What follows belongs to an exercise in optimizing a design on an open flow for small area, a short achievable clock period and few clock cycles per item; a production flow would make more cautious choices.
Only simulation tests tie the RTL to the original design; equivalence was not proved.
Some runs may be left out. An edit can pass the tests and still lose a function that they never use.

`flow/config.mk`:
```
export PLATFORM = sky130hd
export DESIGN_NAME = matrix_multiplier
export DESIGN_NICKNAME = matrix_multiplier
export VERILOG_FILES = /design/flow/design.v
export SDC_FILE = /design/flow/constraint.sdc
export NUM_CORES = 4
export LEC_CHECK = 0
export CAP_MARGIN = 20
export CORE_MARGIN = 2
export CORE_UTILIZATION = 40
export SLEW_MARGIN = 20
```
`flow/constraint.sdc`:
```
create_clock -name core_clock -period 8.0 [get_ports {clk}]
set_input_delay 1.6000 -clock core_clock [delete_from_list [all_inputs] [get_ports {clk}]]
set_output_delay 1.6000 -clock core_clock [all_outputs]
set_load 0.01 [all_outputs]
```
`flow/design.v`:
```
module matrix_multiplier(
    input logic clk,
    input logic NRST,
    input logic start,
    input logic [7:0] A,
    input logic [7:0 ]B,
    output logic [16:0] out,
    output logic out_strobe
);
   logic [16:0] temp_mul;
   logic [16:0] accumlator;
   logic [1:0] state,next_state; 
   logic [7:0] x0,x1,y0,y1;
always_ff @(posedge clk or negedge NRST) begin 
    if(NRST == 0) begin 
        state <= 0;
        out <= 0;
        out_strobe <= 0;
        x0 <= 0;
        x1 <= 0;
        y0 <= 0;
        y1 <= 0;
        temp_mul <= 0;
        accumlator <= 0;
        next_state <= 0;
    end else begin
            if  (start == 1) begin 
                if (state == 0) begin 
                    out_strobe <= 0;
                    x0 <= A;
                    y0 <= B; 
                    temp_mul <=  $signed(A) * $signed(B);
                    accumlator <=  $signed(A) * $signed(B);
                    state <= 1;
                end else if (state == 1) begin 
                    x1 <= A;
                    y1 <= B;
                    temp_mul <=  $signed(A) * $signed(B);
                    accumlator <= $signed(accumlator) + $signed(A) * $signed(B);
                    state <= 2;
                end else if(state == 2) begin 
                    out <= accumlator;
                    out_strobe <= 1;
                    state <= 0;
                end 
            end
        end
    end 
endmodule
```
`flow/run.sh`:
```
#!/bin/bash
# synth_recipe.tcl (not shown) runs the flow's synth.tcl, then flattens the netlist and writes it again
# the make line also repeats each setting of config.mk as NAME=value (left out here)
make -C /OpenROAD-flow-scripts/flow DESIGN_CONFIG=/design/flow/config.mk WORK_HOME=/design/flow/orfs CLKGATE_MAP_FILE= SYNTH_SCRIPT=/design/flow/synth_recipe.tcl finish
```
==> key figures, run 1 <==
Floorplanning
  • Chip Width: 114 um

Run status
  • Status: complete, no violations

Layout
  • Fillers: 1116

Yosys
  • Synth Register Bits: 37
  • Mean area per synthesized cell: 9.30 um^2
  • Biggest area consumer among synthesized cells: fa_1

Clock network
  • Hold-fix buffers, CTS: 0
  • Sinks on Clock Net: 37
  • Clk slew on worst S/H paths: 0.05 ns
  • Resize count post-CTS: 0

STA
  • Setup TNS: 0 ns
  • Max_slew headroom: 41.6%
  • Post-layout minimum cycle time: 7.40 ns
  • Unrepaired setup endpoints after global routing: false

Worst setup path
  • WP data arrival: 7.54 ns
  • Register-to-register setup slack: 5.26 ns
  • Worst R2R End: accumlator[16]
  • Critical Path RT: 8.14 ns
  • Beginning of the worst register-to-register path: accumlator[0]

Global route
  • Number of global-route vias before repair: 3496
  • Initial antenna violation count: 0

Placed design
  • Gp weighted congestion: 0.901
  • Dpl ws: 0.268 ns
  • Number of port buffers: 36

Detailed routing
  • Initial DRC Count: 124
  • TritonRoute pass-1 iters: 4
Testbench counts for the RTL of run 1, summed over its fixed seeds: cycles 4,800, items 1,600.
run 1: sequential cells by signal (all words and copies together), names as in the netlist:
register and count:
accumlator 17, out 17, state 2, out_strobe 1
run 1: per-stage QoR:
step	cells	hold WS, ns	cell area, um^2
5_1_grt	704	0.513	5540
3_3_place_gp	696	0.466	5350
6_report	704	0.479	5540
4_1_cts	704	0.483	5540
2_1_floorplan	519	0.474	4830
3_5_place_dp	696	0.471	5350
run 1: synth_stat cells, drive strengths merged:
cell type / number
a211oi: 4
a21o: 11
a21oi: 17
a221oi: 3
a311oi: 1
a31oi: 4
a41oi: 1
and2: 44
and3: 3
and4: 1
buf: 1
clkbuf: 7
dfrtp: 37
fa: 56
ha: 46
inv: 100
mux2: 18
mux2i: 5
nand2: 40
nand2b: 3
nand3: 7
nand3b: 1
nand4: 3
nor2: 15
nor2b: 7
nor3: 7
nor4: 1
o2111a: 1
o2111ai: 1
o211ai: 2
o21a: 6
o21ai: 24
o21bai: 5
o221a: 1
o22ai: 4
or2: 1
or3: 1
xnor2: 25
xor2: 5
run 1: final cells by class:
cell class	count	area, um^2	share of cell area [%]
Tap cell	147	184	3.32
Sequential cell	37	926	16.7
Multi-Input combinational cell	374	3490	63.1
Clock buffer	5	125	2.26
Inverter	100	375	6.78
Timing Repair Buffer	38	370	6.69
Clock inverter	3	65.1	1.17
run 1: worst max-delay path: stages:
cell             delay [ns]
clkdlybuf4s50_1        0.53
and2_1                 0.24
fa_1                   0.53
inv_1                  0.05
fa_1                   0.47
inv_1                  0.05
fa_1                   0.52
inv_1                  0.05
fa_1                   0.53
inv_1                  0.04
ha_1                   0.34
a21o_1                 0.19
a221oi_2               0.35
xnor2_1                0.21
ha_1                   0.34
o21ai_0                0.25
o21ai_1                0.12
a21o_1                 0.22
a221oi_4               0.36
o211ai_2               0.13
a221oi_2               0.30
mux2i_1                0.11
run 1: cell usage in the layout (no fill, tap or decap), drive strengths merged, types with 2 or more instances in the layout:
cell type / count
clkdlybuf4s50: 35
nor3: 7
o211ai: 2
nand2: 40
a211oi: 4
and2: 44
nand2b: 3
inv: 100
ha: 46
a31oi: 4
a21oi: 17
fa: 56
clkbuf: 5
o21bai: 5
dfrtp: 37
a21o: 11
xnor2: 25
and3: 3
nor2b: 7
o21ai: 24
nand4: 3
nand3: 7
nor2: 15
bufinv: 2
o21a: 6
mux2i: 5
mux2: 18
o22ai: 4
a221oi: 3
buf: 3
xor2: 5
run 1: cell families after synthesis:
family,Yosys count,synth area share [%]
DFF,37,19.2
AOI/OAI and AO/OA,85,12.0
muxes,23,5.24
and+or+nand+nor,134,14.5
buffers and inverters,108,8.43
adders and majority gates,102,35.2
xor gates and xnor gates,30,5.44
run 1: routing by layer:
| layer | GRT usage, % | up-vias | share of wire, % |
|---|---|---|---|
| met2 | 25.4 | 52 | 46 |
| met3 | 0.903 | 9 | 1.9 |
| li1 | - | 1752 | - |
| met4 | 4.15 | 0 | 1.1 |
| met5 | 0 | - | 0 |
| met1 | 21.6 | 1644 | 51 |
run 1: worst min-delay path by stage:
stage | cells past startpoint | to | slack (ns)
2_1_floorplan | 2 | accumlator[11] | 0.47
3_3_place_gp | 2 | out[16] | 0.47
3_5_place_dp | 2 | out[16] | 0.47
4_1_cts | 2 | out[16] | 0.48
5_1_grt | 1 | out[10] | 0.51
6_report | 2 | out[16] | 0.48
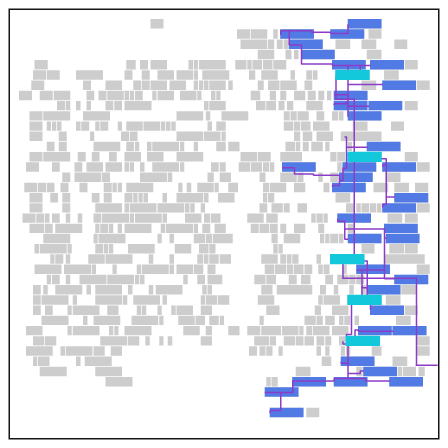
(run_1/clock_wires.png)
[clock-net drivers] cyan | count: 5
[clock wires] purple | length: 441 um
[flip-flops] blue | count: 37
flops lie: a column on the right
routed clock nets: 6
Max Clock Skew: 0.00384 ns
Worst-Skew Late Latency: 0.27 ns

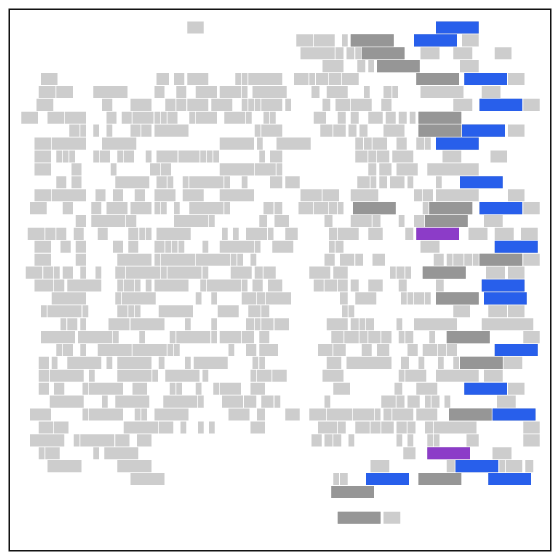
(run_1/ff_map.png)
Other sequential cells in the stronger grey, the rest of the logic in the fainter grey.
| name in the netlist | colour | flops |
|---|---|---|
| state | purple | 2 |
| out | blue | 17 |
not coloured: 18
sequential cell area share: 16.7%
final core utilization: 46.5%

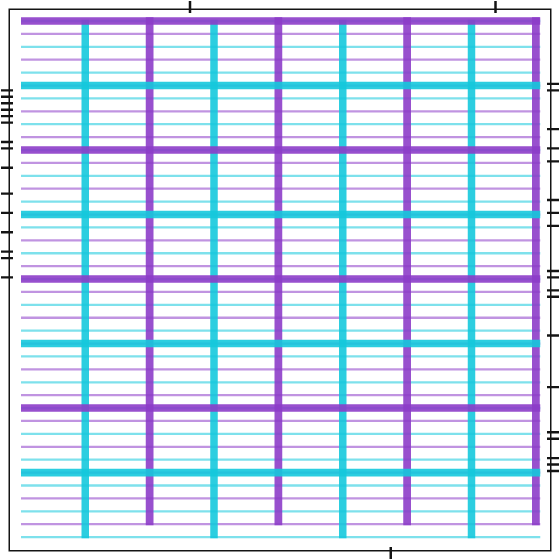
(run_1/floorplan.png)
Pins as bars on the die edge.
| net | colour |
|---|---|
| VSS | cyan |
| VDD | purple |
met4 straps: 8
met5 straps: 8
met1 rails: 41

==> run_1/pinout.png <==
Pins as bars across the die edge, other pins in grey.
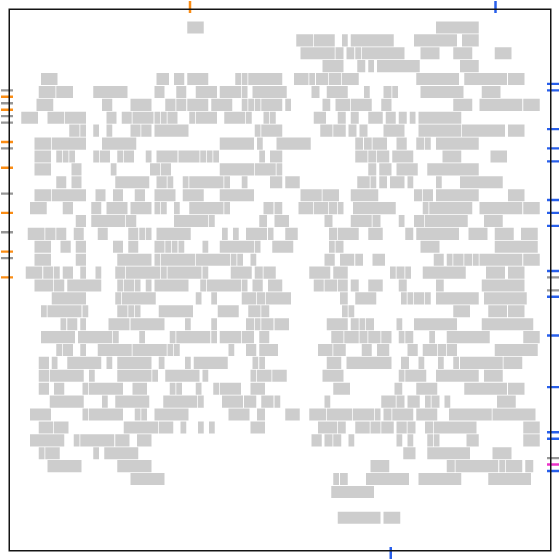

## Run 2: files that changed since run 1, shown whole
removed: flow/run.sh
==> flow/design.v <==
module matrix_multiplier(
    input logic clk,
    input logic NRST,
    input logic start,
    input logic [7:0] A,
    input logic [7:0 ]B,
    output logic [16:0] out,
    output logic out_strobe
);
   logic busy;
   logic [16:0] s_q, s_d;
   logic [16:1] c_q, c_d;
   logic go, keep;
   wire one1, two2, neg3, bp4, bp5, bp6, bp7, bp8, bp9, bp10, bp11, bp12, one13, two14, neg15, bp16, bp17, bp18, bp19, bp20, bp21, bp22, bp23, bp24, one25, two26, neg27, bp28, bp29, bp30, bp31, bp32, bp33, bp34, bp35, bp36, one37, two38, neg39, bp40, bp41, bp42, bp43, bp44, bp45, bp46, bp47, bp48, m49, sx50, sa51, m52, mc53, sx54, sa55, m56, mc57, sx58, sa59, m60, mc61, sx62, sa63, m64, mc65, sx66, sa67, m68, mc69, sx70, sa71, m72, mc73, sx74, sa75, m76, mc77, sx78, sa79, m80, mc81, sx82, sa83, m84, mc85, sx86, sa87, m88, mc89, sx90, sa91, m92, mc93, sx94, sa95, m96, mc97, sx98, sa99, m100, mc101, sx102, sa103, m104, mc105, sx106, sa107, m108, mc109, sx110, sa111, m112, mc113, s114, c115, s116, c117, s118, c119, s120, c121, s122, c123, s124, c125, s126, c127, s128, c129, s130, c131, s132, c133, s134, c135, s136, c137, s138, c139, s140, c141, s142, c143, s144, c145, s146, c147, s148, c149, s150, c151, s152, c153, s154, c155, s156, c157, s158, c159, s160, c161, s162, c163, s164, c165, s166, c167, s168, c169, s170, c171, s172, c173, s174, c175, s176, c177, s178, c179, s180, c181;
   assign go = start;
   assign keep = busy | ~start;
   assign one1 = go & (B[0] ^ 1'b0);
   assign two2 = go & ((B[1] & ~B[0] & ~1'b0) | (~B[1] & B[0] & 1'b0));
   assign neg3 = go & B[1] & ~(B[0] & 1'b0);
   assign bp4 = ((one1 & A[0]) | (two2 & 1'b0)) ^ neg3;
   assign bp5 = ((one1 & A[1]) | (two2 & A[0])) ^ neg3;
   assign bp6 = ((one1 & A[2]) | (two2 & A[1])) ^ neg3;
   assign bp7 = ((one1 & A[3]) | (two2 & A[2])) ^ neg3;
   assign bp8 = ((one1 & A[4]) | (two2 & A[3])) ^ neg3;
   assign bp9 = ((one1 & A[5]) | (two2 & A[4])) ^ neg3;
   assign bp10 = ((one1 & A[6]) | (two2 & A[5])) ^ neg3;
   assign bp11 = ((one1 & A[7]) | (two2 & A[6])) ^ neg3;
   assign bp12 = go & ~(((one1 & A[7]) | (two2 & A[7])) ^ neg3);
   assign one13 = go & (B[2] ^ B[1]);
   assign two14 = go & ((B[3] & ~B[2] & ~B[1]) | (~B[3] & B[2] & B[1]));
   assign neg15 = go & B[3] & ~(B[2] & B[1]);
   assign bp16 = ((one13 & A[0]) | (two14 & 1'b0)) ^ neg15;
   assign bp17 = ((one13 & A[1]) | (two14 & A[0])) ^ neg15;
   assign bp18 = ((one13 & A[2]) | (two14 & A[1])) ^ neg15;
   assign bp19 = ((one13 & A[3]) | (two14 & A[2])) ^ neg15;
   assign bp20 = ((one13 & A[4]) | (two14 & A[3])) ^ neg15;
   assign bp21 = ((one13 & A[5]) | (two14 & A[4])) ^ neg15;
   assign bp22 = ((one13 & A[6]) | (two14 & A[5])) ^ neg15;
   assign bp23 = ((one13 & A[7]) | (two14 & A[6])) ^ neg15;
   assign bp24 = go & ~(((one13 & A[7]) | (two14 & A[7])) ^ neg15);
   assign one25 = go & (B[4] ^ B[3]);
   assign two26 = go & ((B[5] & ~B[4] & ~B[3]) | (~B[5] & B[4] & B[3]));
   assign neg27 = go & B[5] & ~(B[4] & B[3]);
   assign bp28 = ((one25 & A[0]) | (two26 & 1'b0)) ^ neg27;
   assign bp29 = ((one25 & A[1]) | (two26 & A[0])) ^ neg27;
   assign bp30 = ((one25 & A[2]) | (two26 & A[1])) ^ neg27;
   assign bp31 = ((one25 & A[3]) | (two26 & A[2])) ^ neg27;
   assign bp32 = ((one25 & A[4]) | (two26 & A[3])) ^ neg27;
   assign bp33 = ((one25 & A[5]) | (two26 & A[4])) ^ neg27;
   assign bp34 = ((one25 & A[6]) | (two26 & A[5])) ^ neg27;
   assign bp35 = ((one25 & A[7]) | (two26 & A[6])) ^ neg27;
   assign bp36 = go & ~(((one25 & A[7]) | (two26 & A[7])) ^ neg27);
   assign one37 = go & (B[6] ^ B[5]);
   assign two38 = go & ((B[7] & ~B[6] & ~B[5]) | (~B[7] & B[6] & B[5]));
   assign neg39 = go & B[7] & ~(B[6] & B[5]);
   assign bp40 = ((one37 & A[0]) | (two38 & 1'b0)) ^ neg39;
   assign bp41 = ((one37 & A[1]) | (two38 & A[0])) ^ neg39;
   assign bp42 = ((one37 & A[2]) | (two38 & A[1])) ^ neg39;
   assign bp43 = ((one37 & A[3]) | (two38 & A[2])) ^ neg39;
   assign bp44 = ((one37 & A[4]) | (two38 & A[3])) ^ neg39;
   assign bp45 = ((one37 & A[5]) | (two38 & A[4])) ^ neg39;
   assign bp46 = ((one37 & A[6]) | (two38 & A[5])) ^ neg39;
   assign bp47 = ((one37 & A[7]) | (two38 & A[6])) ^ neg39;
   assign bp48 = go & ~(((one37 & A[7]) | (two38 & A[7])) ^ neg39);
   assign m49 = keep & s_q[0];
   assign sx50 = s_q[1] ^ c_q[1];
   assign sa51 = s_q[1] & c_q[1];
   assign m52 = bp5 ^ (keep & sx50);
   assign mc53 = keep & (sa51 | (bp5 & sx50));
   assign sx54 = s_q[2] ^ c_q[2];
   assign sa55 = s_q[2] & c_q[2];
   assign m56 = neg15 ^ (keep & sx54);
   assign mc57 = keep & (sa55 | (neg15 & sx54));
   assign sx58 = s_q[3] ^ c_q[3];
   assign sa59 = s_q[3] & c_q[3];
   assign m60 = bp7 ^ (keep & sx58);
   assign mc61 = keep & (sa59 | (bp7 & sx58));
   assign sx62 = s_q[4] ^ c_q[4];
   assign sa63 = s_q[4] & c_q[4];
   assign m64 = neg27 ^ (keep & sx62);
   assign mc65 = keep & (sa63 | (neg27 & sx62));
   assign sx66 = s_q[5] ^ c_q[5];
   assign sa67 = s_q[5] & c_q[5];
   assign m68 = bp9 ^ (keep & sx66);
   assign mc69 = keep & (sa67 | (bp9 & sx66));
   assign sx70 = s_q[6] ^ c_q[6];
   assign sa71 = s_q[6] & c_q[6];
   assign m72 = neg39 ^ (keep & sx70);
   assign mc73 = keep & (sa71 | (neg39 & sx70));
   assign sx74 = s_q[7] ^ c_q[7];
   assign sa75 = s_q[7] & c_q[7];
   assign m76 = bp11 ^ (keep & sx74);
   assign mc77 = keep & (sa75 | (bp11 & sx74));
   assign sx78 = s_q[8] ^ c_q[8];
   assign sa79 = s_q[8] & c_q[8];
   assign m80 = go ^ (keep & sx78);
   assign mc81 = keep & (sa79 | (go & sx78));
   assign sx82 = s_q[9] ^ c_q[9];
   assign sa83 = s_q[9] & c_q[9];
   assign m84 = go ^ (keep & sx82);
   assign mc85 = keep & (sa83 | (go & sx82));
   assign sx86 = s_q[10] ^ c_q[10];
   assign sa87 = s_q[10] & c_q[10];
   assign m88 = mc85 ^ (keep & sx86);
   assign mc89 = keep & (sa87 | (mc85 & sx86));
   assign sx90 = s_q[11] ^ c_q[11];
   assign sa91 = s_q[11] & c_q[11];
   assign m92 = go ^ (keep & sx90);
   assign mc93 = keep & (sa91 | (go & sx90));
   assign sx94 = s_q[12] ^ c_q[12];
   assign sa95 = s_q[12] & c_q[12];
   assign m96 = mc93 ^ (keep & sx94);
   assign mc97 = keep & (sa95 | (mc93 & sx94));
   assign sx98 = s_q[13] ^ c_q[13];
   assign sa99 = s_q[13] & c_q[13];
   assign m100 = go ^ (keep & sx98);
   assign mc101 = keep & (sa99 | (go & sx98));
   assign sx102 = s_q[14] ^ c_q[14];
   assign sa103 = s_q[14] & c_q[14];
   assign m104 = mc101 ^ (keep & sx102);
   assign mc105 = keep & (sa103 | (mc101 & sx102));
   assign sx106 = s_q[15] ^ c_q[15];
   assign sa107 = s_q[15] & c_q[15];
   assign m108 = go ^ (keep & sx106);
   assign mc109 = keep & (sa107 | (go & sx106));
   assign sx110 = s_q[16] ^ c_q[16];
   assign sa111 = s_q[16] & c_q[16];
   assign m112 = go ^ (keep & sx110);
   assign mc113 = keep & (sa111 | (go & sx110));
   assign s114 = m49 ^ neg3 ^ bp4;
   assign c115 = (m49 & neg3) | (m49 & bp4) | (neg3 & bp4);
   assign s116 = bp6 ^ bp16 ^ m56;
   assign c117 = (bp6 & bp16) | (bp6 & m56) | (bp16 & m56);
   assign s118 = bp17 ^ mc57 ^ m60;
   assign c119 = (bp17 & mc57) | (bp17 & m60) | (mc57 & m60);
   assign s120 = bp8 ^ bp18 ^ bp28;
   assign c121 = (bp8 & bp18) | (bp8 & bp28) | (bp18 & bp28);
   assign s122 = m64 ^ mc61 ^ s120;
   assign c123 = (m64 & mc61) | (m64 & s120) | (mc61 & s120);
   assign s124 = bp19 ^ bp29 ^ mc65;
   assign c125 = (bp19 & bp29) | (bp19 & mc65) | (bp29 & mc65);
   assign s126 = m68 ^ c121 ^ s124;
   assign c127 = (m68 & c121) | (m68 & s124) | (c121 & s124);
   assign s128 = bp10 ^ bp20 ^ bp30;
   assign c129 = (bp10 & bp20) | (bp10 & bp30) | (bp20 & bp30);
   assign s130 = bp40 ^ m72 ^ mc69;
   assign c131 = (bp40 & m72) | (bp40 & mc69) | (m72 & mc69);
   assign s132 = s128 ^ c125 ^ s130;
   assign c133 = (s128 & c125) | (s128 & s130) | (c125 & s130);
   assign s134 = bp21 ^ bp31 ^ bp41;
   assign c135 = (bp21 & bp31) | (bp21 & bp41) | (bp31 & bp41);
   assign s136 = mc73 ^ m76 ^ c129;
   assign c137 = (mc73 & m76) | (mc73 & c129) | (m76 & c129);
   assign s138 = s134 ^ c131 ^ s136;
   assign c139 = (s134 & c131) | (s134 & s136) | (c131 & s136);
   assign s140 = m80 ^ bp22 ^ bp32;
   assign c141 = (m80 & bp22) | (m80 & bp32) | (bp22 & bp32);
   assign s142 = bp42 ^ bp12 ^ mc77;
   assign c143 = (bp42 & bp12) | (bp42 & mc77) | (bp12 & mc77);
   assign s144 = c135 ^ s140 ^ s142;
   assign c145 = (c135 & s140) | (c135 & s142) | (s140 & s142);
   assign s146 = c137 ^ s144;
   assign c147 = c137 & s144;
   assign s148 = mc81 ^ m84 ^ bp23;
   assign c149 = (mc81 & m84) | (mc81 & bp23) | (m84 & bp23);
   assign s150 = bp33 ^ bp43 ^ c141;
   assign c151 = (bp33 & bp43) | (bp33 & c141) | (bp43 & c141);
   assign s152 = s148 ^ c143 ^ s150;
   assign c153 = (s148 & c143) | (s148 & s150) | (c143 & s150);
   assign s154 = c145 ^ s152;
   assign c155 = c145 & s152;
   assign s156 = bp34 ^ bp44 ^ bp24;
   assign c157 = (bp34 & bp44) | (bp34 & bp24) | (bp44 & bp24);
   assign s158 = m88 ^ c149 ^ s156;
   assign c159 = (m88 & c149) | (m88 & s156) | (c149 & s156);
   assign s160 = c151 ^ s158 ^ c153;
   assign c161 = (c151 & s158) | (c151 & c153) | (s158 & c153);
   assign s162 = m92 ^ bp35 ^ bp45;
   assign c163 = (m92 & bp35) | (m92 & bp45) | (bp35 & bp45);
   assign s164 = mc89 ^ c157 ^ s162;
   assign c165 = (mc89 & c157) | (mc89 & s162) | (c157 & s162);
   assign s166 = c159 ^ s164;
   assign c167 = c159 & s164;
   assign s168 = bp46 ^ bp36 ^ m96;
   assign c169 = (bp46 & bp36) | (bp46 & m96) | (bp36 & m96);
   assign s170 = c163 ^ s168 ^ c165;
   assign c171 = (c163 & s168) | (c163 & c165) | (s168 & c165);
   assign s172 = m100 ^ bp47 ^ mc97;
   assign c173 = (m100 & bp47) | (m100 & mc97) | (bp47 & mc97);
   assign s174 = c169 ^ s172;
   assign c175 = c169 & s172;
   assign s176 = bp48 ^ m104 ^ c173;
   assign c177 = (bp48 & m104) | (bp48 & c173) | (m104 & c173);
   assign s178 = m108 ^ mc105;
   assign c179 = m108 & mc105;
   assign s180 = mc109 ^ m112;
   assign c181 = mc109 & m112;
   assign s_d[0] = s114;
   assign s_d[1] = m52;
   assign c_d[1] = c115;
   assign s_d[2] = mc53;
   assign c_d[2] = s116;
   assign s_d[3] = c117;
   assign c_d[3] = s118;
   assign s_d[4] = c119;
   assign c_d[4] = s122;
   assign s_d[5] = c123;
   assign c_d[5] = s126;
   assign s_d[6] = c127;
   assign c_d[6] = s132;
   assign s_d[7] = c133;
   assign c_d[7] = s138;
   assign s_d[8] = c139;
   assign c_d[8] = s146;
   assign s_d[9] = c147;
   assign c_d[9] = s154;
   assign s_d[10] = c155;
   assign c_d[10] = s160;
   assign s_d[11] = s166;
   assign c_d[11] = c161;
   assign s_d[12] = c167;
   assign c_d[12] = s170;
   assign s_d[13] = s174;
   assign c_d[13] = c171;
   assign s_d[14] = c175;
   assign c_d[14] = s176;
   assign s_d[15] = s178;
   assign c_d[15] = c177;
   assign s_d[16] = s180;
   assign c_d[16] = c179;
always_ff @(posedge clk or negedge NRST) begin
    if (NRST == 0) begin
        busy <= 0;
        out_strobe <= 0;
    end else if (start == 1) begin
        busy <= !busy;
        out_strobe <= busy;
    end
end
always_ff @(posedge clk) begin
    s_q <= s_d;
    c_q <= c_d;
end
   assign out = s_q + {c_q, 1'b0};
endmodule
==> flow/flow/run.sh <==
#!/bin/bash
# Own flow: the standard layout (standard.sh, standard synthesis unchanged), with the
# port buffers that buffer_ports inserts made sky130_fd_sc_hd__buf_2 instead of the
# default (a slow delay cell), so every input and output port still gets its buffer.
set -euo pipefail
export BUFFER_PORTS_ARGS="-buffer_cell sky130_fd_sc_hd__buf_2"
bash standard.sh finish > standard_flow.log 2>&1
==> flow/standard.sh <==
#!/bin/bash
# synth_recipe.tcl (not shown) runs the flow's synth.tcl, then flattens the netlist and writes it again
# the make line also repeats each setting of config.mk as NAME=value (left out here)
make -C /OpenROAD-flow-scripts/flow DESIGN_CONFIG=/design/flow/config.mk WORK_HOME=/design/flow/orfs CLKGATE_MAP_FILE= SYNTH_SCRIPT=/design/flow/synth_recipe.tcl "${@:-finish}"
==> flow/config.mk <==
export PLATFORM = sky130hd
export DESIGN_NAME = matrix_multiplier
export DESIGN_NICKNAME = matrix_multiplier
export VERILOG_FILES = /design/flow/design.v
export SDC_FILE = /design/flow/constraint.sdc
export NUM_CORES = 4
export LEC_CHECK = 0
export CAP_MARGIN = 20
export CORE_MARGIN = 2
export CORE_UTILIZATION = 40
export SETUP_SLACK_MARGIN = 4
export SLEW_MARGIN = 20
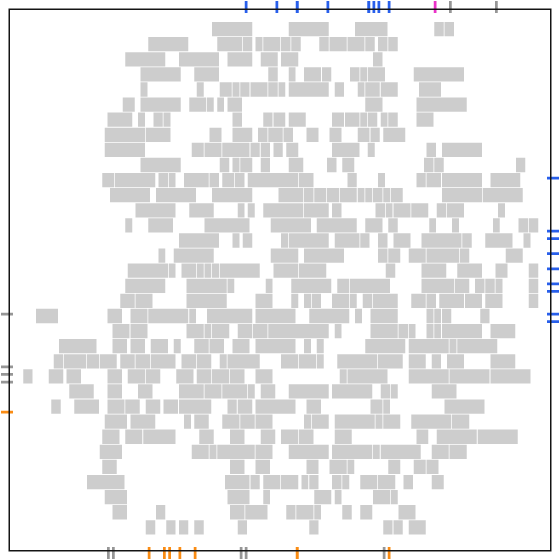
(run_2/pinout.png)
Pins as bars across the die edge, other pins in grey.
| port | colour | pins | direction | edge |
|---|---|---|---|---|
| out | blue | 17 | output | 9 east, 8 north |
| A | orange | 8 | input | 7 south, 1 west |
| NRST | magenta | 1 | input | north |
all pins by edge: 12 south, 11 north, 9 east, 5 west

==> run 2 against run 1 <==
Effect of this change: area after synthesis shrank 28%; non-clock buffer count grew 12; die area shrank 27%; routed wire length shrank 12%; design area shrank 27%; highest routed layer unchanged; worst setup slack gained 3.4 ns; core utilization grew 0.27 points.
==> key figures, run 2 <==
Run status
  • Status: complete, no violations

Floorplanning
  • Chip Width: 97.3 um

Clock network
  • Hold-fix buffers, CTS: 0
  • Clk slew on worst S/H paths: 0.07 ns
  • Worst-Skew Late Latency: 0.29 ns

Global route
  • Initial antenna violation count: 0
  • Number of global-route vias before repair: 2929

STA
  • Unrepaired setup endpoints after global routing: true
  • Post-layout minimum cycle time: 4.02 ns

Layout
  • Most frequent cells in the layout: xnor2_1 (38), dfxtp_1 (33), nand2_1 (31), buf_2 (31), a21oi_1 (28)
  • Final core utilization: 46.8%
  • Commonest non-fill, non-tap cell in the layout: xnor2_1
  • Max reg flops: 17

Detailed routing
  • TritonRoute pass-1 iters: 4
  • Initial DRC Count: 135

Worst setup path
  • Worst path max stage delay: 0.48 ns
  • Critical-path top delay cell: fa_1
  • WP data arrival: 4.18 ns

Yosys
  • Main synth FF type: dfxtp_1
  • Mean area per synthesized cell: 8.79 um^2
  • Synth Register Bits: 35
  • Biggest area consumer among synthesized cells: dfxtp_1

Placed design
  • Number of port buffers: 36
Testbench counts for the RTL of run 2, summed over its fixed seeds: cycles 3,200, items 1,600.
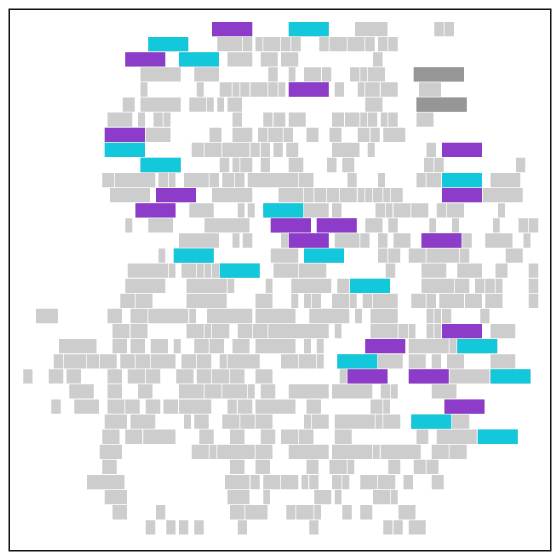
(run_2/ff_map.png)
Other sequential cells in the stronger grey, the rest of the logic in the fainter grey.
| name in the netlist | colour | flops |
|---|---|---|
| s_q | purple | 17 |
| c_q | cyan | 16 |
not coloured: 2

## run 2: cell types whose count changed after synthesis, sizes merged, moves of 21 or more
| cell | change |
|---|---|
| a22oi | +21 |
| and2 | -31 |
| dfrtp | -35 |
| dfxtp | +33 |
| fa | -28 |
| ha | -23 |
| inv | -74 |
## run 2: cell families (layout without fill, tap and decap cells)
| kind of cell | count (synthesis) | in the layout | share of synthesized area, % |
|---|---|---|---|
| flip-flops | 35 | 35 | 20.4 |
| XOR/XNOR | 59 | 59 | 14.8 |
| multiplexers | 1 | 1 | 0.323 |
| buffers and inverters | 58 | 85 | 6.69 |
| AO/OA/AOI/OAI | 98 | 98 | 19.5 |
| AND/OR/NAND/NOR | 94 | 94 | 13.9 |
| adder cells (fa/ha/maj) | 51 | 51 | 24.4 |
## run 2: metrics by stage
stage | instance area (um^2) | hold slack, ns | setup slack [ns] | instances
6_report | 4020 | 0.513 | 3.98 | 531
2_1_floorplan | 3540 | 0.488 | 3.84 | 396
5_1_grt | 4020 | 0.545 | 3.86 | 531
4_1_cts | 3920 | 0.522 | 3.95 | 525
3_3_place_gp | 3700 | 0.498 | 3.36 | 509
3_5_place_dp | 3700 | 0.505 | 3.28 | 509
## run 2: path summary, 6_finish.rpt
path	start	endpoint	slack, ns	cells after the start
worst max-delay path	B[3]	c_q[10]	3.98	12
worst min-delay path	out_strobe	out_strobe	0.51	1
worst max register to register	busy	c_q[10]	5.13	10
worst min register to register	out_strobe	out_strobe	0.51	1
max in group asynchronous	NRST	busy	6.83	1
min in group asynchronous	NRST	out_strobe	1.08	1
## run 2: critical path: cells and delay by family
kind / cells / cell delay [ns]
simple gates: 1 / 0.38
xor+xnor: 1 / 0.21
buf+inv: 4 / 0.27
compound gates: 2 / 0.29
fa+ha+maj: 4 / 1.42
## run 2: timing repair
action | CTS | global route
setup buffers | 8 | 6
setup endpoints to repair | 16 | 12
pin swaps | 7 | 10
hold endpoints to repair | 0 | 0
resized for setup | 13 | 15
## run 2: routing by layer
| layer | up-vias | wire, um | GRT usage (%) |
|---|---|---|---|
| li1 | 1380 | - | - |
| met1 | 1349 | 3690 | 24.3 |
| met2 | 39 | 4200 | 31.4 |
| met3 | 9 | 194 | 2.66 |
| met4 | 0 | 140 | 5.24 |
| met5 | - | 0 | 0 |
## run 2: cell type report
| cell class | count | area, um^2 |
|---|---|---|
| Clock buffer | 6 | 82.6 |
| Clock inverter | 2 | 35.0 |
| Fill cell | 849 | 4570 |
| Inverter | 27 | 101 |
| Multi-Input combinational cell | 303 | 2650 |
| Sequential cell | 35 | 711 |
| Tap cell | 108 | 135 |
| Timing Repair Buffer | 50 | 309 |
==> run_2/top_view.png <==
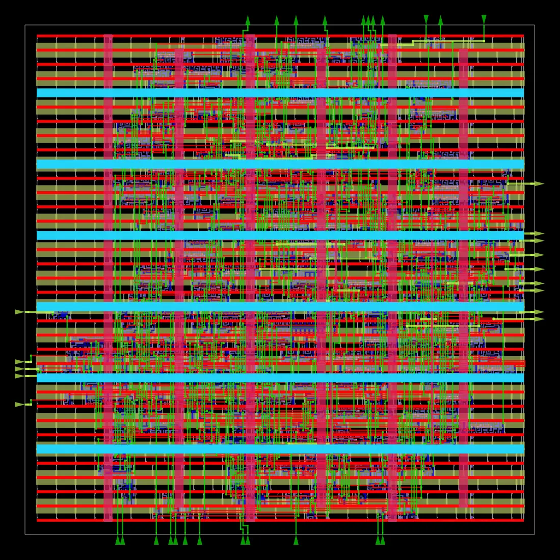

==> run 3: a larger rewrite; changed files in full <==
==> flow/design.v <==
module matrix_multiplier(
    input logic clk,
    input logic NRST,
    input logic start,
    input logic [7:0] A,
    input logic [7:0 ]B,
    output logic [16:0] out,
    output logic out_strobe
);
   logic busy;
   logic [16:0] s_q, s_d;
   logic [15:5] c_q, c_d;
   logic go, keep;
   wire one1, two2, neg3, bp4, bp5, bp6, bp7, bp8, bp9, bp10, bp11, bp12, one13, two14, neg15, bp16, bp17, bp18, bp19, bp20, bp21, bp22, bp23, bp24, one25, two26, neg27, bp28, bp29, bp30, bp31, bp32, bp33, bp34, bp35, bp36, one37, two38, neg39, bp40, bp41, bp42, bp43, bp44, bp45, bp46, bp47, bp48, m49, m50, m51, m52, m53, sx54, sa55, m56, mc57, sx58, sa59, m60, mc61, sx62, sa63, m64, mc65, sx66, sa67, m68, mc69, sx70, sa71, m72, mc73, sx74, sa75, m76, mc77, sx78, sa79, m80, mc81, sx82, sa83, m84, mc85, sx86, sa87, m88, mc89, sx90, sa91, m92, mc93, sx94, sa95, m96, mc97, m98, s99, c100, s101, c102, s103, c104, s105, c106, s107, c108, s109, c110, s111, c112, s113, c114, s115, c116, s117, c118, s119, c120, s121, c122, s123, c124, s125, c126, s127, c128, s129, c130, s131, c132, s133, c134, s135, c136, s137, c138, s139, c140, s141, c142, s143, c144, s145, c146, s147, c148, s149, c150, s151, c152, s153, c154, s155, c156, s157, c158, s159, c160, s161, c162, s163, c164, s165, c166, s167, c168, s169, c170, s171, c172, s173, c174, s175, c176;
   assign go = start;
   assign keep = busy | ~start;
   assign one1 = go & (B[0] ^ 1'b0);
   assign two2 = go & ((B[1] & ~B[0] & ~1'b0) | (~B[1] & B[0] & 1'b0));
   assign neg3 = go & B[1] & ~(B[0] & 1'b0);
   assign bp4 = ((one1 & A[0]) | (two2 & 1'b0)) ^ neg3;
   assign bp5 = ((one1 & A[1]) | (two2 & A[0])) ^ neg3;
   assign bp6 = ((one1 & A[2]) | (two2 & A[1])) ^ neg3;
   assign bp7 = ((one1 & A[3]) | (two2 & A[2])) ^ neg3;
   assign bp8 = ((one1 & A[4]) | (two2 & A[3])) ^ neg3;
   assign bp9 = ((one1 & A[5]) | (two2 & A[4])) ^ neg3;
   assign bp10 = ((one1 & A[6]) | (two2 & A[5])) ^ neg3;
   assign bp11 = ((one1 & A[7]) | (two2 & A[6])) ^ neg3;
   assign bp12 = go & ~(((one1 & A[7]) | (two2 & A[7])) ^ neg3);
   assign one13 = go & (B[2] ^ B[1]);
   assign two14 = go & ((B[3] & ~B[2] & ~B[1]) | (~B[3] & B[2] & B[1]));
   assign neg15 = go & B[3] & ~(B[2] & B[1]);
   assign bp16 = ((one13 & A[0]) | (two14 & 1'b0)) ^ neg15;
   assign bp17 = ((one13 & A[1]) | (two14 & A[0])) ^ neg15;
   assign bp18 = ((one13 & A[2]) | (two14 & A[1])) ^ neg15;
   assign bp19 = ((one13 & A[3]) | (two14 & A[2])) ^ neg15;
   assign bp20 = ((one13 & A[4]) | (two14 & A[3])) ^ neg15;
   assign bp21 = ((one13 & A[5]) | (two14 & A[4])) ^ neg15;
   assign bp22 = ((one13 & A[6]) | (two14 & A[5])) ^ neg15;
   assign bp23 = ((one13 & A[7]) | (two14 & A[6])) ^ neg15;
   assign bp24 = go & ~(((one13 & A[7]) | (two14 & A[7])) ^ neg15);
   assign one25 = go & (B[4] ^ B[3]);
   assign two26 = go & ((B[5] & ~B[4] & ~B[3]) | (~B[5] & B[4] & B[3]));
   assign neg27 = go & B[5] & ~(B[4] & B[3]);
   assign bp28 = ((one25 & A[0]) | (two26 & 1'b0)) ^ neg27;
   assign bp29 = ((one25 & A[1]) | (two26 & A[0])) ^ neg27;
   assign bp30 = ((one25 & A[2]) | (two26 & A[1])) ^ neg27;
   assign bp31 = ((one25 & A[3]) | (two26 & A[2])) ^ neg27;
   assign bp32 = ((one25 & A[4]) | (two26 & A[3])) ^ neg27;
   assign bp33 = ((one25 & A[5]) | (two26 & A[4])) ^ neg27;
   assign bp34 = ((one25 & A[6]) | (two26 & A[5])) ^ neg27;
   assign bp35 = ((one25 & A[7]) | (two26 & A[6])) ^ neg27;
   assign bp36 = go & ~(((one25 & A[7]) | (two26 & A[7])) ^ neg27);
   assign one37 = go & (B[6] ^ B[5]);
   assign two38 = go & ((B[7] & ~B[6] & ~B[5]) | (~B[7] & B[6] & B[5]));
   assign neg39 = go & B[7] & ~(B[6] & B[5]);
   assign bp40 = ((one37 & A[0]) | (two38 & 1'b0)) ^ neg39;
   assign bp41 = ((one37 & A[1]) | (two38 & A[0])) ^ neg39;
   assign bp42 = ((one37 & A[2]) | (two38 & A[1])) ^ neg39;
   assign bp43 = ((one37 & A[3]) | (two38 & A[2])) ^ neg39;
   assign bp44 = ((one37 & A[4]) | (two38 & A[3])) ^ neg39;
   assign bp45 = ((one37 & A[5]) | (two38 & A[4])) ^ neg39;
   assign bp46 = ((one37 & A[6]) | (two38 & A[5])) ^ neg39;
   assign bp47 = ((one37 & A[7]) | (two38 & A[6])) ^ neg39;
   assign bp48 = go & ~(((one37 & A[7]) | (two38 & A[7])) ^ neg39);
   assign m49 = keep & s_q[0];
   assign m50 = keep & s_q[1];
   assign m51 = keep & s_q[2];
   assign m52 = keep & s_q[3];
   assign m53 = keep & s_q[4];
   assign sx54 = s_q[5] ^ c_q[5];
   assign sa55 = s_q[5] & c_q[5];
   assign m56 = bp9 ^ (keep & sx54);
   assign mc57 = keep & (sa55 | (bp9 & sx54));
   assign sx58 = s_q[6] ^ c_q[6];
   assign sa59 = s_q[6] & c_q[6];
   assign m60 = neg39 ^ (keep & sx58);
   assign mc61 = keep & (sa59 | (neg39 & sx58));
   assign sx62 = s_q[7] ^ c_q[7];
   assign sa63 = s_q[7] & c_q[7];
   assign m64 = mc61 ^ (keep & sx62);
   assign mc65 = keep & (sa63 | (mc61 & sx62));
   assign sx66 = s_q[8] ^ c_q[8];
   assign sa67 = s_q[8] & c_q[8];
   assign m68 = go ^ (keep & sx66);
   assign mc69 = keep & (sa67 | (go & sx66));
   assign sx70 = s_q[9] ^ c_q[9];
   assign sa71 = s_q[9] & c_q[9];
   assign m72 = go ^ (keep & sx70);
   assign mc73 = keep & (sa71 | (go & sx70));
   assign sx74 = s_q[10] ^ c_q[10];
   assign sa75 = s_q[10] & c_q[10];
   assign m76 = mc73 ^ (keep & sx74);
   assign mc77 = keep & (sa75 | (mc73 & sx74));
   assign sx78 = s_q[11] ^ c_q[11];
   assign sa79 = s_q[11] & c_q[11];
   assign m80 = go ^ (keep & sx78);
   assign mc81 = keep & (sa79 | (go & sx78));
   assign sx82 = s_q[12] ^ c_q[12];
   assign sa83 = s_q[12] & c_q[12];
   assign m84 = mc81 ^ (keep & sx82);
   assign mc85 = keep & (sa83 | (mc81 & sx82));
   assign sx86 = s_q[13] ^ c_q[13];
   assign sa87 = s_q[13] & c_q[13];
   assign m88 = go ^ (keep & sx86);
   assign mc89 = keep & (sa87 | (go & sx86));
   assign sx90 = s_q[14] ^ c_q[14];
   assign sa91 = s_q[14] & c_q[14];
   assign m92 = mc89 ^ (keep & sx90);
   assign mc93 = keep & (sa91 | (mc89 & sx90));
   assign sx94 = s_q[15] ^ c_q[15];
   assign sa95 = s_q[15] & c_q[15];
   assign m96 = go ^ (keep & sx94);
   assign mc97 = keep & (sa95 | (go & sx94));
   assign m98 = keep & s_q[16];
   assign s99 = m49 ^ neg3 ^ bp4;
   assign c100 = (m49 & neg3) | (m49 & bp4) | (neg3 & bp4);
   assign s101 = m50 ^ bp5 ^ c100;
   assign c102 = (m50 & bp5) | (m50 & c100) | (bp5 & c100);
   assign s103 = m51 ^ neg15 ^ bp6;
   assign c104 = (m51 & neg15) | (m51 & bp6) | (neg15 & bp6);
   assign s105 = bp16 ^ s103 ^ c102;
   assign c106 = (bp16 & s103) | (bp16 & c102) | (s103 & c102);
   assign s107 = m52 ^ bp7 ^ bp17;
   assign c108 = (m52 & bp7) | (m52 & bp17) | (bp7 & bp17);
   assign s109 = c104 ^ s107 ^ c106;
   assign c110 = (c104 & s107) | (c104 & c106) | (s107 & c106);
   assign s111 = m53 ^ neg27 ^ bp8;
   assign c112 = (m53 & neg27) | (m53 & bp8) | (neg27 & bp8);
   assign s113 = bp18 ^ bp28 ^ c108;
   assign c114 = (bp18 & bp28) | (bp18 & c108) | (bp28 & c108);
   assign s115 = s111 ^ s113 ^ c110;
   assign c116 = (s111 & s113) | (s111 & c110) | (s113 & c110);
   assign s117 = bp19 ^ bp29 ^ m56;
   assign c118 = (bp19 & bp29) | (bp19 & m56) | (bp29 & m56);
   assign s119 = c112 ^ s117 ^ c114;
   assign c120 = (c112 & s117) | (c112 & c114) | (s117 & c114);
   assign s121 = m60 ^ bp10 ^ bp20;
   assign c122 = (m60 & bp10) | (m60 & bp20) | (bp10 & bp20);
   assign s123 = bp30 ^ bp40 ^ mc57;
   assign c124 = (bp30 & bp40) | (bp30 & mc57) | (bp40 & mc57);
   assign s125 = s121 ^ c118 ^ s123;
   assign c126 = (s121 & c118) | (s121 & s123) | (c118 & s123);
   assign s127 = bp11 ^ bp21 ^ bp31;
   assign c128 = (bp11 & bp21) | (bp11 & bp31) | (bp21 & bp31);
   assign s129 = bp41 ^ m64 ^ c122;
   assign c130 = (bp41 & m64) | (bp41 & c122) | (m64 & c122);
   assign s131 = s127 ^ c124 ^ s129;
   assign c132 = (s127 & c124) | (s127 & s129) | (c124 & s129);
   assign s133 = m68 ^ bp22 ^ bp32;
   assign c134 = (m68 & bp22) | (m68 & bp32) | (bp22 & bp32);
   assign s135 = bp42 ^ bp12 ^ mc65;
   assign c136 = (bp42 & bp12) | (bp42 & mc65) | (bp12 & mc65);
   assign s137 = c128 ^ s133 ^ s135;
   assign c138 = (c128 & s133) | (c128 & s135) | (s133 & s135);
   assign s139 = c130 ^ s137;
   assign c140 = c130 & s137;
   assign s141 = mc69 ^ m72 ^ bp23;
   assign c142 = (mc69 & m72) | (mc69 & bp23) | (m72 & bp23);
   assign s143 = bp33 ^ bp43 ^ c134;
   assign c144 = (bp33 & bp43) | (bp33 & c134) | (bp43 & c134);
   assign s145 = s141 ^ c136 ^ s143;
   assign c146 = (s141 & c136) | (s141 & s143) | (c136 & s143);
   assign s147 = c138 ^ s145;
   assign c148 = c138 & s145;
   assign s149 = m76 ^ bp34 ^ bp44;
   assign c150 = (m76 & bp34) | (m76 & bp44) | (bp34 & bp44);
   assign s151 = bp24 ^ c142 ^ s149;
   assign c152 = (bp24 & c142) | (bp24 & s149) | (c142 & s149);
   assign s153 = c144 ^ s151 ^ c146;
   assign c154 = (c144 & s151) | (c144 & c146) | (s151 & c146);
   assign s155 = m80 ^ mc77 ^ bp35;
   assign c156 = (m80 & mc77) | (m80 & bp35) | (mc77 & bp35);
   assign s157 = bp45 ^ c150 ^ s155;
   assign c158 = (bp45 & c150) | (bp45 & s155) | (c150 & s155);
   assign s159 = c152 ^ s157;
   assign c160 = c152 & s157;
   assign s161 = m84 ^ bp46 ^ bp36;
   assign c162 = (m84 & bp46) | (m84 & bp36) | (bp46 & bp36);
   assign s163 = c156 ^ s161 ^ c158;
   assign c164 = (c156 & s161) | (c156 & c158) | (s161 & c158);
   assign s165 = m88 ^ mc85 ^ bp47;
   assign c166 = (m88 & mc85) | (m88 & bp47) | (mc85 & bp47);
   assign s167 = c162 ^ s165;
   assign c168 = c162 & s165;
   assign s169 = m92 ^ bp48 ^ c166;
   assign c170 = (m92 & bp48) | (m92 & c166) | (bp48 & c166);
   assign s171 = m96 ^ mc93;
   assign c172 = m96 & mc93;
   assign s173 = go ^ mc97 ^ m98;
   assign c174 = (go & mc97) | (go & m98) | (mc97 & m98);
   assign s175 = s173 ^ c172;
   assign c176 = s173 & c172;
   assign s_d[0] = s99;
   assign s_d[1] = s101;
   assign s_d[2] = s105;
   assign s_d[3] = s109;
   assign s_d[4] = s115;
   assign s_d[5] = s119;
   assign c_d[5] = c116;
   assign s_d[6] = c120;
   assign c_d[6] = s125;
   assign s_d[7] = c126;
   assign c_d[7] = s131;
   assign s_d[8] = c132;
   assign c_d[8] = s139;
   assign s_d[9] = c140;
   assign c_d[9] = s147;
   assign s_d[10] = c148;
   assign c_d[10] = s153;
   assign s_d[11] = s159;
   assign c_d[11] = c154;
   assign s_d[12] = c160;
   assign c_d[12] = s163;
   assign s_d[13] = s167;
   assign c_d[13] = c164;
   assign s_d[14] = c168;
   assign c_d[14] = s169;
   assign s_d[15] = s171;
   assign c_d[15] = c170;
   assign s_d[16] = s175;
always_ff @(posedge clk or negedge NRST) begin
    if (NRST == 0) begin
        busy <= 0;
        out_strobe <= 0;
    end else if (start == 1) begin
        busy <= !busy;
        out_strobe <= busy;
    end
end
always_ff @(posedge clk) begin
    s_q <= s_d;
    c_q <= c_d;
end
   assign out = s_q + {1'b0, c_q, 5'b0};
endmodule
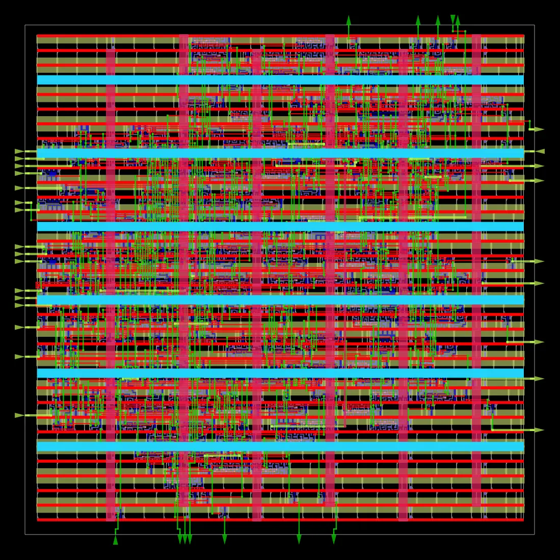
(run_3/top_view.png)
Die Area: 8930 um^2
Chip Width: 94.5 um
Die Y: 94.5 um
post-route cell area: 3710 um^2
final core utilization: 45.9%

==> run 3 against run 2 <==
Effect of this change: flip-flop and latch count down 5; final cell count fell by 5.1%; non-clock buffer count fell by 1; core utilization decreased by 0.90 points; area after synthesis down 5.9%; synthesized cell count is 5.1% lower; routed wire length is 17% lower.
==> key figures, run 3 <==
Layout
  • Top reg by flops: s_q
  • Fillers: 815
  • Largest regs: s_q (17), c_q (11)
  • Most frequent cells in the layout: inv_1 (35), nand2_1 (34), buf_2 (32)
  • Max reg flops: 17
  • Commonest non-fill, non-tap cell in the layout: inv_1

Worst setup path
  • Worst R2R End: s_q[4]
  • Beginning of the worst register-to-register path: busy
  • Cells on worst reg2reg path: 9
  • Critical Path RT: 8.17 ns
  • CP Cell Sequence: buf_8 > ha_1 > and2_4 > a22oi_2 > xnor2_2 > fa_2 > inv_2 > fa_1 > inv_2 > fa_2 > inv_2 > fa_1
  • Worst path max stage delay: 0.49 ns
  • Register-to-register setup slack: 5.00 ns
  • CP endpoint: c_q[10]
  • Worst Setup SP: B[3]
  • Critical-path top delay cell: fa_1
  • WP data arrival: 4.09 ns
  • Most used cell, CP: inv_2

Clock network
  • H-Tree Depth: 2
  • Clk slew on worst S/H paths: 0.07 ns
  • Worst-Skew Late Latency: 0.29 ns
  • Hold-fix buffers, CTS: 0
  • Sinks on Clock Net: 30

Yosys
  • Most common cell in the netlist: inv_1
  • Yosys cell types: 44
  • Main synth FF type: dfxtp_1
  • EDFF count, synth: 0
  • Biggest area consumer among synthesized cells: fa_1
  • Mean area per synthesized cell: 8.71 um^2
  • Post-synth ARST share: 6.67%
  • Top post-synthesis cells by count: inv_1 (39), nand2_1 (34), fa_1 (32), xnor2_1 (30), dfxtp_1 (28)
  • Synth Register Bits: 30

Detailed routing
  • TritonRoute pass-1 iters: 4
  • Post-route ant nets: 0
  • Initial DRC Count: 91

STA
  • Post-layout minimum cycle time: 3.92 ns
  • Max_slew headroom: 69.0%
  • Max Freq: 0.255 GHz
  • Unrepaired setup endpoints after global routing: true
  • Final Hold Fails: 0
  • Setup TNS: 0 ns

Placed design
  • Number of port buffers: 36
  • Gp weighted congestion: 0.777

Job
  • Max_cap viols: 0

Run status
  • Status: complete, no violations

Floorplanning
  • Initial Util: 40.5%

Hold path
  • Hold path start: out_strobe

Global route
  • Initial antenna violation count: 0
  • Number of global-route vias before repair: 2365
Testbench counts for the RTL of run 3, summed over its fixed seeds: cycles 3,200, items 1,600.
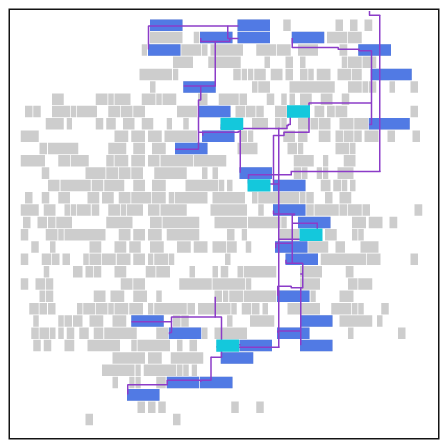
(run_3/clock_wires.png)
[clock wires] purple | length: 468 um
[clock-net drivers] cyan | count: 5
[flip-flops] blue | count: 30
routed clock nets: 6
Max Clock Skew: 0.00618 ns

-- run 3: changes by cell type after synthesis, moves of 5 or more --
cell and delta:
a21oi_1 -13, buf_4 +7, clkbuf_1 -8, dfxtp_1 -5, inv_1 +14, nand3_1 +7
xnor2_1 -11, xor2_1 -6
-- run 3: how the worst min path moves through the flow --
stage                      end  slack (ns)  cells after the start
finish              out_strobe        0.52                      2
global route        out_strobe        0.54                      2
CTS                 out_strobe        0.52                      2
detailed placement  out_strobe        0.51                      2
global placement    out_strobe        0.52                      2
floorplan               s_q[0]        0.49                      2
-- run 3: repair_timing --
action                                  in CTS  in global routing
setup buffers                                9                  4
resized for setup                           13                 13
cloned                                       0                  0
endpoints found under the hold margin        0                  0
pin swaps                                   10                  3
endpoints found under the setup margin      17                  9
-- run 3: logic make-up after synthesis --
| group | share of synthesized area, % |
|---|---|
| adders and majority gates | 26.8 |
| DFF | 18.6 |
| and+or+nand+nor | 15.9 |
| AOI/OAI and AO/OA | 16.2 |
| buffers and inverters | 10.3 |
| muxes | 0.917 |
| xor gates and xnor gates | 11.2 |
-- run 3: final cells by class --
| cell class | count | area [um^2] | share of cell area, % |
|---|---|---|---|
| inverters | 39 | 146 | 3.94 |
| repair buffers | 49 | 310 | 8.36 |
| flip-flops and latches | 30 | 611 | 16.4 |
| well taps | 105 | 131 | 3.54 |
| multi-input cells | 273 | 2420 | 65.2 |
| clock buffers | 6 | 82.6 | 2.22 |
| clock inverters | 2 | 12.5 | 0.337 |
-- run 3: critical path: cells and delay by family --
kind                     cells  cell delay, ns
AO/OA/AOI/OAI                1            0.20
XOR/XNOR                     1            0.14
adder cells (fa/ha/maj)      5            1.73
buffers and inverters        4            0.24
AND/OR/NAND/NOR              1            0.18
-- run 3: per-layer routing --
layer | routed length (um) | part of all wire, % | GRT usage, % | vias up
met3 | 221 | 3.2 | 2.23 | 6
li1 | - | - | - | 1268
met2 | 2980 | 44 | 24.7 | 49
met4 | 66 | 0.97 | 5.07 | 0
met5 | 0 | 0 | 0 | -
met1 | 3530 | 52 | 23.5 | 1199
-- run 3: metrics by stage --
stage / instance area (um^2) / setup slack [ns] / cells / hold slack, ns
2_1_floorplan: 3300 / 3.80 / 376 / 0.488
3_3_place_gp: 3420 / 3.16 / 483 / 0.517
3_5_place_dp: 3420 / 3.05 / 483 / 0.514
4_1_cts: 3640 / 4.01 / 500 / 0.524
5_1_grt: 3710 / 3.94 / 504 / 0.543
6_report: 3710 / 4.08 / 504 / 0.515
==> run_3/pinout.png <==
Pins as bars across the die edge, other pins in grey.
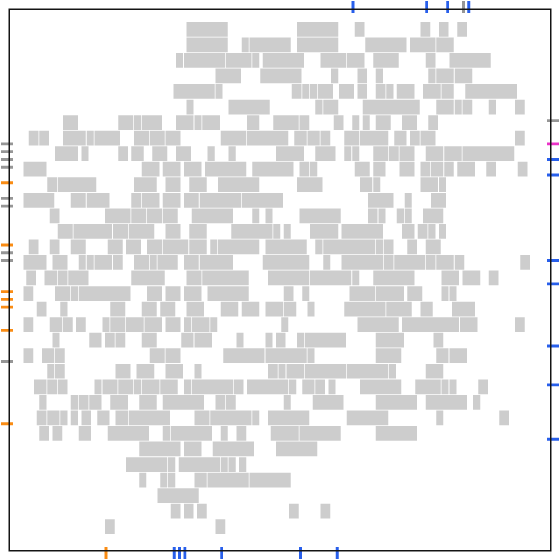

==> run 4: a larger rewrite; changed files in full <==
==> flow/design.v <==
module matrix_multiplier(
    input logic clk,
    input logic NRST,
    input logic start,
    input logic [7:0] A,
    input logic [7:0 ]B,
    output logic [16:0] out,
    output logic out_strobe
);
   logic busy;
   logic [16:0] s_q, s_d;
   logic [15:5] c_q, c_d;
   logic go, keep;
   wire one1, two2, neg3, bp4, bp5, bp6, bp7, bp8, bp9, bp10, bp11, bp12, one13, two14, neg15, bp16, bp17, bp18, bp19, bp20, bp21, bp22, bp23, bp24, one25, two26, neg27, bp28, bp29, bp30, bp31, bp32, bp33, bp34, bp35, bp36, one37, two38, neg39, bp40, bp41, bp42, bp43, bp44, bp45, bp46, bp47, bp48, m49, m50, m51, m52, m53, sx54, sa55, m56, mc57, sx58, sa59, m60, mc61, sx62, sa63, m64, mc65, sx66, sa67, m68, mc69, sx70, sa71, m72, mc73, sx74, sa75, m76, mc77, sx78, sa79, m80, mc81, sx82, sa83, m84, mc85, sx86, sa87, m88, mc89, sx90, sa91, m92, mc93, sx94, sa95, m96, mc97, m98, s99, c100, s101, c102, s103, c104, s105, c106, s107, c108, s109, c110, s111, c112, s113, c114, s115, c116, s117, c118, s119, c120, s121, c122, s123, c124, s125, c126, s127, c128, s129, c130, s131, c132, s133, c134, s135, c136, s137, c138, s139, c140, s141, c142, s143, c144, s145, c146, s147, c148, s149, c150, s151, c152, s153, c154, s155, c156, s157, c158, s159, c160, s161, c162, s163, c164, s165, c166, s167, c168, s169, c170, s171, c172, s173, c174, s175, c176;
   assign go = start;
   assign keep = busy | ~start;
   assign one1 = go & (B[0] ^ 1'b0);
   assign two2 = go & ((B[1] & ~B[0] & ~1'b0) | (~B[1] & B[0] & 1'b0));
   assign neg3 = go & B[1] & ~(B[0] & 1'b0);
   assign bp4 = ((one1 & A[0]) | (two2 & 1'b0)) ^ neg3;
   assign bp5 = ((one1 & A[1]) | (two2 & A[0])) ^ neg3;
   assign bp6 = ((one1 & A[2]) | (two2 & A[1])) ^ neg3;
   assign bp7 = ((one1 & A[3]) | (two2 & A[2])) ^ neg3;
   assign bp8 = ((one1 & A[4]) | (two2 & A[3])) ^ neg3;
   assign bp9 = ((one1 & A[5]) | (two2 & A[4])) ^ neg3;
   assign bp10 = ((one1 & A[6]) | (two2 & A[5])) ^ neg3;
   assign bp11 = ((one1 & A[7]) | (two2 & A[6])) ^ neg3;
   assign bp12 = go & ~(((one1 & A[7]) | (two2 & A[7])) ^ neg3);
   assign one13 = go & (B[2] ^ B[1]);
   assign two14 = go & ((B[3] & ~B[2] & ~B[1]) | (~B[3] & B[2] & B[1]));
   assign neg15 = go & B[3] & ~(B[2] & B[1]);
   assign bp16 = ((one13 & A[0]) | (two14 & 1'b0)) ^ neg15;
   assign bp17 = ((one13 & A[1]) | (two14 & A[0])) ^ neg15;
   assign bp18 = ((one13 & A[2]) | (two14 & A[1])) ^ neg15;
   assign bp19 = ((one13 & A[3]) | (two14 & A[2])) ^ neg15;
   assign bp20 = ((one13 & A[4]) | (two14 & A[3])) ^ neg15;
   assign bp21 = ((one13 & A[5]) | (two14 & A[4])) ^ neg15;
   assign bp22 = ((one13 & A[6]) | (two14 & A[5])) ^ neg15;
   assign bp23 = ((one13 & A[7]) | (two14 & A[6])) ^ neg15;
   assign bp24 = go & ~(((one13 & A[7]) | (two14 & A[7])) ^ neg15);
   assign one25 = go & (B[4] ^ B[3]);
   assign two26 = go & ((B[5] & ~B[4] & ~B[3]) | (~B[5] & B[4] & B[3]));
   assign neg27 = go & B[5] & ~(B[4] & B[3]);
   assign bp28 = ((one25 & A[0]) | (two26 & 1'b0)) ^ neg27;
   assign bp29 = ((one25 & A[1]) | (two26 & A[0])) ^ neg27;
   assign bp30 = ((one25 & A[2]) | (two26 & A[1])) ^ neg27;
   assign bp31 = ((one25 & A[3]) | (two26 & A[2])) ^ neg27;
   assign bp32 = ((one25 & A[4]) | (two26 & A[3])) ^ neg27;
   assign bp33 = ((one25 & A[5]) | (two26 & A[4])) ^ neg27;
   assign bp34 = ((one25 & A[6]) | (two26 & A[5])) ^ neg27;
   assign bp35 = ((one25 & A[7]) | (two26 & A[6])) ^ neg27;
   assign bp36 = go & ~(((one25 & A[7]) | (two26 & A[7])) ^ neg27);
   assign one37 = go & (B[6] ^ B[5]);
   assign two38 = go & ((B[7] & ~B[6] & ~B[5]) | (~B[7] & B[6] & B[5]));
   assign neg39 = go & B[7] & ~(B[6] & B[5]);
   assign bp40 = ((one37 & A[0]) | (two38 & 1'b0)) ^ neg39;
   assign bp41 = ((one37 & A[1]) | (two38 & A[0])) ^ neg39;
   assign bp42 = ((one37 & A[2]) | (two38 & A[1])) ^ neg39;
   assign bp43 = ((one37 & A[3]) | (two38 & A[2])) ^ neg39;
   assign bp44 = ((one37 & A[4]) | (two38 & A[3])) ^ neg39;
   assign bp45 = ((one37 & A[5]) | (two38 & A[4])) ^ neg39;
   assign bp46 = ((one37 & A[6]) | (two38 & A[5])) ^ neg39;
   assign bp47 = ((one37 & A[7]) | (two38 & A[6])) ^ neg39;
   assign bp48 = go & ~(((one37 & A[7]) | (two38 & A[7])) ^ neg39);
   assign m49 = keep & s_q[0];
   assign m50 = keep & s_q[1];
   assign m51 = keep & s_q[2];
   assign m52 = keep & s_q[3];
   assign m53 = keep & s_q[4];
   assign sx54 = s_q[5] ^ c_q[5];
   assign sa55 = s_q[5] & c_q[5];
   assign m56 = bp9 ^ (keep & sx54);
   assign mc57 = keep & (sa55 | (bp9 & sx54));
   assign sx58 = s_q[6] ^ c_q[6];
   assign sa59 = s_q[6] & c_q[6];
   assign m60 = neg39 ^ (keep & sx58);
   assign mc61 = keep & (sa59 | (neg39 & sx58));
   assign sx62 = s_q[7] ^ c_q[7];
   assign sa63 = s_q[7] & c_q[7];
   assign m64 = mc61 ^ (keep & sx62);
   assign mc65 = keep & (sa63 | (mc61 & sx62));
   assign sx66 = s_q[8] ^ c_q[8];
   assign sa67 = s_q[8] & c_q[8];
   assign m68 = go ^ (keep & sx66);
   assign mc69 = keep & (sa67 | (go & sx66));
   assign sx70 = s_q[9] ^ c_q[9];
   assign sa71 = s_q[9] & c_q[9];
   assign m72 = go ^ (keep & sx70);
   assign mc73 = keep & (sa71 | (go & sx70));
   assign sx74 = s_q[10] ^ c_q[10];
   assign sa75 = s_q[10] & c_q[10];
   assign m76 = mc73 ^ (keep & sx74);
   assign mc77 = keep & (sa75 | (mc73 & sx74));
   assign sx78 = s_q[11] ^ c_q[11];
   assign sa79 = s_q[11] & c_q[11];
   assign m80 = go ^ (keep & sx78);
   assign mc81 = keep & (sa79 | (go & sx78));
   assign sx82 = s_q[12] ^ c_q[12];
   assign sa83 = s_q[12] & c_q[12];
   assign m84 = mc81 ^ (keep & sx82);
   assign mc85 = keep & (sa83 | (mc81 & sx82));
   assign sx86 = s_q[13] ^ c_q[13];
   assign sa87 = s_q[13] & c_q[13];
   assign m88 = go ^ (keep & sx86);
   assign mc89 = keep & (sa87 | (go & sx86));
   assign sx90 = s_q[14] ^ c_q[14];
   assign sa91 = s_q[14] & c_q[14];
   assign m92 = mc89 ^ (keep & sx90);
   assign mc93 = keep & (sa91 | (mc89 & sx90));
   assign sx94 = s_q[15] ^ c_q[15];
   assign sa95 = s_q[15] & c_q[15];
   assign m96 = go ^ (keep & sx94);
   assign mc97 = keep & (sa95 | (go & sx94));
   assign m98 = keep & s_q[16];
   mm_fa u_s99 (.a(m49), .b(neg3), .c(bp4), .s(s99), .co(c100));
   mm_fa u_s101 (.a(m50), .b(bp5), .c(c100), .s(s101), .co(c102));
   mm_fa u_s103 (.a(m51), .b(neg15), .c(bp6), .s(s103), .co(c104));
   mm_fa u_s105 (.a(bp16), .b(s103), .c(c102), .s(s105), .co(c106));
   mm_fa u_s107 (.a(m52), .b(bp7), .c(bp17), .s(s107), .co(c108));
   mm_fa u_s109 (.a(c104), .b(s107), .c(c106), .s(s109), .co(c110));
   mm_fa u_s111 (.a(m53), .b(neg27), .c(bp8), .s(s111), .co(c112));
   mm_fa u_s113 (.a(bp18), .b(bp28), .c(c108), .s(s113), .co(c114));
   mm_fa u_s115 (.a(s111), .b(s113), .c(c110), .s(s115), .co(c116));
   mm_fa u_s117 (.a(bp19), .b(bp29), .c(m56), .s(s117), .co(c118));
   mm_fa u_s119 (.a(c112), .b(s117), .c(c114), .s(s119), .co(c120));
   mm_fa u_s121 (.a(m60), .b(bp10), .c(bp20), .s(s121), .co(c122));
   mm_fa u_s123 (.a(bp30), .b(bp40), .c(mc57), .s(s123), .co(c124));
   mm_fa u_s125 (.a(s121), .b(c118), .c(s123), .s(s125), .co(c126));
   mm_fa u_s127 (.a(bp11), .b(bp21), .c(bp31), .s(s127), .co(c128));
   mm_fa u_s129 (.a(bp41), .b(m64), .c(c122), .s(s129), .co(c130));
   mm_fa u_s131 (.a(s127), .b(c124), .c(s129), .s(s131), .co(c132));
   mm_fa u_s133 (.a(m68), .b(bp22), .c(bp32), .s(s133), .co(c134));
   mm_fa u_s135 (.a(bp42), .b(bp12), .c(mc65), .s(s135), .co(c136));
   mm_fa u_s137 (.a(c128), .b(s133), .c(s135), .s(s137), .co(c138));
   mm_ha u_s139 (.a(c130), .b(s137), .s(s139), .co(c140));
   mm_fa u_s141 (.a(mc69), .b(m72), .c(bp23), .s(s141), .co(c142));
   mm_fa u_s143 (.a(bp33), .b(bp43), .c(c134), .s(s143), .co(c144));
   mm_fa u_s145 (.a(s141), .b(c136), .c(s143), .s(s145), .co(c146));
   mm_ha u_s147 (.a(c138), .b(s145), .s(s147), .co(c148));
   mm_fa u_s149 (.a(m76), .b(bp34), .c(bp44), .s(s149), .co(c150));
   mm_fa u_s151 (.a(bp24), .b(c142), .c(s149), .s(s151), .co(c152));
   mm_fa u_s153 (.a(c144), .b(s151), .c(c146), .s(s153), .co(c154));
   mm_fa u_s155 (.a(m80), .b(mc77), .c(bp35), .s(s155), .co(c156));
   mm_fa u_s157 (.a(bp45), .b(c150), .c(s155), .s(s157), .co(c158));
   mm_ha u_s159 (.a(c152), .b(s157), .s(s159), .co(c160));
   mm_fa u_s161 (.a(m84), .b(bp46), .c(bp36), .s(s161), .co(c162));
   mm_fa u_s163 (.a(c156), .b(s161), .c(c158), .s(s163), .co(c164));
   mm_fa u_s165 (.a(m88), .b(mc85), .c(bp47), .s(s165), .co(c166));
   mm_ha u_s167 (.a(c162), .b(s165), .s(s167), .co(c168));
   mm_fa u_s169 (.a(m92), .b(bp48), .c(c166), .s(s169), .co(c170));
   mm_ha u_s171 (.a(m96), .b(mc93), .s(s171), .co(c172));
   mm_fa u_s173 (.a(go), .b(mc97), .c(m98), .s(s173), .co(c174));
   mm_ha u_s175 (.a(s173), .b(c172), .s(s175), .co(c176));
   assign s_d[0] = s99;
   assign s_d[1] = s101;
   assign s_d[2] = s105;
   assign s_d[3] = s109;
   assign s_d[4] = s115;
   assign s_d[5] = s119;
   assign c_d[5] = c116;
   assign s_d[6] = c120;
   assign c_d[6] = s125;
   assign s_d[7] = c126;
   assign c_d[7] = s131;
   assign s_d[8] = c132;
   assign c_d[8] = s139;
   assign s_d[9] = c140;
   assign c_d[9] = s147;
   assign s_d[10] = c148;
   assign c_d[10] = s153;
   assign s_d[11] = s159;
   assign c_d[11] = c154;
   assign s_d[12] = c160;
   assign c_d[12] = s163;
   assign s_d[13] = s167;
   assign c_d[13] = c164;
   assign s_d[14] = c168;
   assign c_d[14] = s169;
   assign s_d[15] = s171;
   assign c_d[15] = c170;
   assign s_d[16] = s175;
always_ff @(posedge clk or negedge NRST) begin
    if (NRST == 0) begin
        busy <= 0;
        out_strobe <= 0;
    end else if (start == 1) begin
        busy <= !busy;
        out_strobe <= busy;
    end
end
always_ff @(posedge clk) begin
    s_q <= s_d;
    c_q <= c_d;
end
   assign out = s_q + {1'b0, c_q, 5'b0};
endmodule
module mm_x3(input logic a, input logic b, input logic c, output logic y);
   assign y = a ^ b ^ c;
endmodule
module mm_mj(input logic a, input logic b, input logic c, output logic y);
   assign y = (a & b) | (a & c) | (b & c);
endmodule
module mm_ao21(input logic a, input logic b, input logic c, output logic y);
   assign y = a | (b & c);
endmodule
module mm_and2(input logic a, input logic b, output logic y);
   assign y = a & b;
endmodule
module mm_xor2(input logic a, input logic b, output logic y);
   assign y = a ^ b;
endmodule
module mm_fa(input logic a, input logic b, input logic c, output logic s, output logic co);
   assign s = a ^ b ^ c;
   assign co = (a & b) | (a & c) | (b & c);
endmodule
module mm_ha(input logic a, input logic b, output logic s, output logic co);
   assign s = a ^ b;
   assign co = a & b;
endmodule
==> flow/config.mk <==
export PLATFORM = sky130hd
export DESIGN_NAME = matrix_multiplier
export DESIGN_NICKNAME = matrix_multiplier
export VERILOG_FILES = /design/flow/design.v
export SDC_FILE = /design/flow/constraint.sdc
export NUM_CORES = 4
export LEC_CHECK = 0
export CAP_MARGIN = 20
export CORE_MARGIN = 2
export CORE_UTILIZATION = 40
export SETUP_SLACK_MARGIN = 4
export SLEW_MARGIN = 20
export SYNTH_HIERARCHICAL = 1
export SYNTH_MINIMUM_KEEP_SIZE = 0
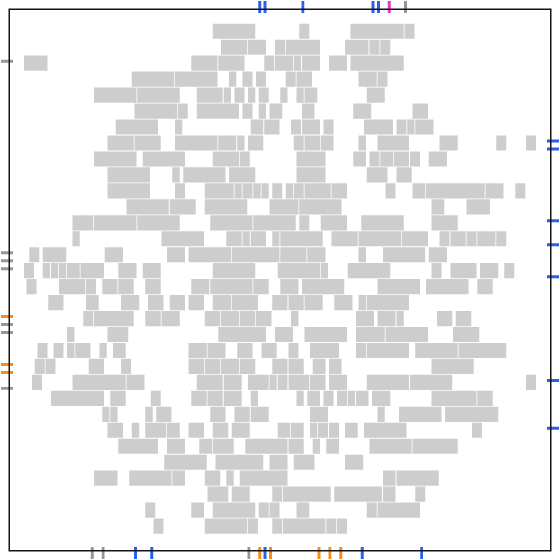
(run_4/pinout.png)
Pins as bars across the die edge, other pins in grey.
Chip Width: 92.0 um
number of port buffers: 36
Die Y: 92.0 um

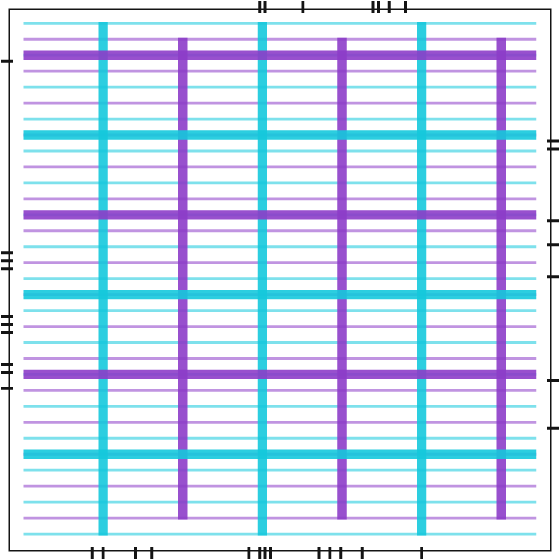
(run_4/floorplan.png)
Pins as bars on the die edge.
Core ar.: 7610 um^2

==> run 4 against run 3 <==
Effect of this change: via count decreased by 7.9%; register-to-register slack improved by 0.17 ns; design area decreased by 4.0%; critical path type unchanged; critical endpoint unchanged.
==> key figures, run 4 <==
Floorplanning
  • Initial Util: 40.7%

Run status
  • Status: complete, no violations

Clock network
  • Sinks on Clock Net: 30
  • Clk slew on worst S/H paths: 0.07 ns
  • Hold-fix buffers, CTS: 0

Layout
  • Largest regs: s_q (17), c_q (11)
  • Top reg by flops: s_q
  • Finished Layout Cells: 449
  • Max reg flops: 17

Detailed routing
  • Initial DRC Count: 147
  • TritonRoute pass-1 iters: 4

Placed design
  • Post-Place Cells: 432
  • Gp weighted congestion: 0.780

Yosys
  • Top post-synthesis cells by count: xnor2_1 (36), fa_1 (34), dfxtp_1 (28), a22oi_1 (26), nor2_1 (21)
  • Most common cell in the netlist: xnor2_1
  • Main synth FF type: dfxtp_1
  • Mean area per synthesized cell: 9.51 um^2

STA
  • Post-layout minimum cycle time: 3.99 ns
  • Final Hold Fails: 0
  • Max Clock Skew: 0.00718 ns
  • Max Freq: 0.251 GHz

Worst setup path
  • Critical-path top delay cell: fa_1
  • CP Cell Sequence: buf_2 > nand3b_1 > a21boi_4 > a22oi_2 > xnor2_1 > fa_2 > fa_1 > fa_2 > fa_1
  • CP endpoint: c_q[10]
  • Worst Setup SP: B[5]
  • Worst R2R End: s_q[4]

Global route
  • Number of global-route vias before repair: 2238
Testbench counts for the RTL of run 4, summed over its fixed seeds: cycles 3,200, items 1,600.
-- run 4: cell types whose count changed after synthesis, sizes merged, moves of 6 or more --
cell / change
inv: -35
nand2: -16
o21ai: -13
buf: -7
nand2b: -7
nand3: -7
nor2: +7
xor2: -7
xnor2: +6
-- run 4: cell type report --
type                    instances  area, um^2  share of cell area, %
multi-input cells             260        2450                   68.7
clock buffers                   6        82.6                   2.32
repair buffers                 45         260                   7.30
inverters                       4        17.5                  0.492
well taps                     102         128                   3.58
flip-flops and latches         30         613                   17.2
clock inverters                 2        12.5                  0.351
-- run 4: logic make-up after synthesis --
family,after synthesis,share of synthesized area (%)
buffers and inverters,36,5.49
adders and majority gates,54,30.0
xor gates and xnor gates,41,11.6
muxes,9,2.95
DFF,30,19.7
and+or+nand+nor,82,13.6
AOI/OAI and AO/OA,74,16.7
-- run 4: Yosys stat by module, one instance, submodules excluded --
module,times used,cell area (um^2)
matrix_multiplier,1,2360
mm_fa,33,20.0
mm_ha,6,12.5
-- run 4: worst min-delay path by stage --
stage	from	end	slack [ns]	cells after the start
finish	out_strobe	out_strobe	0.51	1
global route	out_strobe	out_strobe	0.52	1
global placement	out_strobe	out_strobe	0.49	1
CTS	out_strobe	out_strobe	0.51	1
floorplan	busy	busy	0.49	1
detailed placement	out_strobe	out_strobe	0.50	1
-- run 4: critical path: cells and delay by family --
family / cells / cell delay (ns)
AO/OA/AOI/OAI: 2 / 0.37
XOR/XNOR: 1 / 0.16
adder cells (fa/ha/maj): 4 / 1.67
buffers and inverters: 1 / 0.13
AND/OR/NAND/NOR: 1 / 0.21
-- run 4: per-layer routing --
layer | global-route usage (%) | routed length (um) | vias up
li1 | - | - | 1150
met2 | 24.5 | 2860 | 56
met4 | 4.85 | 82 | 0
met3 | 2.05 | 240 | 4
met1 | 23.7 | 3210 | 1113
met5 | 0 | 0 | -
-- run 4: timing repair --
action	in CTS	in global routing
pin swaps	2	7
setup buffers	0	9
resized for setup	12	8
setup endpoints to repair	16	8
-- run 4: metrics by stage --
step           utilization, %  instance area [um^2]  setup WS (ns)
6_report                 46.8                  3560           4.01
5_1_grt                  46.8                  3560           3.93
4_1_cts                  45.5                  3460           3.99
3_5_place_dp             43.7                  3320           3.27
3_3_place_gp             43.7                  3320           3.31
2_1_floorplan               -                  3220           3.90
==> run_4/clock_wires.png <==
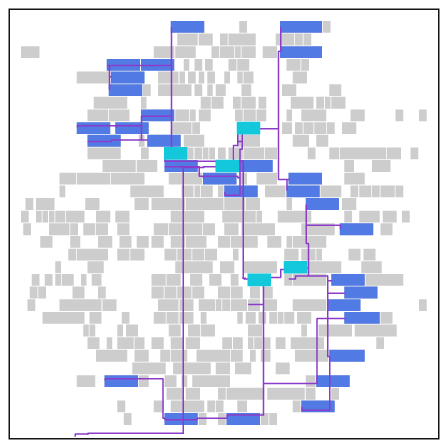

--- run 5 (changed files replaced; the others as in run 4) ---
==> flow/design.v <==
module matrix_multiplier(
    input logic clk,
    input logic NRST,
    input logic start,
    input logic [7:0] A,
    input logic [7:0 ]B,
    output logic [16:0] out,
    output logic out_strobe
);
   logic busy;
   logic [16:0] s_q, s_d;
   logic [15:5] c_q, c_d;
   logic go, keep;
   wire one1, two2, neg3, bp4, bp5, bp6, bp7, bp8, bp9, bp10, bp11, bp12, one13, two14, neg15, bp16, bp17, bp18, bp19, bp20, bp21, bp22, bp23, bp24, one25, two26, neg27, bp28, bp29, bp30, bp31, bp32, bp33, bp34, bp35, bp36, one37, two38, neg39, bp40, bp41, bp42, bp43, bp44, bp45, bp46, bp47, bp48, m49, m50, m51, m52, m53, sx54, sa55, m56, mc57, sx58, sa59, m60, mc61, sx62, sa63, m64, mc65, sx66, sa67, m68, mc69, sx70, sa71, m72, mc73, sx74, sa75, m76, mc77, sx78, sa79, m80, mc81, sx82, sa83, m84, mc85, sx86, sa87, m88, mc89, sx90, sa91, m92, mc93, sx94, sa95, m96, mc97, m98, s99, c100, s101, c102, s103, c104, s105, c106, s107, c108, s109, c110, s111, c112, s113, c114, s115, c116, s117, c118, s119, c120, s121, c122, s123, c124, s125, c126, s127, c128, s129, c130, s131, c132, s133, c134, s135, c136, s137, c138, s139, c140, s141, c142, s143, c144, s145, c146, s147, c148, s149, c150, s151, c152, s153, c154, s155, c156, s157, c158, s159, c160, s161, c162, s163, c164;
   assign go = start;
   assign keep = busy | ~start;
   assign one1 = go & (B[0] ^ 1'b0);
   assign two2 = go & ((B[1] & ~B[0] & ~1'b0) | (~B[1] & B[0] & 1'b0));
   assign neg3 = go & B[1] & ~(B[0] & 1'b0);
   assign bp4 = ((one1 & A[0]) | (two2 & 1'b0)) ^ neg3;
   assign bp5 = ((one1 & A[1]) | (two2 & A[0])) ^ neg3;
   assign bp6 = ((one1 & A[2]) | (two2 & A[1])) ^ neg3;
   assign bp7 = ((one1 & A[3]) | (two2 & A[2])) ^ neg3;
   assign bp8 = ((one1 & A[4]) | (two2 & A[3])) ^ neg3;
   assign bp9 = ((one1 & A[5]) | (two2 & A[4])) ^ neg3;
   assign bp10 = ((one1 & A[6]) | (two2 & A[5])) ^ neg3;
   assign bp11 = ((one1 & A[7]) | (two2 & A[6])) ^ neg3;
   assign bp12 = go & ~(((one1 & A[7]) | (two2 & A[7])) ^ neg3);
   assign one13 = go & (B[2] ^ B[1]);
   assign two14 = go & ((B[3] & ~B[2] & ~B[1]) | (~B[3] & B[2] & B[1]));
   assign neg15 = go & B[3] & ~(B[2] & B[1]);
   assign bp16 = ((one13 & A[0]) | (two14 & 1'b0)) ^ neg15;
   assign bp17 = ((one13 & A[1]) | (two14 & A[0])) ^ neg15;
   assign bp18 = ((one13 & A[2]) | (two14 & A[1])) ^ neg15;
   assign bp19 = ((one13 & A[3]) | (two14 & A[2])) ^ neg15;
   assign bp20 = ((one13 & A[4]) | (two14 & A[3])) ^ neg15;
   assign bp21 = ((one13 & A[5]) | (two14 & A[4])) ^ neg15;
   assign bp22 = ((one13 & A[6]) | (two14 & A[5])) ^ neg15;
   assign bp23 = ((one13 & A[7]) | (two14 & A[6])) ^ neg15;
   assign bp24 = go & ~(((one13 & A[7]) | (two14 & A[7])) ^ neg15);
   assign one25 = go & (B[4] ^ B[3]);
   assign two26 = go & ((B[5] & ~B[4] & ~B[3]) | (~B[5] & B[4] & B[3]));
   assign neg27 = go & B[5] & ~(B[4] & B[3]);
   assign bp28 = ((one25 & A[0]) | (two26 & 1'b0)) ^ neg27;
   assign bp29 = ((one25 & A[1]) | (two26 & A[0])) ^ neg27;
   assign bp30 = ((one25 & A[2]) | (two26 & A[1])) ^ neg27;
   assign bp31 = ((one25 & A[3]) | (two26 & A[2])) ^ neg27;
   assign bp32 = ((one25 & A[4]) | (two26 & A[3])) ^ neg27;
   assign bp33 = ((one25 & A[5]) | (two26 & A[4])) ^ neg27;
   assign bp34 = ((one25 & A[6]) | (two26 & A[5])) ^ neg27;
   assign bp35 = ((one25 & A[7]) | (two26 & A[6])) ^ neg27;
   assign bp36 = go & ~(((one25 & A[7]) | (two26 & A[7])) ^ neg27);
   assign one37 = go & (B[6] ^ B[5]);
   assign two38 = go & ((B[7] & ~B[6] & ~B[5]) | (~B[7] & B[6] & B[5]));
   assign neg39 = go & B[7] & ~(B[6] & B[5]);
   assign bp40 = ((one37 & A[0]) | (two38 & 1'b0)) ^ neg39;
   assign bp41 = ((one37 & A[1]) | (two38 & A[0])) ^ neg39;
   assign bp42 = ((one37 & A[2]) | (two38 & A[1])) ^ neg39;
   assign bp43 = ((one37 & A[3]) | (two38 & A[2])) ^ neg39;
   assign bp44 = ((one37 & A[4]) | (two38 & A[3])) ^ neg39;
   assign bp45 = ((one37 & A[5]) | (two38 & A[4])) ^ neg39;
   assign bp46 = ((one37 & A[6]) | (two38 & A[5])) ^ neg39;
   assign bp47 = ((one37 & A[7]) | (two38 & A[6])) ^ neg39;
   assign bp48 = go & ~(((one37 & A[7]) | (two38 & A[7])) ^ neg39);
   assign m49 = keep & s_q[0];
   assign m50 = keep & s_q[1];
   assign m51 = keep & s_q[2];
   assign m52 = keep & s_q[3];
   assign m53 = keep & s_q[4];
   assign sx54 = s_q[5] ^ c_q[5];
   assign sa55 = s_q[5] & c_q[5];
   assign m56 = bp9 ^ (keep & sx54);
   assign mc57 = keep & (sa55 | (bp9 & sx54));
   assign sx58 = s_q[6] ^ c_q[6];
   assign sa59 = s_q[6] & c_q[6];
   assign m60 = neg39 ^ (keep & sx58);
   assign mc61 = keep & (sa59 | (neg39 & sx58));
   assign sx62 = s_q[7] ^ c_q[7];
   assign sa63 = s_q[7] & c_q[7];
   assign m64 = mc61 ^ (keep & sx62);
   assign mc65 = keep & (sa63 | (mc61 & sx62));
   assign sx66 = s_q[8] ^ c_q[8];
   assign sa67 = s_q[8] & c_q[8];
   assign m68 = bp22 ^ (keep & sx66);
   assign mc69 = keep & (sa67 | (bp22 & sx66));
   assign sx70 = s_q[9] ^ c_q[9];
   assign sa71 = s_q[9] & c_q[9];
   assign m72 = bp23 ^ (~keep | sx70);
   assign mc73 = (keep & sa71) | (bp23 & (~keep | sx70));
   assign sx74 = s_q[10] ^ c_q[10];
   assign sa75 = s_q[10] & c_q[10];
   assign m76 = bp34 ^ (~keep | sx74);
   assign mc77 = (keep & sa75) | (bp34 & (~keep | sx74));
   assign sx78 = s_q[11] ^ c_q[11];
   assign sa79 = s_q[11] & c_q[11];
   assign m80 = bp35 ^ (keep & sx78);
   assign mc81 = keep & (sa79 | (bp35 & sx78));
   assign sx82 = s_q[12] ^ c_q[12];
   assign sa83 = s_q[12] & c_q[12];
   assign m84 = bp46 ^ (~keep | sx82);
   assign mc85 = (keep & sa83) | (bp46 & (~keep | sx82));
   assign sx86 = s_q[13] ^ c_q[13];
   assign sa87 = s_q[13] & c_q[13];
   assign m88 = bp47 ^ (keep & sx86);
   assign mc89 = keep & (sa87 | (bp47 & sx86));
   assign sx90 = s_q[14] ^ c_q[14];
   assign sa91 = s_q[14] & c_q[14];
   assign m92 = bp48 ^ (~keep | sx90);
   assign mc93 = (keep & sa91) | (bp48 & (~keep | sx90));
   assign sx94 = s_q[15] ^ c_q[15];
   assign sa95 = s_q[15] & c_q[15];
   assign m96 = mc93 ^ (keep & sx94);
   assign mc97 = keep & (sa95 | (mc93 & sx94));
   assign m98 = ~keep | s_q[16];
   mm_fa u_s99 (.a(m49), .b(neg3), .c(bp4), .s(s99), .co(c100));
   mm_fa u_s101 (.a(m50), .b(bp5), .c(c100), .s(s101), .co(c102));
   mm_fa u_s103 (.a(m51), .b(neg15), .c(bp6), .s(s103), .co(c104));
   mm_fa u_s105 (.a(bp16), .b(s103), .c(c102), .s(s105), .co(c106));
   mm_fa u_s107 (.a(m52), .b(bp7), .c(bp17), .s(s107), .co(c108));
   mm_fa u_s109 (.a(c104), .b(s107), .c(c106), .s(s109), .co(c110));
   mm_fa u_s111 (.a(m53), .b(neg27), .c(bp8), .s(s111), .co(c112));
   mm_fa u_s113 (.a(bp18), .b(bp28), .c(c108), .s(s113), .co(c114));
   mm_fa u_s115 (.a(s111), .b(s113), .c(c110), .s(s115), .co(c116));
   mm_fa u_s117 (.a(bp19), .b(bp29), .c(m56), .s(s117), .co(c118));
   mm_fa u_s119 (.a(c112), .b(s117), .c(c114), .s(s119), .co(c120));
   mm_fa u_s121 (.a(m60), .b(bp10), .c(bp20), .s(s121), .co(c122));
   mm_fa u_s123 (.a(bp30), .b(bp40), .c(mc57), .s(s123), .co(c124));
   mm_fa u_s125 (.a(s121), .b(c118), .c(s123), .s(s125), .co(c126));
   mm_fa u_s127 (.a(bp11), .b(bp21), .c(bp31), .s(s127), .co(c128));
   mm_fa u_s129 (.a(bp41), .b(m64), .c(c122), .s(s129), .co(c130));
   mm_fa u_s131 (.a(s127), .b(c124), .c(s129), .s(s131), .co(c132));
   mm_fa u_s133 (.a(bp32), .b(bp42), .c(bp12), .s(s133), .co(c134));
   mm_fa u_s135 (.a(mc65), .b(m68), .c(c128), .s(s135), .co(c136));
   mm_fa u_s137 (.a(s133), .b(c130), .c(s135), .s(s137), .co(c138));
   mm_fa u_s139 (.a(bp33), .b(bp43), .c(m72), .s(s139), .co(c140));
   mm_fa u_s141 (.a(mc69), .b(c134), .c(s139), .s(s141), .co(c142));
   mm_ha u_s143 (.a(c136), .b(s141), .s(s143), .co(c144));
   mm_fa u_s145 (.a(bp44), .b(bp24), .c(m76), .s(s145), .co(c146));
   mm_fa u_s147 (.a(mc73), .b(c140), .c(s145), .s(s147), .co(c148));
   mm_ha u_s149 (.a(c142), .b(s147), .s(s149), .co(c150));
   mm_fa u_s151 (.a(bp45), .b(m80), .c(mc77), .s(s151), .co(c152));
   mm_fa u_s153 (.a(c146), .b(s151), .c(c148), .s(s153), .co(c154));
   mm_fa u_s155 (.a(bp36), .b(m84), .c(mc81), .s(s155), .co(c156));
   mm_ha u_s157 (.a(c152), .b(s155), .s(s157), .co(c158));
   mm_fa u_s159 (.a(m88), .b(mc85), .c(c156), .s(s159), .co(c160));
   mm_ha u_s161 (.a(mc89), .b(m92), .s(s161), .co(c162));
   mm_ha u_s163 (.a(m98), .b(mc97), .s(s163), .co(c164));
   assign s_d[0] = s99;
   assign s_d[1] = s101;
   assign s_d[2] = s105;
   assign s_d[3] = s109;
   assign s_d[4] = s115;
   assign s_d[5] = s119;
   assign c_d[5] = c116;
   assign s_d[6] = c120;
   assign c_d[6] = s125;
   assign s_d[7] = c126;
   assign c_d[7] = s131;
   assign s_d[8] = c132;
   assign c_d[8] = s137;
   assign s_d[9] = c138;
   assign c_d[9] = s143;
   assign s_d[10] = c144;
   assign c_d[10] = s149;
   assign s_d[11] = c150;
   assign c_d[11] = s153;
   assign s_d[12] = s157;
   assign c_d[12] = c154;
   assign s_d[13] = c158;
   assign c_d[13] = s159;
   assign s_d[14] = s161;
   assign c_d[14] = c160;
   assign s_d[15] = c162;
   assign c_d[15] = m96;
   assign s_d[16] = s163;
always_ff @(posedge clk or negedge NRST) begin
    if (NRST == 0) begin
        busy <= 0;
        out_strobe <= 0;
    end else if (start == 1) begin
        busy <= !busy;
        out_strobe <= busy;
    end
end
always_ff @(posedge clk) begin
    s_q <= s_d;
    c_q <= c_d;
end
   assign out = s_q + {1'b0, c_q, 5'b0};
endmodule
module mm_benc(input logic go, input logic b1, input logic b0, input logic bm,
               output logic one, output logic two, output logic neg);
   assign one = go & (b0 ^ bm);
   assign two = go & ((b1 & ~b0 & ~bm) | (~b1 & b0 & bm));
   assign neg = go & b1 & ~(b0 & bm);
endmodule
module mm_bsel(input logic one, input logic two, input logic neg, input logic a, input logic am,
               output logic pp);
   assign pp = ((one & a) | (two & am)) ^ neg;
endmodule
module mm_x3(input logic a, input logic b, input logic c, output logic y);
   assign y = a ^ b ^ c;
endmodule
module mm_mj(input logic a, input logic b, input logic c, output logic y);
   assign y = (a & b) | (a & c) | (b & c);
endmodule
module mm_ao21(input logic a, input logic b, input logic c, output logic y);
   assign y = a | (b & c);
endmodule
module mm_and2(input logic a, input logic b, output logic y);
   assign y = a & b;
endmodule
module mm_xor2(input logic a, input logic b, output logic y);
   assign y = a ^ b;
endmodule
module mm_fa(input logic a, input logic b, input logic c, output logic s, output logic co);
   assign s = a ^ b ^ c;
   assign co = (a & b) | (a & c) | (b & c);
endmodule
module mm_ha(input logic a, input logic b, output logic s, output logic co);
   assign s = a ^ b;
   assign co = a & b;
endmodule
==> flow/flow/run.sh <==
#!/bin/bash
# Own flow: the standard layout (standard.sh; the standard synthesis unchanged) with two
# changes, both passed to ORFS through its own variables:
#  - buffer_ports makes every port buffer a sky130_fd_sc_hd__buf_2 (instead of the default,
#    a slow delay cell); every input and output port still gets its buffer;
#  - after the global-route stage's own repairs, flow/post_grt.tcl runs an area recovery
#    (flow/area_recover.tcl) that downsizes logic cells whose smaller size leaves the worst
#    setup and hold slack and the slew/capacitance checks no worse.
# Each ORFS step writes its full log under orfs/logs/; make's own output goes to
# standard_flow.log here.
set -euo pipefail
here=$(pwd)
export BUFFER_PORTS_ARGS="-buffer_cell sky130_fd_sc_hd__buf_2"
export POST_GLOBAL_ROUTE_TCL="$here/flow/post_grt.tcl"
bash standard.sh finish > standard_flow.log 2>&1
==> flow/flow/area_recover.tcl <==
# Area recovery after global-route repair: try each logic cell (not registers, not the
# clock tree) at smaller drive strengths of the same cell family, and keep the smaller one
# only when the worst setup slack, the worst hold slack and the slew and capacitance
# checks do not get worse. Parasitics are estimated again after every swap.
proc ar_ws {} { return [sta::worst_slack_cmd max] }
proc ar_hs {} { return [sta::worst_slack_cmd min] }
proc ar_viol {} {
  return [expr {[sta::max_slew_violation_count] + [sta::max_capacitance_violation_count]}]
}
set ar_lib [lindex [get_libs *] 0]
set ar_names {}
foreach lc [get_lib_cells *] { lappend ar_names [get_name $lc] }
set ar_dont_use [expr {[info exists ::env(DONT_USE_CELLS)] ? $::env(DONT_USE_CELLS) : {}}]
if {![info exists ::ar_mode]} { set ::ar_mode -global_routing }
log_cmd estimate_parasitics $::ar_mode
set ws0 [ar_ws]
set hs0 [ar_hs]
set v0 [ar_viol]
puts "area recovery: start ws [format %.4f [expr {$ws0 * 1e9}]] hs [format %.4f [expr {$hs0 * 1e9}]] violations $v0"
set saved 0.0
set changed 0
foreach inst [get_cells *] {
  set ref [get_property $inst ref_name]
  if {[regexp {dfxtp|dfrtp|dfstp|edfxtp|clkbuf|clkinv|clkdly|tapvpwr|fill|decap|conb|dlygate} $ref]} { continue }
  if {![regexp {^(.*)_([0-9]+)$} $ref -> base drv]} { continue }
  set cands {}
  foreach n $ar_names {
    if {[regexp "^${base}_(\[0-9\]+)\$" $n -> d] && $d < $drv && [lsearch -exact $ar_dont_use $n] < 0} {
      lappend cands [list $d $n]
    }
  }
  if {$cands eq {}} { continue }
  set cur $ref
  foreach c [lsort -integer -index 0 $cands] {
    set n [lindex $c 1]
    set lc [get_lib_cells */$n]
    replace_cell $inst $lc
    estimate_parasitics $::ar_mode
    if {[ar_ws] >= $ws0 - 1e-13 && [ar_hs] >= [expr {min($hs0, 0.05e-9)}] && [ar_viol] <= $v0} {
      set a0 [get_property [get_lib_cells */$cur] area]
      set a1 [get_property $lc area]
      set saved [expr {$saved + $a0 - $a1}]
      incr changed
      set cur $n
      break
    }
    replace_cell $inst [get_lib_cells */$cur]
    estimate_parasitics $::ar_mode
  }
}
puts "area recovery: $changed cells downsized, [format %.1f $saved] um2 saved, ws [format %.4f [expr {[ar_ws] * 1e9}]]"
==> flow/flow/post_grt.tcl <==
# POST_GLOBAL_ROUTE hook: area recovery (area_recover.tcl), followed by detailed placement
# and an incremental global route in the same way global_route.tcl does it after its own
# repairs.
source [file join [file dirname [info script]] area_recover.tcl]
log_cmd global_route -start_incremental
log_cmd detailed_placement
log_cmd global_route -end_incremental
log_cmd estimate_parasitics -global_routing
report_worst_slack -max -digits 4
write_guides $::env(RESULTS_DIR)/route.guide
==> flow/config.mk <==
export PLATFORM = sky130hd
export DESIGN_NAME = matrix_multiplier
export DESIGN_NICKNAME = matrix_multiplier
export VERILOG_FILES = /design/flow/design.v
export SDC_FILE = /design/flow/constraint.sdc
export NUM_CORES = 4
export LEC_CHECK = 0
export CAP_MARGIN = 20
export CORE_MARGIN = 2
export CORE_UTILIZATION = 40
export CTS_BUF_LIST = sky130_fd_sc_hd__clkbuf_4
export SETUP_SLACK_MARGIN = 4
export SLEW_MARGIN = 20
export SYNTH_HIERARCHICAL = 1
export SYNTH_MINIMUM_KEEP_SIZE = 0
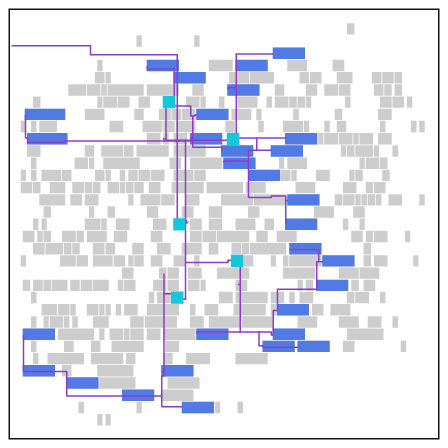
(run_5/clock_wires.png)
[flip-flops] blue | count: 30
[clock-net drivers] cyan | count: 5
[clock wires] purple | length: 476 um
routed clock nets: 6

==> run 5 against run 4 <==
Effect of this change: still clean; synthesized cell count up 6.4%; critical path depth shrank 1; area after synthesis increased by 7.6%; register-to-register slack worse by 0.10 ns; final cell count is 4.0% higher; critical path type unchanged; clock-buffer cell count is the same.
==> key figures, run 5 <==
Run status
  • Status: complete, no violations

Yosys
  • Synth Register Bits: 30
  • Most common cell in the netlist: xnor2_1
  • Main synth FF type: dfxtp_1
  • Yosys cell types: 59
  • Mean area per synthesized cell: 9.61 um^2
  • Post-synth ARST share: 6.67%

Worst setup path
  • Most used cell, CP: fa_2
  • Critical-path top delay cell: fa_1
  • Worst Path Buf+Inv: 1
  • CP delay by family, top: adder cells
  • Worst path max stage delay: 0.42 ns
  • CP Cell Sequence: buf_4 > nand2b_4 > and2_1 > fa_2 > fa_2 > fa_2 > fa_2 > fa_1

Floorplanning
  • Initial Util: 41.0%
  • Chip Width: 95.3 um
  • Core ar.: 8130 um^2
  • Die Y: 95.3 um

Layout
  • Finished Layout Cells: 467
  • Sequential Area: 611 um^2
  • Fillers: 825
  • Final core utilization: 42.6%
  • Commonest non-fill, non-tap cell in the layout: xnor2_1
  • Area occupied by multi-input gates: 2470 um^2
  • Top reg by flops: s_q
  • Largest regs: s_q (17), c_q (11)
  • Max reg flops: 17
  • Most frequent cells in the layout: xnor2_1 (34), buf_1 (32), dfxtp_1 (28)

Clock network
  • H-Tree Depth: 2
  • Resize count post-CTS: 3
  • Hold-fix buffers, CTS: 0
  • Sinks on Clock Net: 30
  • Worst-Skew Late Latency: 0.33 ns
  • Clk slew on worst S/H paths: 0.10 ns

Placed design
  • Gp weighted congestion: 0.913
  • Post-Place Cells: 456

Detailed routing
  • Post-route ant nets: 0
  • Initial DRC Count: 72

STA
  • Max Freq: 0.255 GHz
  • Post-layout minimum cycle time: 3.93 ns
  • Setup TNS: 0 ns
  • Min Hold Slack: 0.500 ns
Testbench counts for the RTL of run 5, summed over its fixed seeds: cycles 3,200, items 1,600.
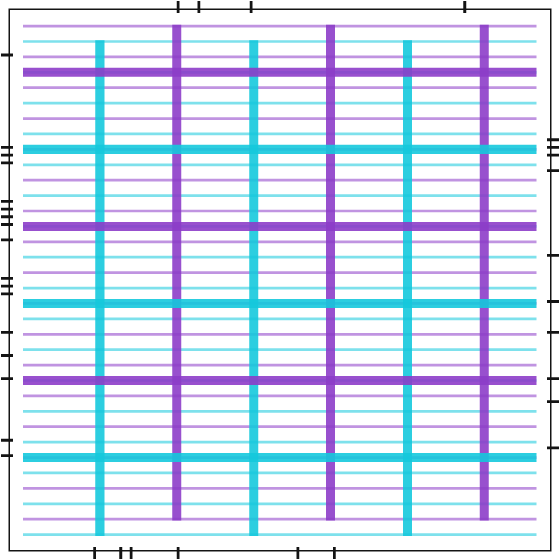
(run_5/floorplan.png)
Pins as bars on the die edge.
| net | colour |
|---|---|
| VSS | cyan |
| VDD | purple |
rows: 33
signal pins: 37

-- run 5: cells by family (layout without fill, tap and decap cells) --
logic type | count (synthesis) | in the layout | share of synthesized area, %
AND/OR/NAND/NOR | 96 | 96 | 15.8
AO/OA/AOI/OAI | 80 | 80 | 18.9
adder cells (fa/ha/maj) | 52 | 52 | 26.0
buffers and inverters | 42 | 57 | 7.01
XOR/XNOR | 40 | 40 | 11.7
flip-flops | 30 | 30 | 18.3
multiplexers | 7 | 7 | 2.18
-- run 5: per-stage QoR --
stage / setup WS (ns) / area, um^2
detailed placement: 3.49 / 3470
CTS: 3.99 / 3540
global placement: 3.58 / 3470
floorplan: 3.83 / 3380
finish: 4.07 / 3470
-- run 5: final cells by class --
cell class / count / area share, %
multi-input combinational: 275 / 71.1
sequential: 30 / 17.6
timing repair buffer: 39 / 4.62
tap: 105 / 3.79
inverter: 10 / 1.33
clock buffer: 6 / 1.30
clock inverter: 2 / 0.253
-- run 5: final timing paths --
check / startpoint / to / slack (ns) / depth (start not counted)
max: start / s_q[4] / 4.07 / 8
min reg2reg: out_strobe / out_strobe / 0.50 / 1
min in group asynchronous: NRST / out_strobe / 1.04 / 1
max reg2reg: busy / s_q[4] / 5.07 / 7
max in group asynchronous: NRST / busy / 6.84 / 1
min: out_strobe / out_strobe / 0.50 / 1
-- run 5: worst reg2reg max path: stages (launching register included) --
cell and delay (ns):
dfrtp_1 0.43, nand2b_4 0.27, and2_1 0.25, fa_2 0.39, fa_2 0.35, fa_2 0.35, fa_2 0.35, fa_1 0.42
-- run 5: per-module statistics from Yosys, one instance, submodules excluded --
module / copies in the design / flip-flops and latches / cells inside
mm_ha: 5 / 0 / 1
mm_fa: 28 / 0 / 1
matrix_multiplier: 1 / 30 / 314
-- run 5: routing by layer --
metal | GRT usage, % | routed length, um | vias up
met3 | 2.37 | 291 | 8
li1 | - | - | 1239
met2 | 26.5 | 3100 | 57
met5 | 0 | 0 | -
met1 | 26.0 | 3730 | 1199
met4 | 4.59 | 86 | 0
==> run_5/pinout.png <==
Pins as bars across the die edge, other pins in grey.
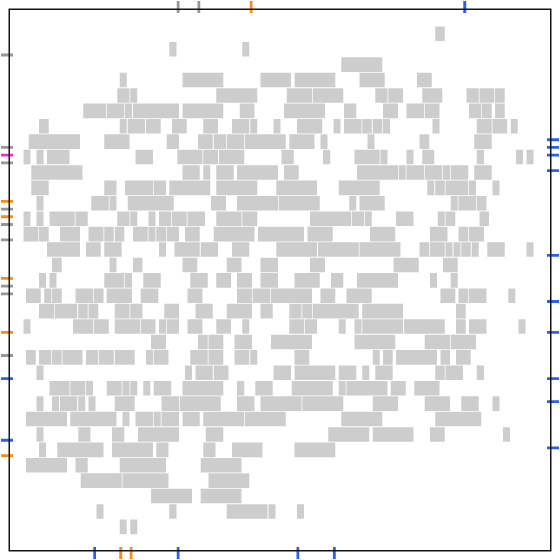

==> run 6: a larger rewrite; changed files in full <==
==> flow/design.v <==
module matrix_multiplier(
    input logic clk,
    input logic NRST,
    input logic start,
    input logic [7:0] A,
    input logic [7:0 ]B,
    output logic [16:0] out,
    output logic out_strobe
);
   logic busy;
   logic [16:0] s_q, s_d;
   logic [13:5] c_q, c_d;
   logic go, keep;
   wire one1, two2, neg3, bp4, bp5, bp6, bp7, bp8, bp9, bp10, bp11, bp12, one13, two14, neg15, bp16, bp17, bp18, bp19, bp20, bp21, bp22, bp23, bp24, one25, two26, neg27, bp28, bp29, bp30, bp31, bp32, bp33, bp34, bp35, bp36, one37, two38, neg39, bp40, bp41, bp42, bp43, bp44, bp45, bp46, bp47, bp48, m49, m50, m51, m52, m53, sx54, sa55, m56, mc57, sx58, sa59, m60, mc61, sx62, sa63, m64, mc65, sx66, sa67, m68, mc69, sx70, sa71, m72, mc73, sx74, sa75, m76, mc77, sx78, sa79, m80, mc81, sx82, sa83, m84, mc85, sx86, sa87, m88, mc89, m90, m91, m92, s93, c94, s95, c96, s97, c98, s99, c100, s101, c102, s103, c104, s105, c106, s107, c108, s109, c110, s111, c112, s113, c114, s115, c116, s117, c118, s119, c120, s121, c122, s123, c124, s125, c126, s127, c128, s129, c130, s131, c132, s133, c134, s135, c136, s137, c138, s139, c140, s141, c142, s143, c144, s145, c146, s147, c148, s149, c150, s151, c152, s153, c154, s155, c156, s157, c158, s159, c160, s161, c162;
   assign go = start;
   assign keep = busy | ~start;
   assign one1 = go & (B[0] ^ 1'b0);
   assign two2 = go & ((B[1] & ~B[0] & ~1'b0) | (~B[1] & B[0] & 1'b0));
   assign neg3 = go & B[1] & ~(B[0] & 1'b0);
   assign bp4 = ((one1 & A[0]) | (two2 & 1'b0)) ^ neg3;
   assign bp5 = ((one1 & A[1]) | (two2 & A[0])) ^ neg3;
   assign bp6 = ((one1 & A[2]) | (two2 & A[1])) ^ neg3;
   assign bp7 = ((one1 & A[3]) | (two2 & A[2])) ^ neg3;
   assign bp8 = ((one1 & A[4]) | (two2 & A[3])) ^ neg3;
   assign bp9 = ((one1 & A[5]) | (two2 & A[4])) ^ neg3;
   assign bp10 = ((one1 & A[6]) | (two2 & A[5])) ^ neg3;
   assign bp11 = ((one1 & A[7]) | (two2 & A[6])) ^ neg3;
   assign bp12 = go & ~(((one1 & A[7]) | (two2 & A[7])) ^ neg3);
   assign one13 = go & (B[2] ^ B[1]);
   assign two14 = go & ((B[3] & ~B[2] & ~B[1]) | (~B[3] & B[2] & B[1]));
   assign neg15 = go & B[3] & ~(B[2] & B[1]);
   assign bp16 = ((one13 & A[0]) | (two14 & 1'b0)) ^ neg15;
   assign bp17 = ((one13 & A[1]) | (two14 & A[0])) ^ neg15;
   assign bp18 = ((one13 & A[2]) | (two14 & A[1])) ^ neg15;
   assign bp19 = ((one13 & A[3]) | (two14 & A[2])) ^ neg15;
   assign bp20 = ((one13 & A[4]) | (two14 & A[3])) ^ neg15;
   assign bp21 = ((one13 & A[5]) | (two14 & A[4])) ^ neg15;
   assign bp22 = ((one13 & A[6]) | (two14 & A[5])) ^ neg15;
   assign bp23 = ((one13 & A[7]) | (two14 & A[6])) ^ neg15;
   assign bp24 = go & ~(((one13 & A[7]) | (two14 & A[7])) ^ neg15);
   assign one25 = go & (B[4] ^ B[3]);
   assign two26 = go & ((B[5] & ~B[4] & ~B[3]) | (~B[5] & B[4] & B[3]));
   assign neg27 = go & B[5] & ~(B[4] & B[3]);
   assign bp28 = ((one25 & A[0]) | (two26 & 1'b0)) ^ neg27;
   assign bp29 = ((one25 & A[1]) | (two26 & A[0])) ^ neg27;
   assign bp30 = ((one25 & A[2]) | (two26 & A[1])) ^ neg27;
   assign bp31 = ((one25 & A[3]) | (two26 & A[2])) ^ neg27;
   assign bp32 = ((one25 & A[4]) | (two26 & A[3])) ^ neg27;
   assign bp33 = ((one25 & A[5]) | (two26 & A[4])) ^ neg27;
   assign bp34 = ((one25 & A[6]) | (two26 & A[5])) ^ neg27;
   assign bp35 = ((one25 & A[7]) | (two26 & A[6])) ^ neg27;
   assign bp36 = go & ~(((one25 & A[7]) | (two26 & A[7])) ^ neg27);
   assign one37 = go & (B[6] ^ B[5]);
   assign two38 = go & ((B[7] & ~B[6] & ~B[5]) | (~B[7] & B[6] & B[5]));
   assign neg39 = go & B[7] & ~(B[6] & B[5]);
   assign bp40 = ((one37 & A[0]) | (two38 & 1'b0)) ^ neg39;
   assign bp41 = ((one37 & A[1]) | (two38 & A[0])) ^ neg39;
   assign bp42 = ((one37 & A[2]) | (two38 & A[1])) ^ neg39;
   assign bp43 = ((one37 & A[3]) | (two38 & A[2])) ^ neg39;
   assign bp44 = ((one37 & A[4]) | (two38 & A[3])) ^ neg39;
   assign bp45 = ((one37 & A[5]) | (two38 & A[4])) ^ neg39;
   assign bp46 = ((one37 & A[6]) | (two38 & A[5])) ^ neg39;
   assign bp47 = ((one37 & A[7]) | (two38 & A[6])) ^ neg39;
   assign bp48 = go & ~(((one37 & A[7]) | (two38 & A[7])) ^ neg39);
   assign m49 = keep & s_q[0];
   assign m50 = keep & s_q[1];
   assign m51 = keep & s_q[2];
   assign m52 = keep & s_q[3];
   assign m53 = keep & s_q[4];
   assign sx54 = s_q[5] ^ c_q[5];
   assign sa55 = s_q[5] & c_q[5];
   assign m56 = bp9 ^ (keep & sx54);
   assign mc57 = keep & (sa55 | (bp9 & sx54));
   assign sx58 = s_q[6] ^ c_q[6];
   assign sa59 = s_q[6] & c_q[6];
   assign m60 = neg39 ^ (keep & sx58);
   assign mc61 = keep & (sa59 | (neg39 & sx58));
   assign sx62 = s_q[7] ^ c_q[7];
   assign sa63 = s_q[7] & c_q[7];
   assign m64 = mc61 ^ (keep & sx62);
   assign mc65 = keep & (sa63 | (mc61 & sx62));
   assign sx66 = s_q[8] ^ c_q[8];
   assign sa67 = s_q[8] & c_q[8];
   assign m68 = bp22 ^ (keep & sx66);
   assign mc69 = keep & (sa67 | (bp22 & sx66));
   assign sx70 = s_q[9] ^ c_q[9];
   assign sa71 = s_q[9] & c_q[9];
   assign m72 = bp23 ^ (~keep | sx70);
   assign mc73 = (keep & sa71) | (bp23 & (~keep | sx70));
   assign sx74 = s_q[10] ^ c_q[10];
   assign sa75 = s_q[10] & c_q[10];
   assign m76 = bp34 ^ (~keep | sx74);
   assign mc77 = (keep & sa75) | (bp34 & (~keep | sx74));
   assign sx78 = s_q[11] ^ c_q[11];
   assign sa79 = s_q[11] & c_q[11];
   assign m80 = bp35 ^ (keep & sx78);
   assign mc81 = keep & (sa79 | (bp35 & sx78));
   assign sx82 = s_q[12] ^ c_q[12];
   assign sa83 = s_q[12] & c_q[12];
   assign m84 = bp46 ^ (~keep | sx82);
   assign mc85 = (keep & sa83) | (bp46 & (~keep | sx82));
   assign sx86 = s_q[13] ^ c_q[13];
   assign sa87 = s_q[13] & c_q[13];
   assign m88 = bp47 ^ (keep & sx86);
   assign mc89 = keep & (sa87 | (bp47 & sx86));
   assign m90 = ~keep | s_q[14];
   assign m91 = keep & s_q[15];
   assign m92 = ~keep | s_q[16];
   mm_fa u_s93 (.a(m49), .b(neg3), .c(bp4), .s(s93), .co(c94));
   mm_fa u_s95 (.a(m50), .b(bp5), .c(c94), .s(s95), .co(c96));
   mm_fa u_s97 (.a(m51), .b(neg15), .c(bp6), .s(s97), .co(c98));
   mm_fa u_s99 (.a(bp16), .b(s97), .c(c96), .s(s99), .co(c100));
   mm_fa u_s101 (.a(m52), .b(bp7), .c(bp17), .s(s101), .co(c102));
   mm_fa u_s103 (.a(c98), .b(s101), .c(c100), .s(s103), .co(c104));
   mm_fa u_s105 (.a(m53), .b(neg27), .c(bp8), .s(s105), .co(c106));
   mm_fa u_s107 (.a(bp18), .b(bp28), .c(c102), .s(s107), .co(c108));
   mm_fa u_s109 (.a(s105), .b(s107), .c(c104), .s(s109), .co(c110));
   mm_fa u_s111 (.a(bp19), .b(bp29), .c(m56), .s(s111), .co(c112));
   mm_fa u_s113 (.a(c106), .b(s111), .c(c108), .s(s113), .co(c114));
   mm_fa u_s115 (.a(m60), .b(bp10), .c(bp20), .s(s115), .co(c116));
   mm_fa u_s117 (.a(bp30), .b(bp40), .c(mc57), .s(s117), .co(c118));
   mm_fa u_s119 (.a(s115), .b(c112), .c(s117), .s(s119), .co(c120));
   mm_fa u_s121 (.a(bp11), .b(bp21), .c(bp31), .s(s121), .co(c122));
   mm_fa u_s123 (.a(bp41), .b(m64), .c(c116), .s(s123), .co(c124));
   mm_fa u_s125 (.a(s121), .b(c118), .c(s123), .s(s125), .co(c126));
   mm_fa u_s127 (.a(bp32), .b(bp42), .c(bp12), .s(s127), .co(c128));
   mm_fa u_s129 (.a(mc65), .b(m68), .c(c122), .s(s129), .co(c130));
   mm_fa u_s131 (.a(s127), .b(c124), .c(s129), .s(s131), .co(c132));
   mm_fa u_s133 (.a(bp33), .b(bp43), .c(m72), .s(s133), .co(c134));
   mm_fa u_s135 (.a(mc69), .b(c128), .c(s133), .s(s135), .co(c136));
   mm_ha u_s137 (.a(c130), .b(s135), .s(s137), .co(c138));
   mm_fa u_s139 (.a(bp44), .b(bp24), .c(m76), .s(s139), .co(c140));
   mm_fa u_s141 (.a(mc73), .b(c134), .c(s139), .s(s141), .co(c142));
   mm_ha u_s143 (.a(c136), .b(s141), .s(s143), .co(c144));
   mm_fa u_s145 (.a(bp45), .b(m80), .c(mc77), .s(s145), .co(c146));
   mm_fa u_s147 (.a(c140), .b(s145), .c(c142), .s(s147), .co(c148));
   mm_fa u_s149 (.a(bp36), .b(m84), .c(mc81), .s(s149), .co(c150));
   mm_ha u_s151 (.a(c146), .b(s149), .s(s151), .co(c152));
   mm_fa u_s153 (.a(m88), .b(mc85), .c(c150), .s(s153), .co(c154));
   mm_fa u_s155 (.a(m90), .b(bp48), .c(mc89), .s(s155), .co(c156));
   mm_ha u_s157 (.a(s155), .b(c154), .s(s157), .co(c158));
   mm_fa u_s159 (.a(m91), .b(c156), .c(c158), .s(s159), .co(c160));
   mm_ha u_s161 (.a(m92), .b(c160), .s(s161), .co(c162));
   assign s_d[0] = s93;
   assign s_d[1] = s95;
   assign s_d[2] = s99;
   assign s_d[3] = s103;
   assign s_d[4] = s109;
   assign s_d[5] = s113;
   assign c_d[5] = c110;
   assign s_d[6] = c114;
   assign c_d[6] = s119;
   assign s_d[7] = c120;
   assign c_d[7] = s125;
   assign s_d[8] = c126;
   assign c_d[8] = s131;
   assign s_d[9] = c132;
   assign c_d[9] = s137;
   assign s_d[10] = c138;
   assign c_d[10] = s143;
   assign s_d[11] = c144;
   assign c_d[11] = s147;
   assign s_d[12] = s151;
   assign c_d[12] = c148;
   assign s_d[13] = c152;
   assign c_d[13] = s153;
   assign s_d[14] = s157;
   assign s_d[15] = s159;
   assign s_d[16] = s161;
always_ff @(posedge clk or negedge NRST) begin
    if (NRST == 0) begin
        busy <= 0;
        out_strobe <= 0;
    end else if (start == 1) begin
        busy <= !busy;
        out_strobe <= busy;
    end
end
always_ff @(posedge clk) begin
    s_q <= s_d;
    c_q <= c_d;
end
   assign out = s_q + {3'b0, c_q, 5'b0};
endmodule
module mm_benc(input logic go, input logic b1, input logic b0, input logic bm,
               output logic one, output logic two, output logic neg);
   assign one = go & (b0 ^ bm);
   assign two = go & ((b1 & ~b0 & ~bm) | (~b1 & b0 & bm));
   assign neg = go & b1 & ~(b0 & bm);
endmodule
module mm_bsel(input logic one, input logic two, input logic neg, input logic a, input logic am,
               output logic pp);
   assign pp = ((one & a) | (two & am)) ^ neg;
endmodule
module mm_x3(input logic a, input logic b, input logic c, output logic y);
   assign y = a ^ b ^ c;
endmodule
module mm_mj(input logic a, input logic b, input logic c, output logic y);
   assign y = (a & b) | (a & c) | (b & c);
endmodule
module mm_ao21(input logic a, input logic b, input logic c, output logic y);
   assign y = a | (b & c);
endmodule
module mm_and2(input logic a, input logic b, output logic y);
   assign y = a & b;
endmodule
module mm_xor2(input logic a, input logic b, output logic y);
   assign y = a ^ b;
endmodule
module mm_fa(input logic a, input logic b, input logic c, output logic s, output logic co);
   assign s = a ^ b ^ c;
   assign co = (a & b) | (a & c) | (b & c);
endmodule
module mm_ha(input logic a, input logic b, output logic s, output logic co);
   assign s = a ^ b;
   assign co = a & b;
endmodule
==> flow/config.mk <==
export PLATFORM = sky130hd
export DESIGN_NAME = matrix_multiplier
export DESIGN_NICKNAME = matrix_multiplier
export VERILOG_FILES = /design/flow/design.v
export SDC_FILE = /design/flow/constraint.sdc
export NUM_CORES = 4
export LEC_CHECK = 0
export CAP_MARGIN = 20
export CORE_MARGIN = 2
export CORE_UTILIZATION = 40
export SETUP_SLACK_MARGIN = 4
export SLEW_MARGIN = 20
export SYNTH_HIERARCHICAL = 1
export SYNTH_MINIMUM_KEEP_SIZE = 0
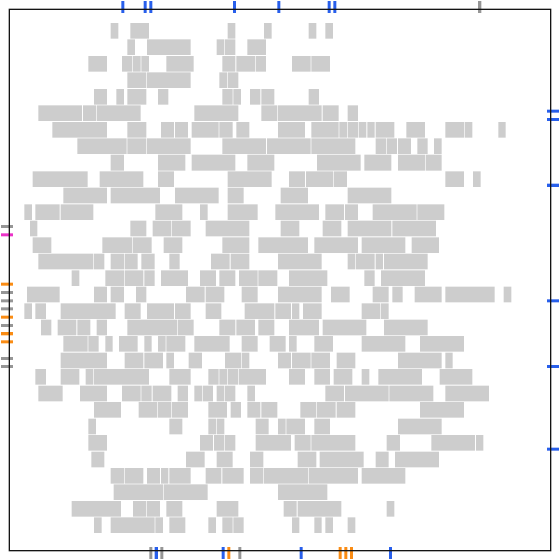
(run_6/pinout.png)
Pins as bars across the die edge, other pins in grey.
| port | colour | pins | direction | edge |
|---|---|---|---|---|
| out | blue | 17 | output | 7 north, 6 east, 4 south |
| NRST | magenta | 1 | input | west |
| A | orange | 8 | input | 4 south, 4 west |

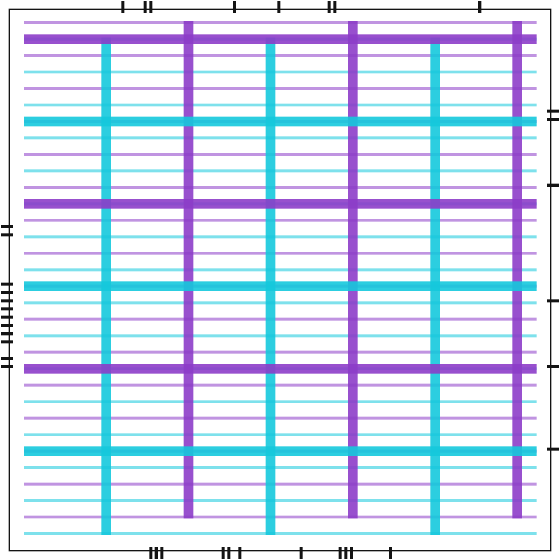
(run_6/floorplan.png)
Pins as bars on the die edge.
| net | colour |
|---|---|
| VSS | cyan |
| VDD | purple |
signal pins: 37
rows: 31
met1 rails: 32
met5 straps: 6
met4 straps: 6

==> run 6 against run 5 <==
Effect of this change: still clean on timing, DRC and antenna; final cell count shrank 11%; maximum frequency shrank 1.5%; first-iteration DRC count up 97%.
==> key figures, run 6 <==
Yosys
  • EDFF count, synth: 0
  • Yosys cell types: 38

Floorplanning
  • Core ar.: 7140 um^2
  • Die Y: 89.1 um
  • Chip Width: 89.1 um

Clock network
  • H-Tree Depth: 1
  • Post-CTS setup buffers: 4
  • Clk slew on worst S/H paths: 0.10 ns
  • Worst-Skew Late Latency: 0.28 ns
  • Resize count post-CTS: 17

Placed design
  • Dpl ws: 3.25 ns
  • Number of port buffers: 36
  • Placed Area: 3140 um^2
  • Gp weighted congestion: 0.820

Worst setup path
  • Worst path max stage delay: 0.45 ns
  • Register-to-register setup slack: 5.03 ns
  • Beginning of the worst register-to-register path: busy
  • CP delay by family, top: adder cells
  • WP data arrival: 4.15 ns
  • Worst R2R End: s_q[4]
  • Cells on worst reg2reg path: 7

Global route
  • Number of global-route vias before repair: 2183

Hold path
  • WHS Endpoint: out_strobe

STA
  • Final WS setup: 4.01 ns
  • Post-layout minimum cycle time: 3.99 ns
  • Max Clock Skew: 0.00347 ns
  • Max Freq: 0.251 GHz
  • Setup TNS: 0 ns

Detailed routing
  • Post-route ant nets: 0

Run status
  • Status: complete, no violations

Layout
  • Post-route cell area: 3260 um^2
  • Most frequent cells in the layout: xnor2_1 (29), buf_1 (28), dfxtp_1 (26)
  • Largest regs: s_q (17), c_q (9)
  • Top reg by flops: s_q

Job
  • Max_cap viols: 0
Testbench counts for the RTL of run 6, summed over its fixed seeds: cycles 3,200, items 1,600.
==> run 6: cell types whose count changed after synthesis, moves of 7 or more <==
cell / delta
nand2_1: -10
xor2_1: +11
a22oi_1: +14
and2_1: +8
nor2b_1: +7
a22oi_2: -12
nor2_1: -12
==> run 6: cells by family after synthesis <==
family / share of synthesized area [%]
AO/OA/AOI/OAI: 15.8
AND/OR/NAND/NOR: 13.8
XOR/XNOR: 13.6
flip-flops: 19.7
buffers and inverters: 5.35
adder cells (fa/ha/maj): 30.1
multiplexers: 1.77
==> run 6: how the worst max path moves through the flow <==
stage / startpoint / to / slack, ns / depth (start not counted)
floorplan: B[5] / s_q[16] / 3.76 / 11
global placement: start / s_q[16] / 3.32 / 11
detailed placement: start / s_q[16] / 3.25 / 11
CTS: B[5] / s_q[16] / 3.98 / 11
finish: start / c_q[11] / 4.01 / 10
==> run 6: layout make-up <==
class,count,area [um^2]
repair buffers,42,199
inverters,5,21.3
clock buffers,3,41.3
clock inverters,1,17.5
flip-flops and latches,28,571
well taps,99,124
fillers,710,3880
multi-input cells,237,2290
==> run 6: routing by layer <==
metal  track usage [%]  up-vias  wire length [um]
met4              5.56        0                88
li1                  -     1042                 -
met3              2.49        6               226
met5                 0        -                 0
met1              25.1     1004              3010
met2              27.8       47              2920
==> run 6: modules after synthesis (local to each module, per instance) <==
module / times used / flops+latches / cells inside / cell area (um^2)
mm_fa: 30 / 0 / 1 / 20.0
matrix_multiplier: 1 / 28 / 261 / 2230
mm_ha: 5 / 0 / 1 / 12.5

==> afterwards: timing with drivers on the ports <==
No port has a modelled driver above. Below, the same layouts with a new extraction and two added sets of constraints. Step 1 (the two cells are an assumption about what drives the block):
set clk [get_ports {clk}]
set_driving_cell -lib_cell sky130_fd_sc_hd__clkbuf_16 $clk
set_driving_cell -lib_cell sky130_fd_sc_hd__buf_2 [delete_from_list [all_inputs] $clk]
Step 2 moves the port delays by t, midway between the first and last clock arrival at a register: inputs arrive t later, outputs are due t later. That takes back most of the time a late clock gives input paths. Slacks: ideal ports / drivers / drivers and shift; pairs: ideal ports / drivers.
| run | shift t [ns] | slack for setup (ns) | latest minus earliest clock arrival (ns) | worst register clock-pin slew, ns | worst slew at a driven data input, ns |
|---|---|---|---|---|---|
| run 1 | 0.303 | 0.596 / 0.604 / 0.301 | 0.005 / 0.004 | 0.05 / 0.05 | 0.04 |
| run 2 | 0.317 | 3.984 / 3.993 / 3.677 | 0.007 / 0.007 | 0.08 / 0.08 | 0.04 |
| run 3 | 0.312 | 4.084 / 4.071 / 3.761 | 0.007 / 0.007 | 0.07 / 0.07 | 0.05 |
| run 4 | 0.311 | 4.011 / 4.013 / 3.702 | 0.007 / 0.008 | 0.07 / 0.07 | 0.04 |
| run 5 | 0.353 | 4.074 / 4.079 / 3.725 | 0.004 / 0.005 | 0.10 / 0.10 | 0.03 |
| run 6 | 0.308 | 4.015 / 3.997 / 3.689 | 0.004 / 0.004 | 0.10 / 0.10 | 0.05 |
After both steps setup and hold are still met in every run listed. The setup slack of run 5, which loses most, moves by +0.005 ns with the drivers and by -0.349 ns with both steps.
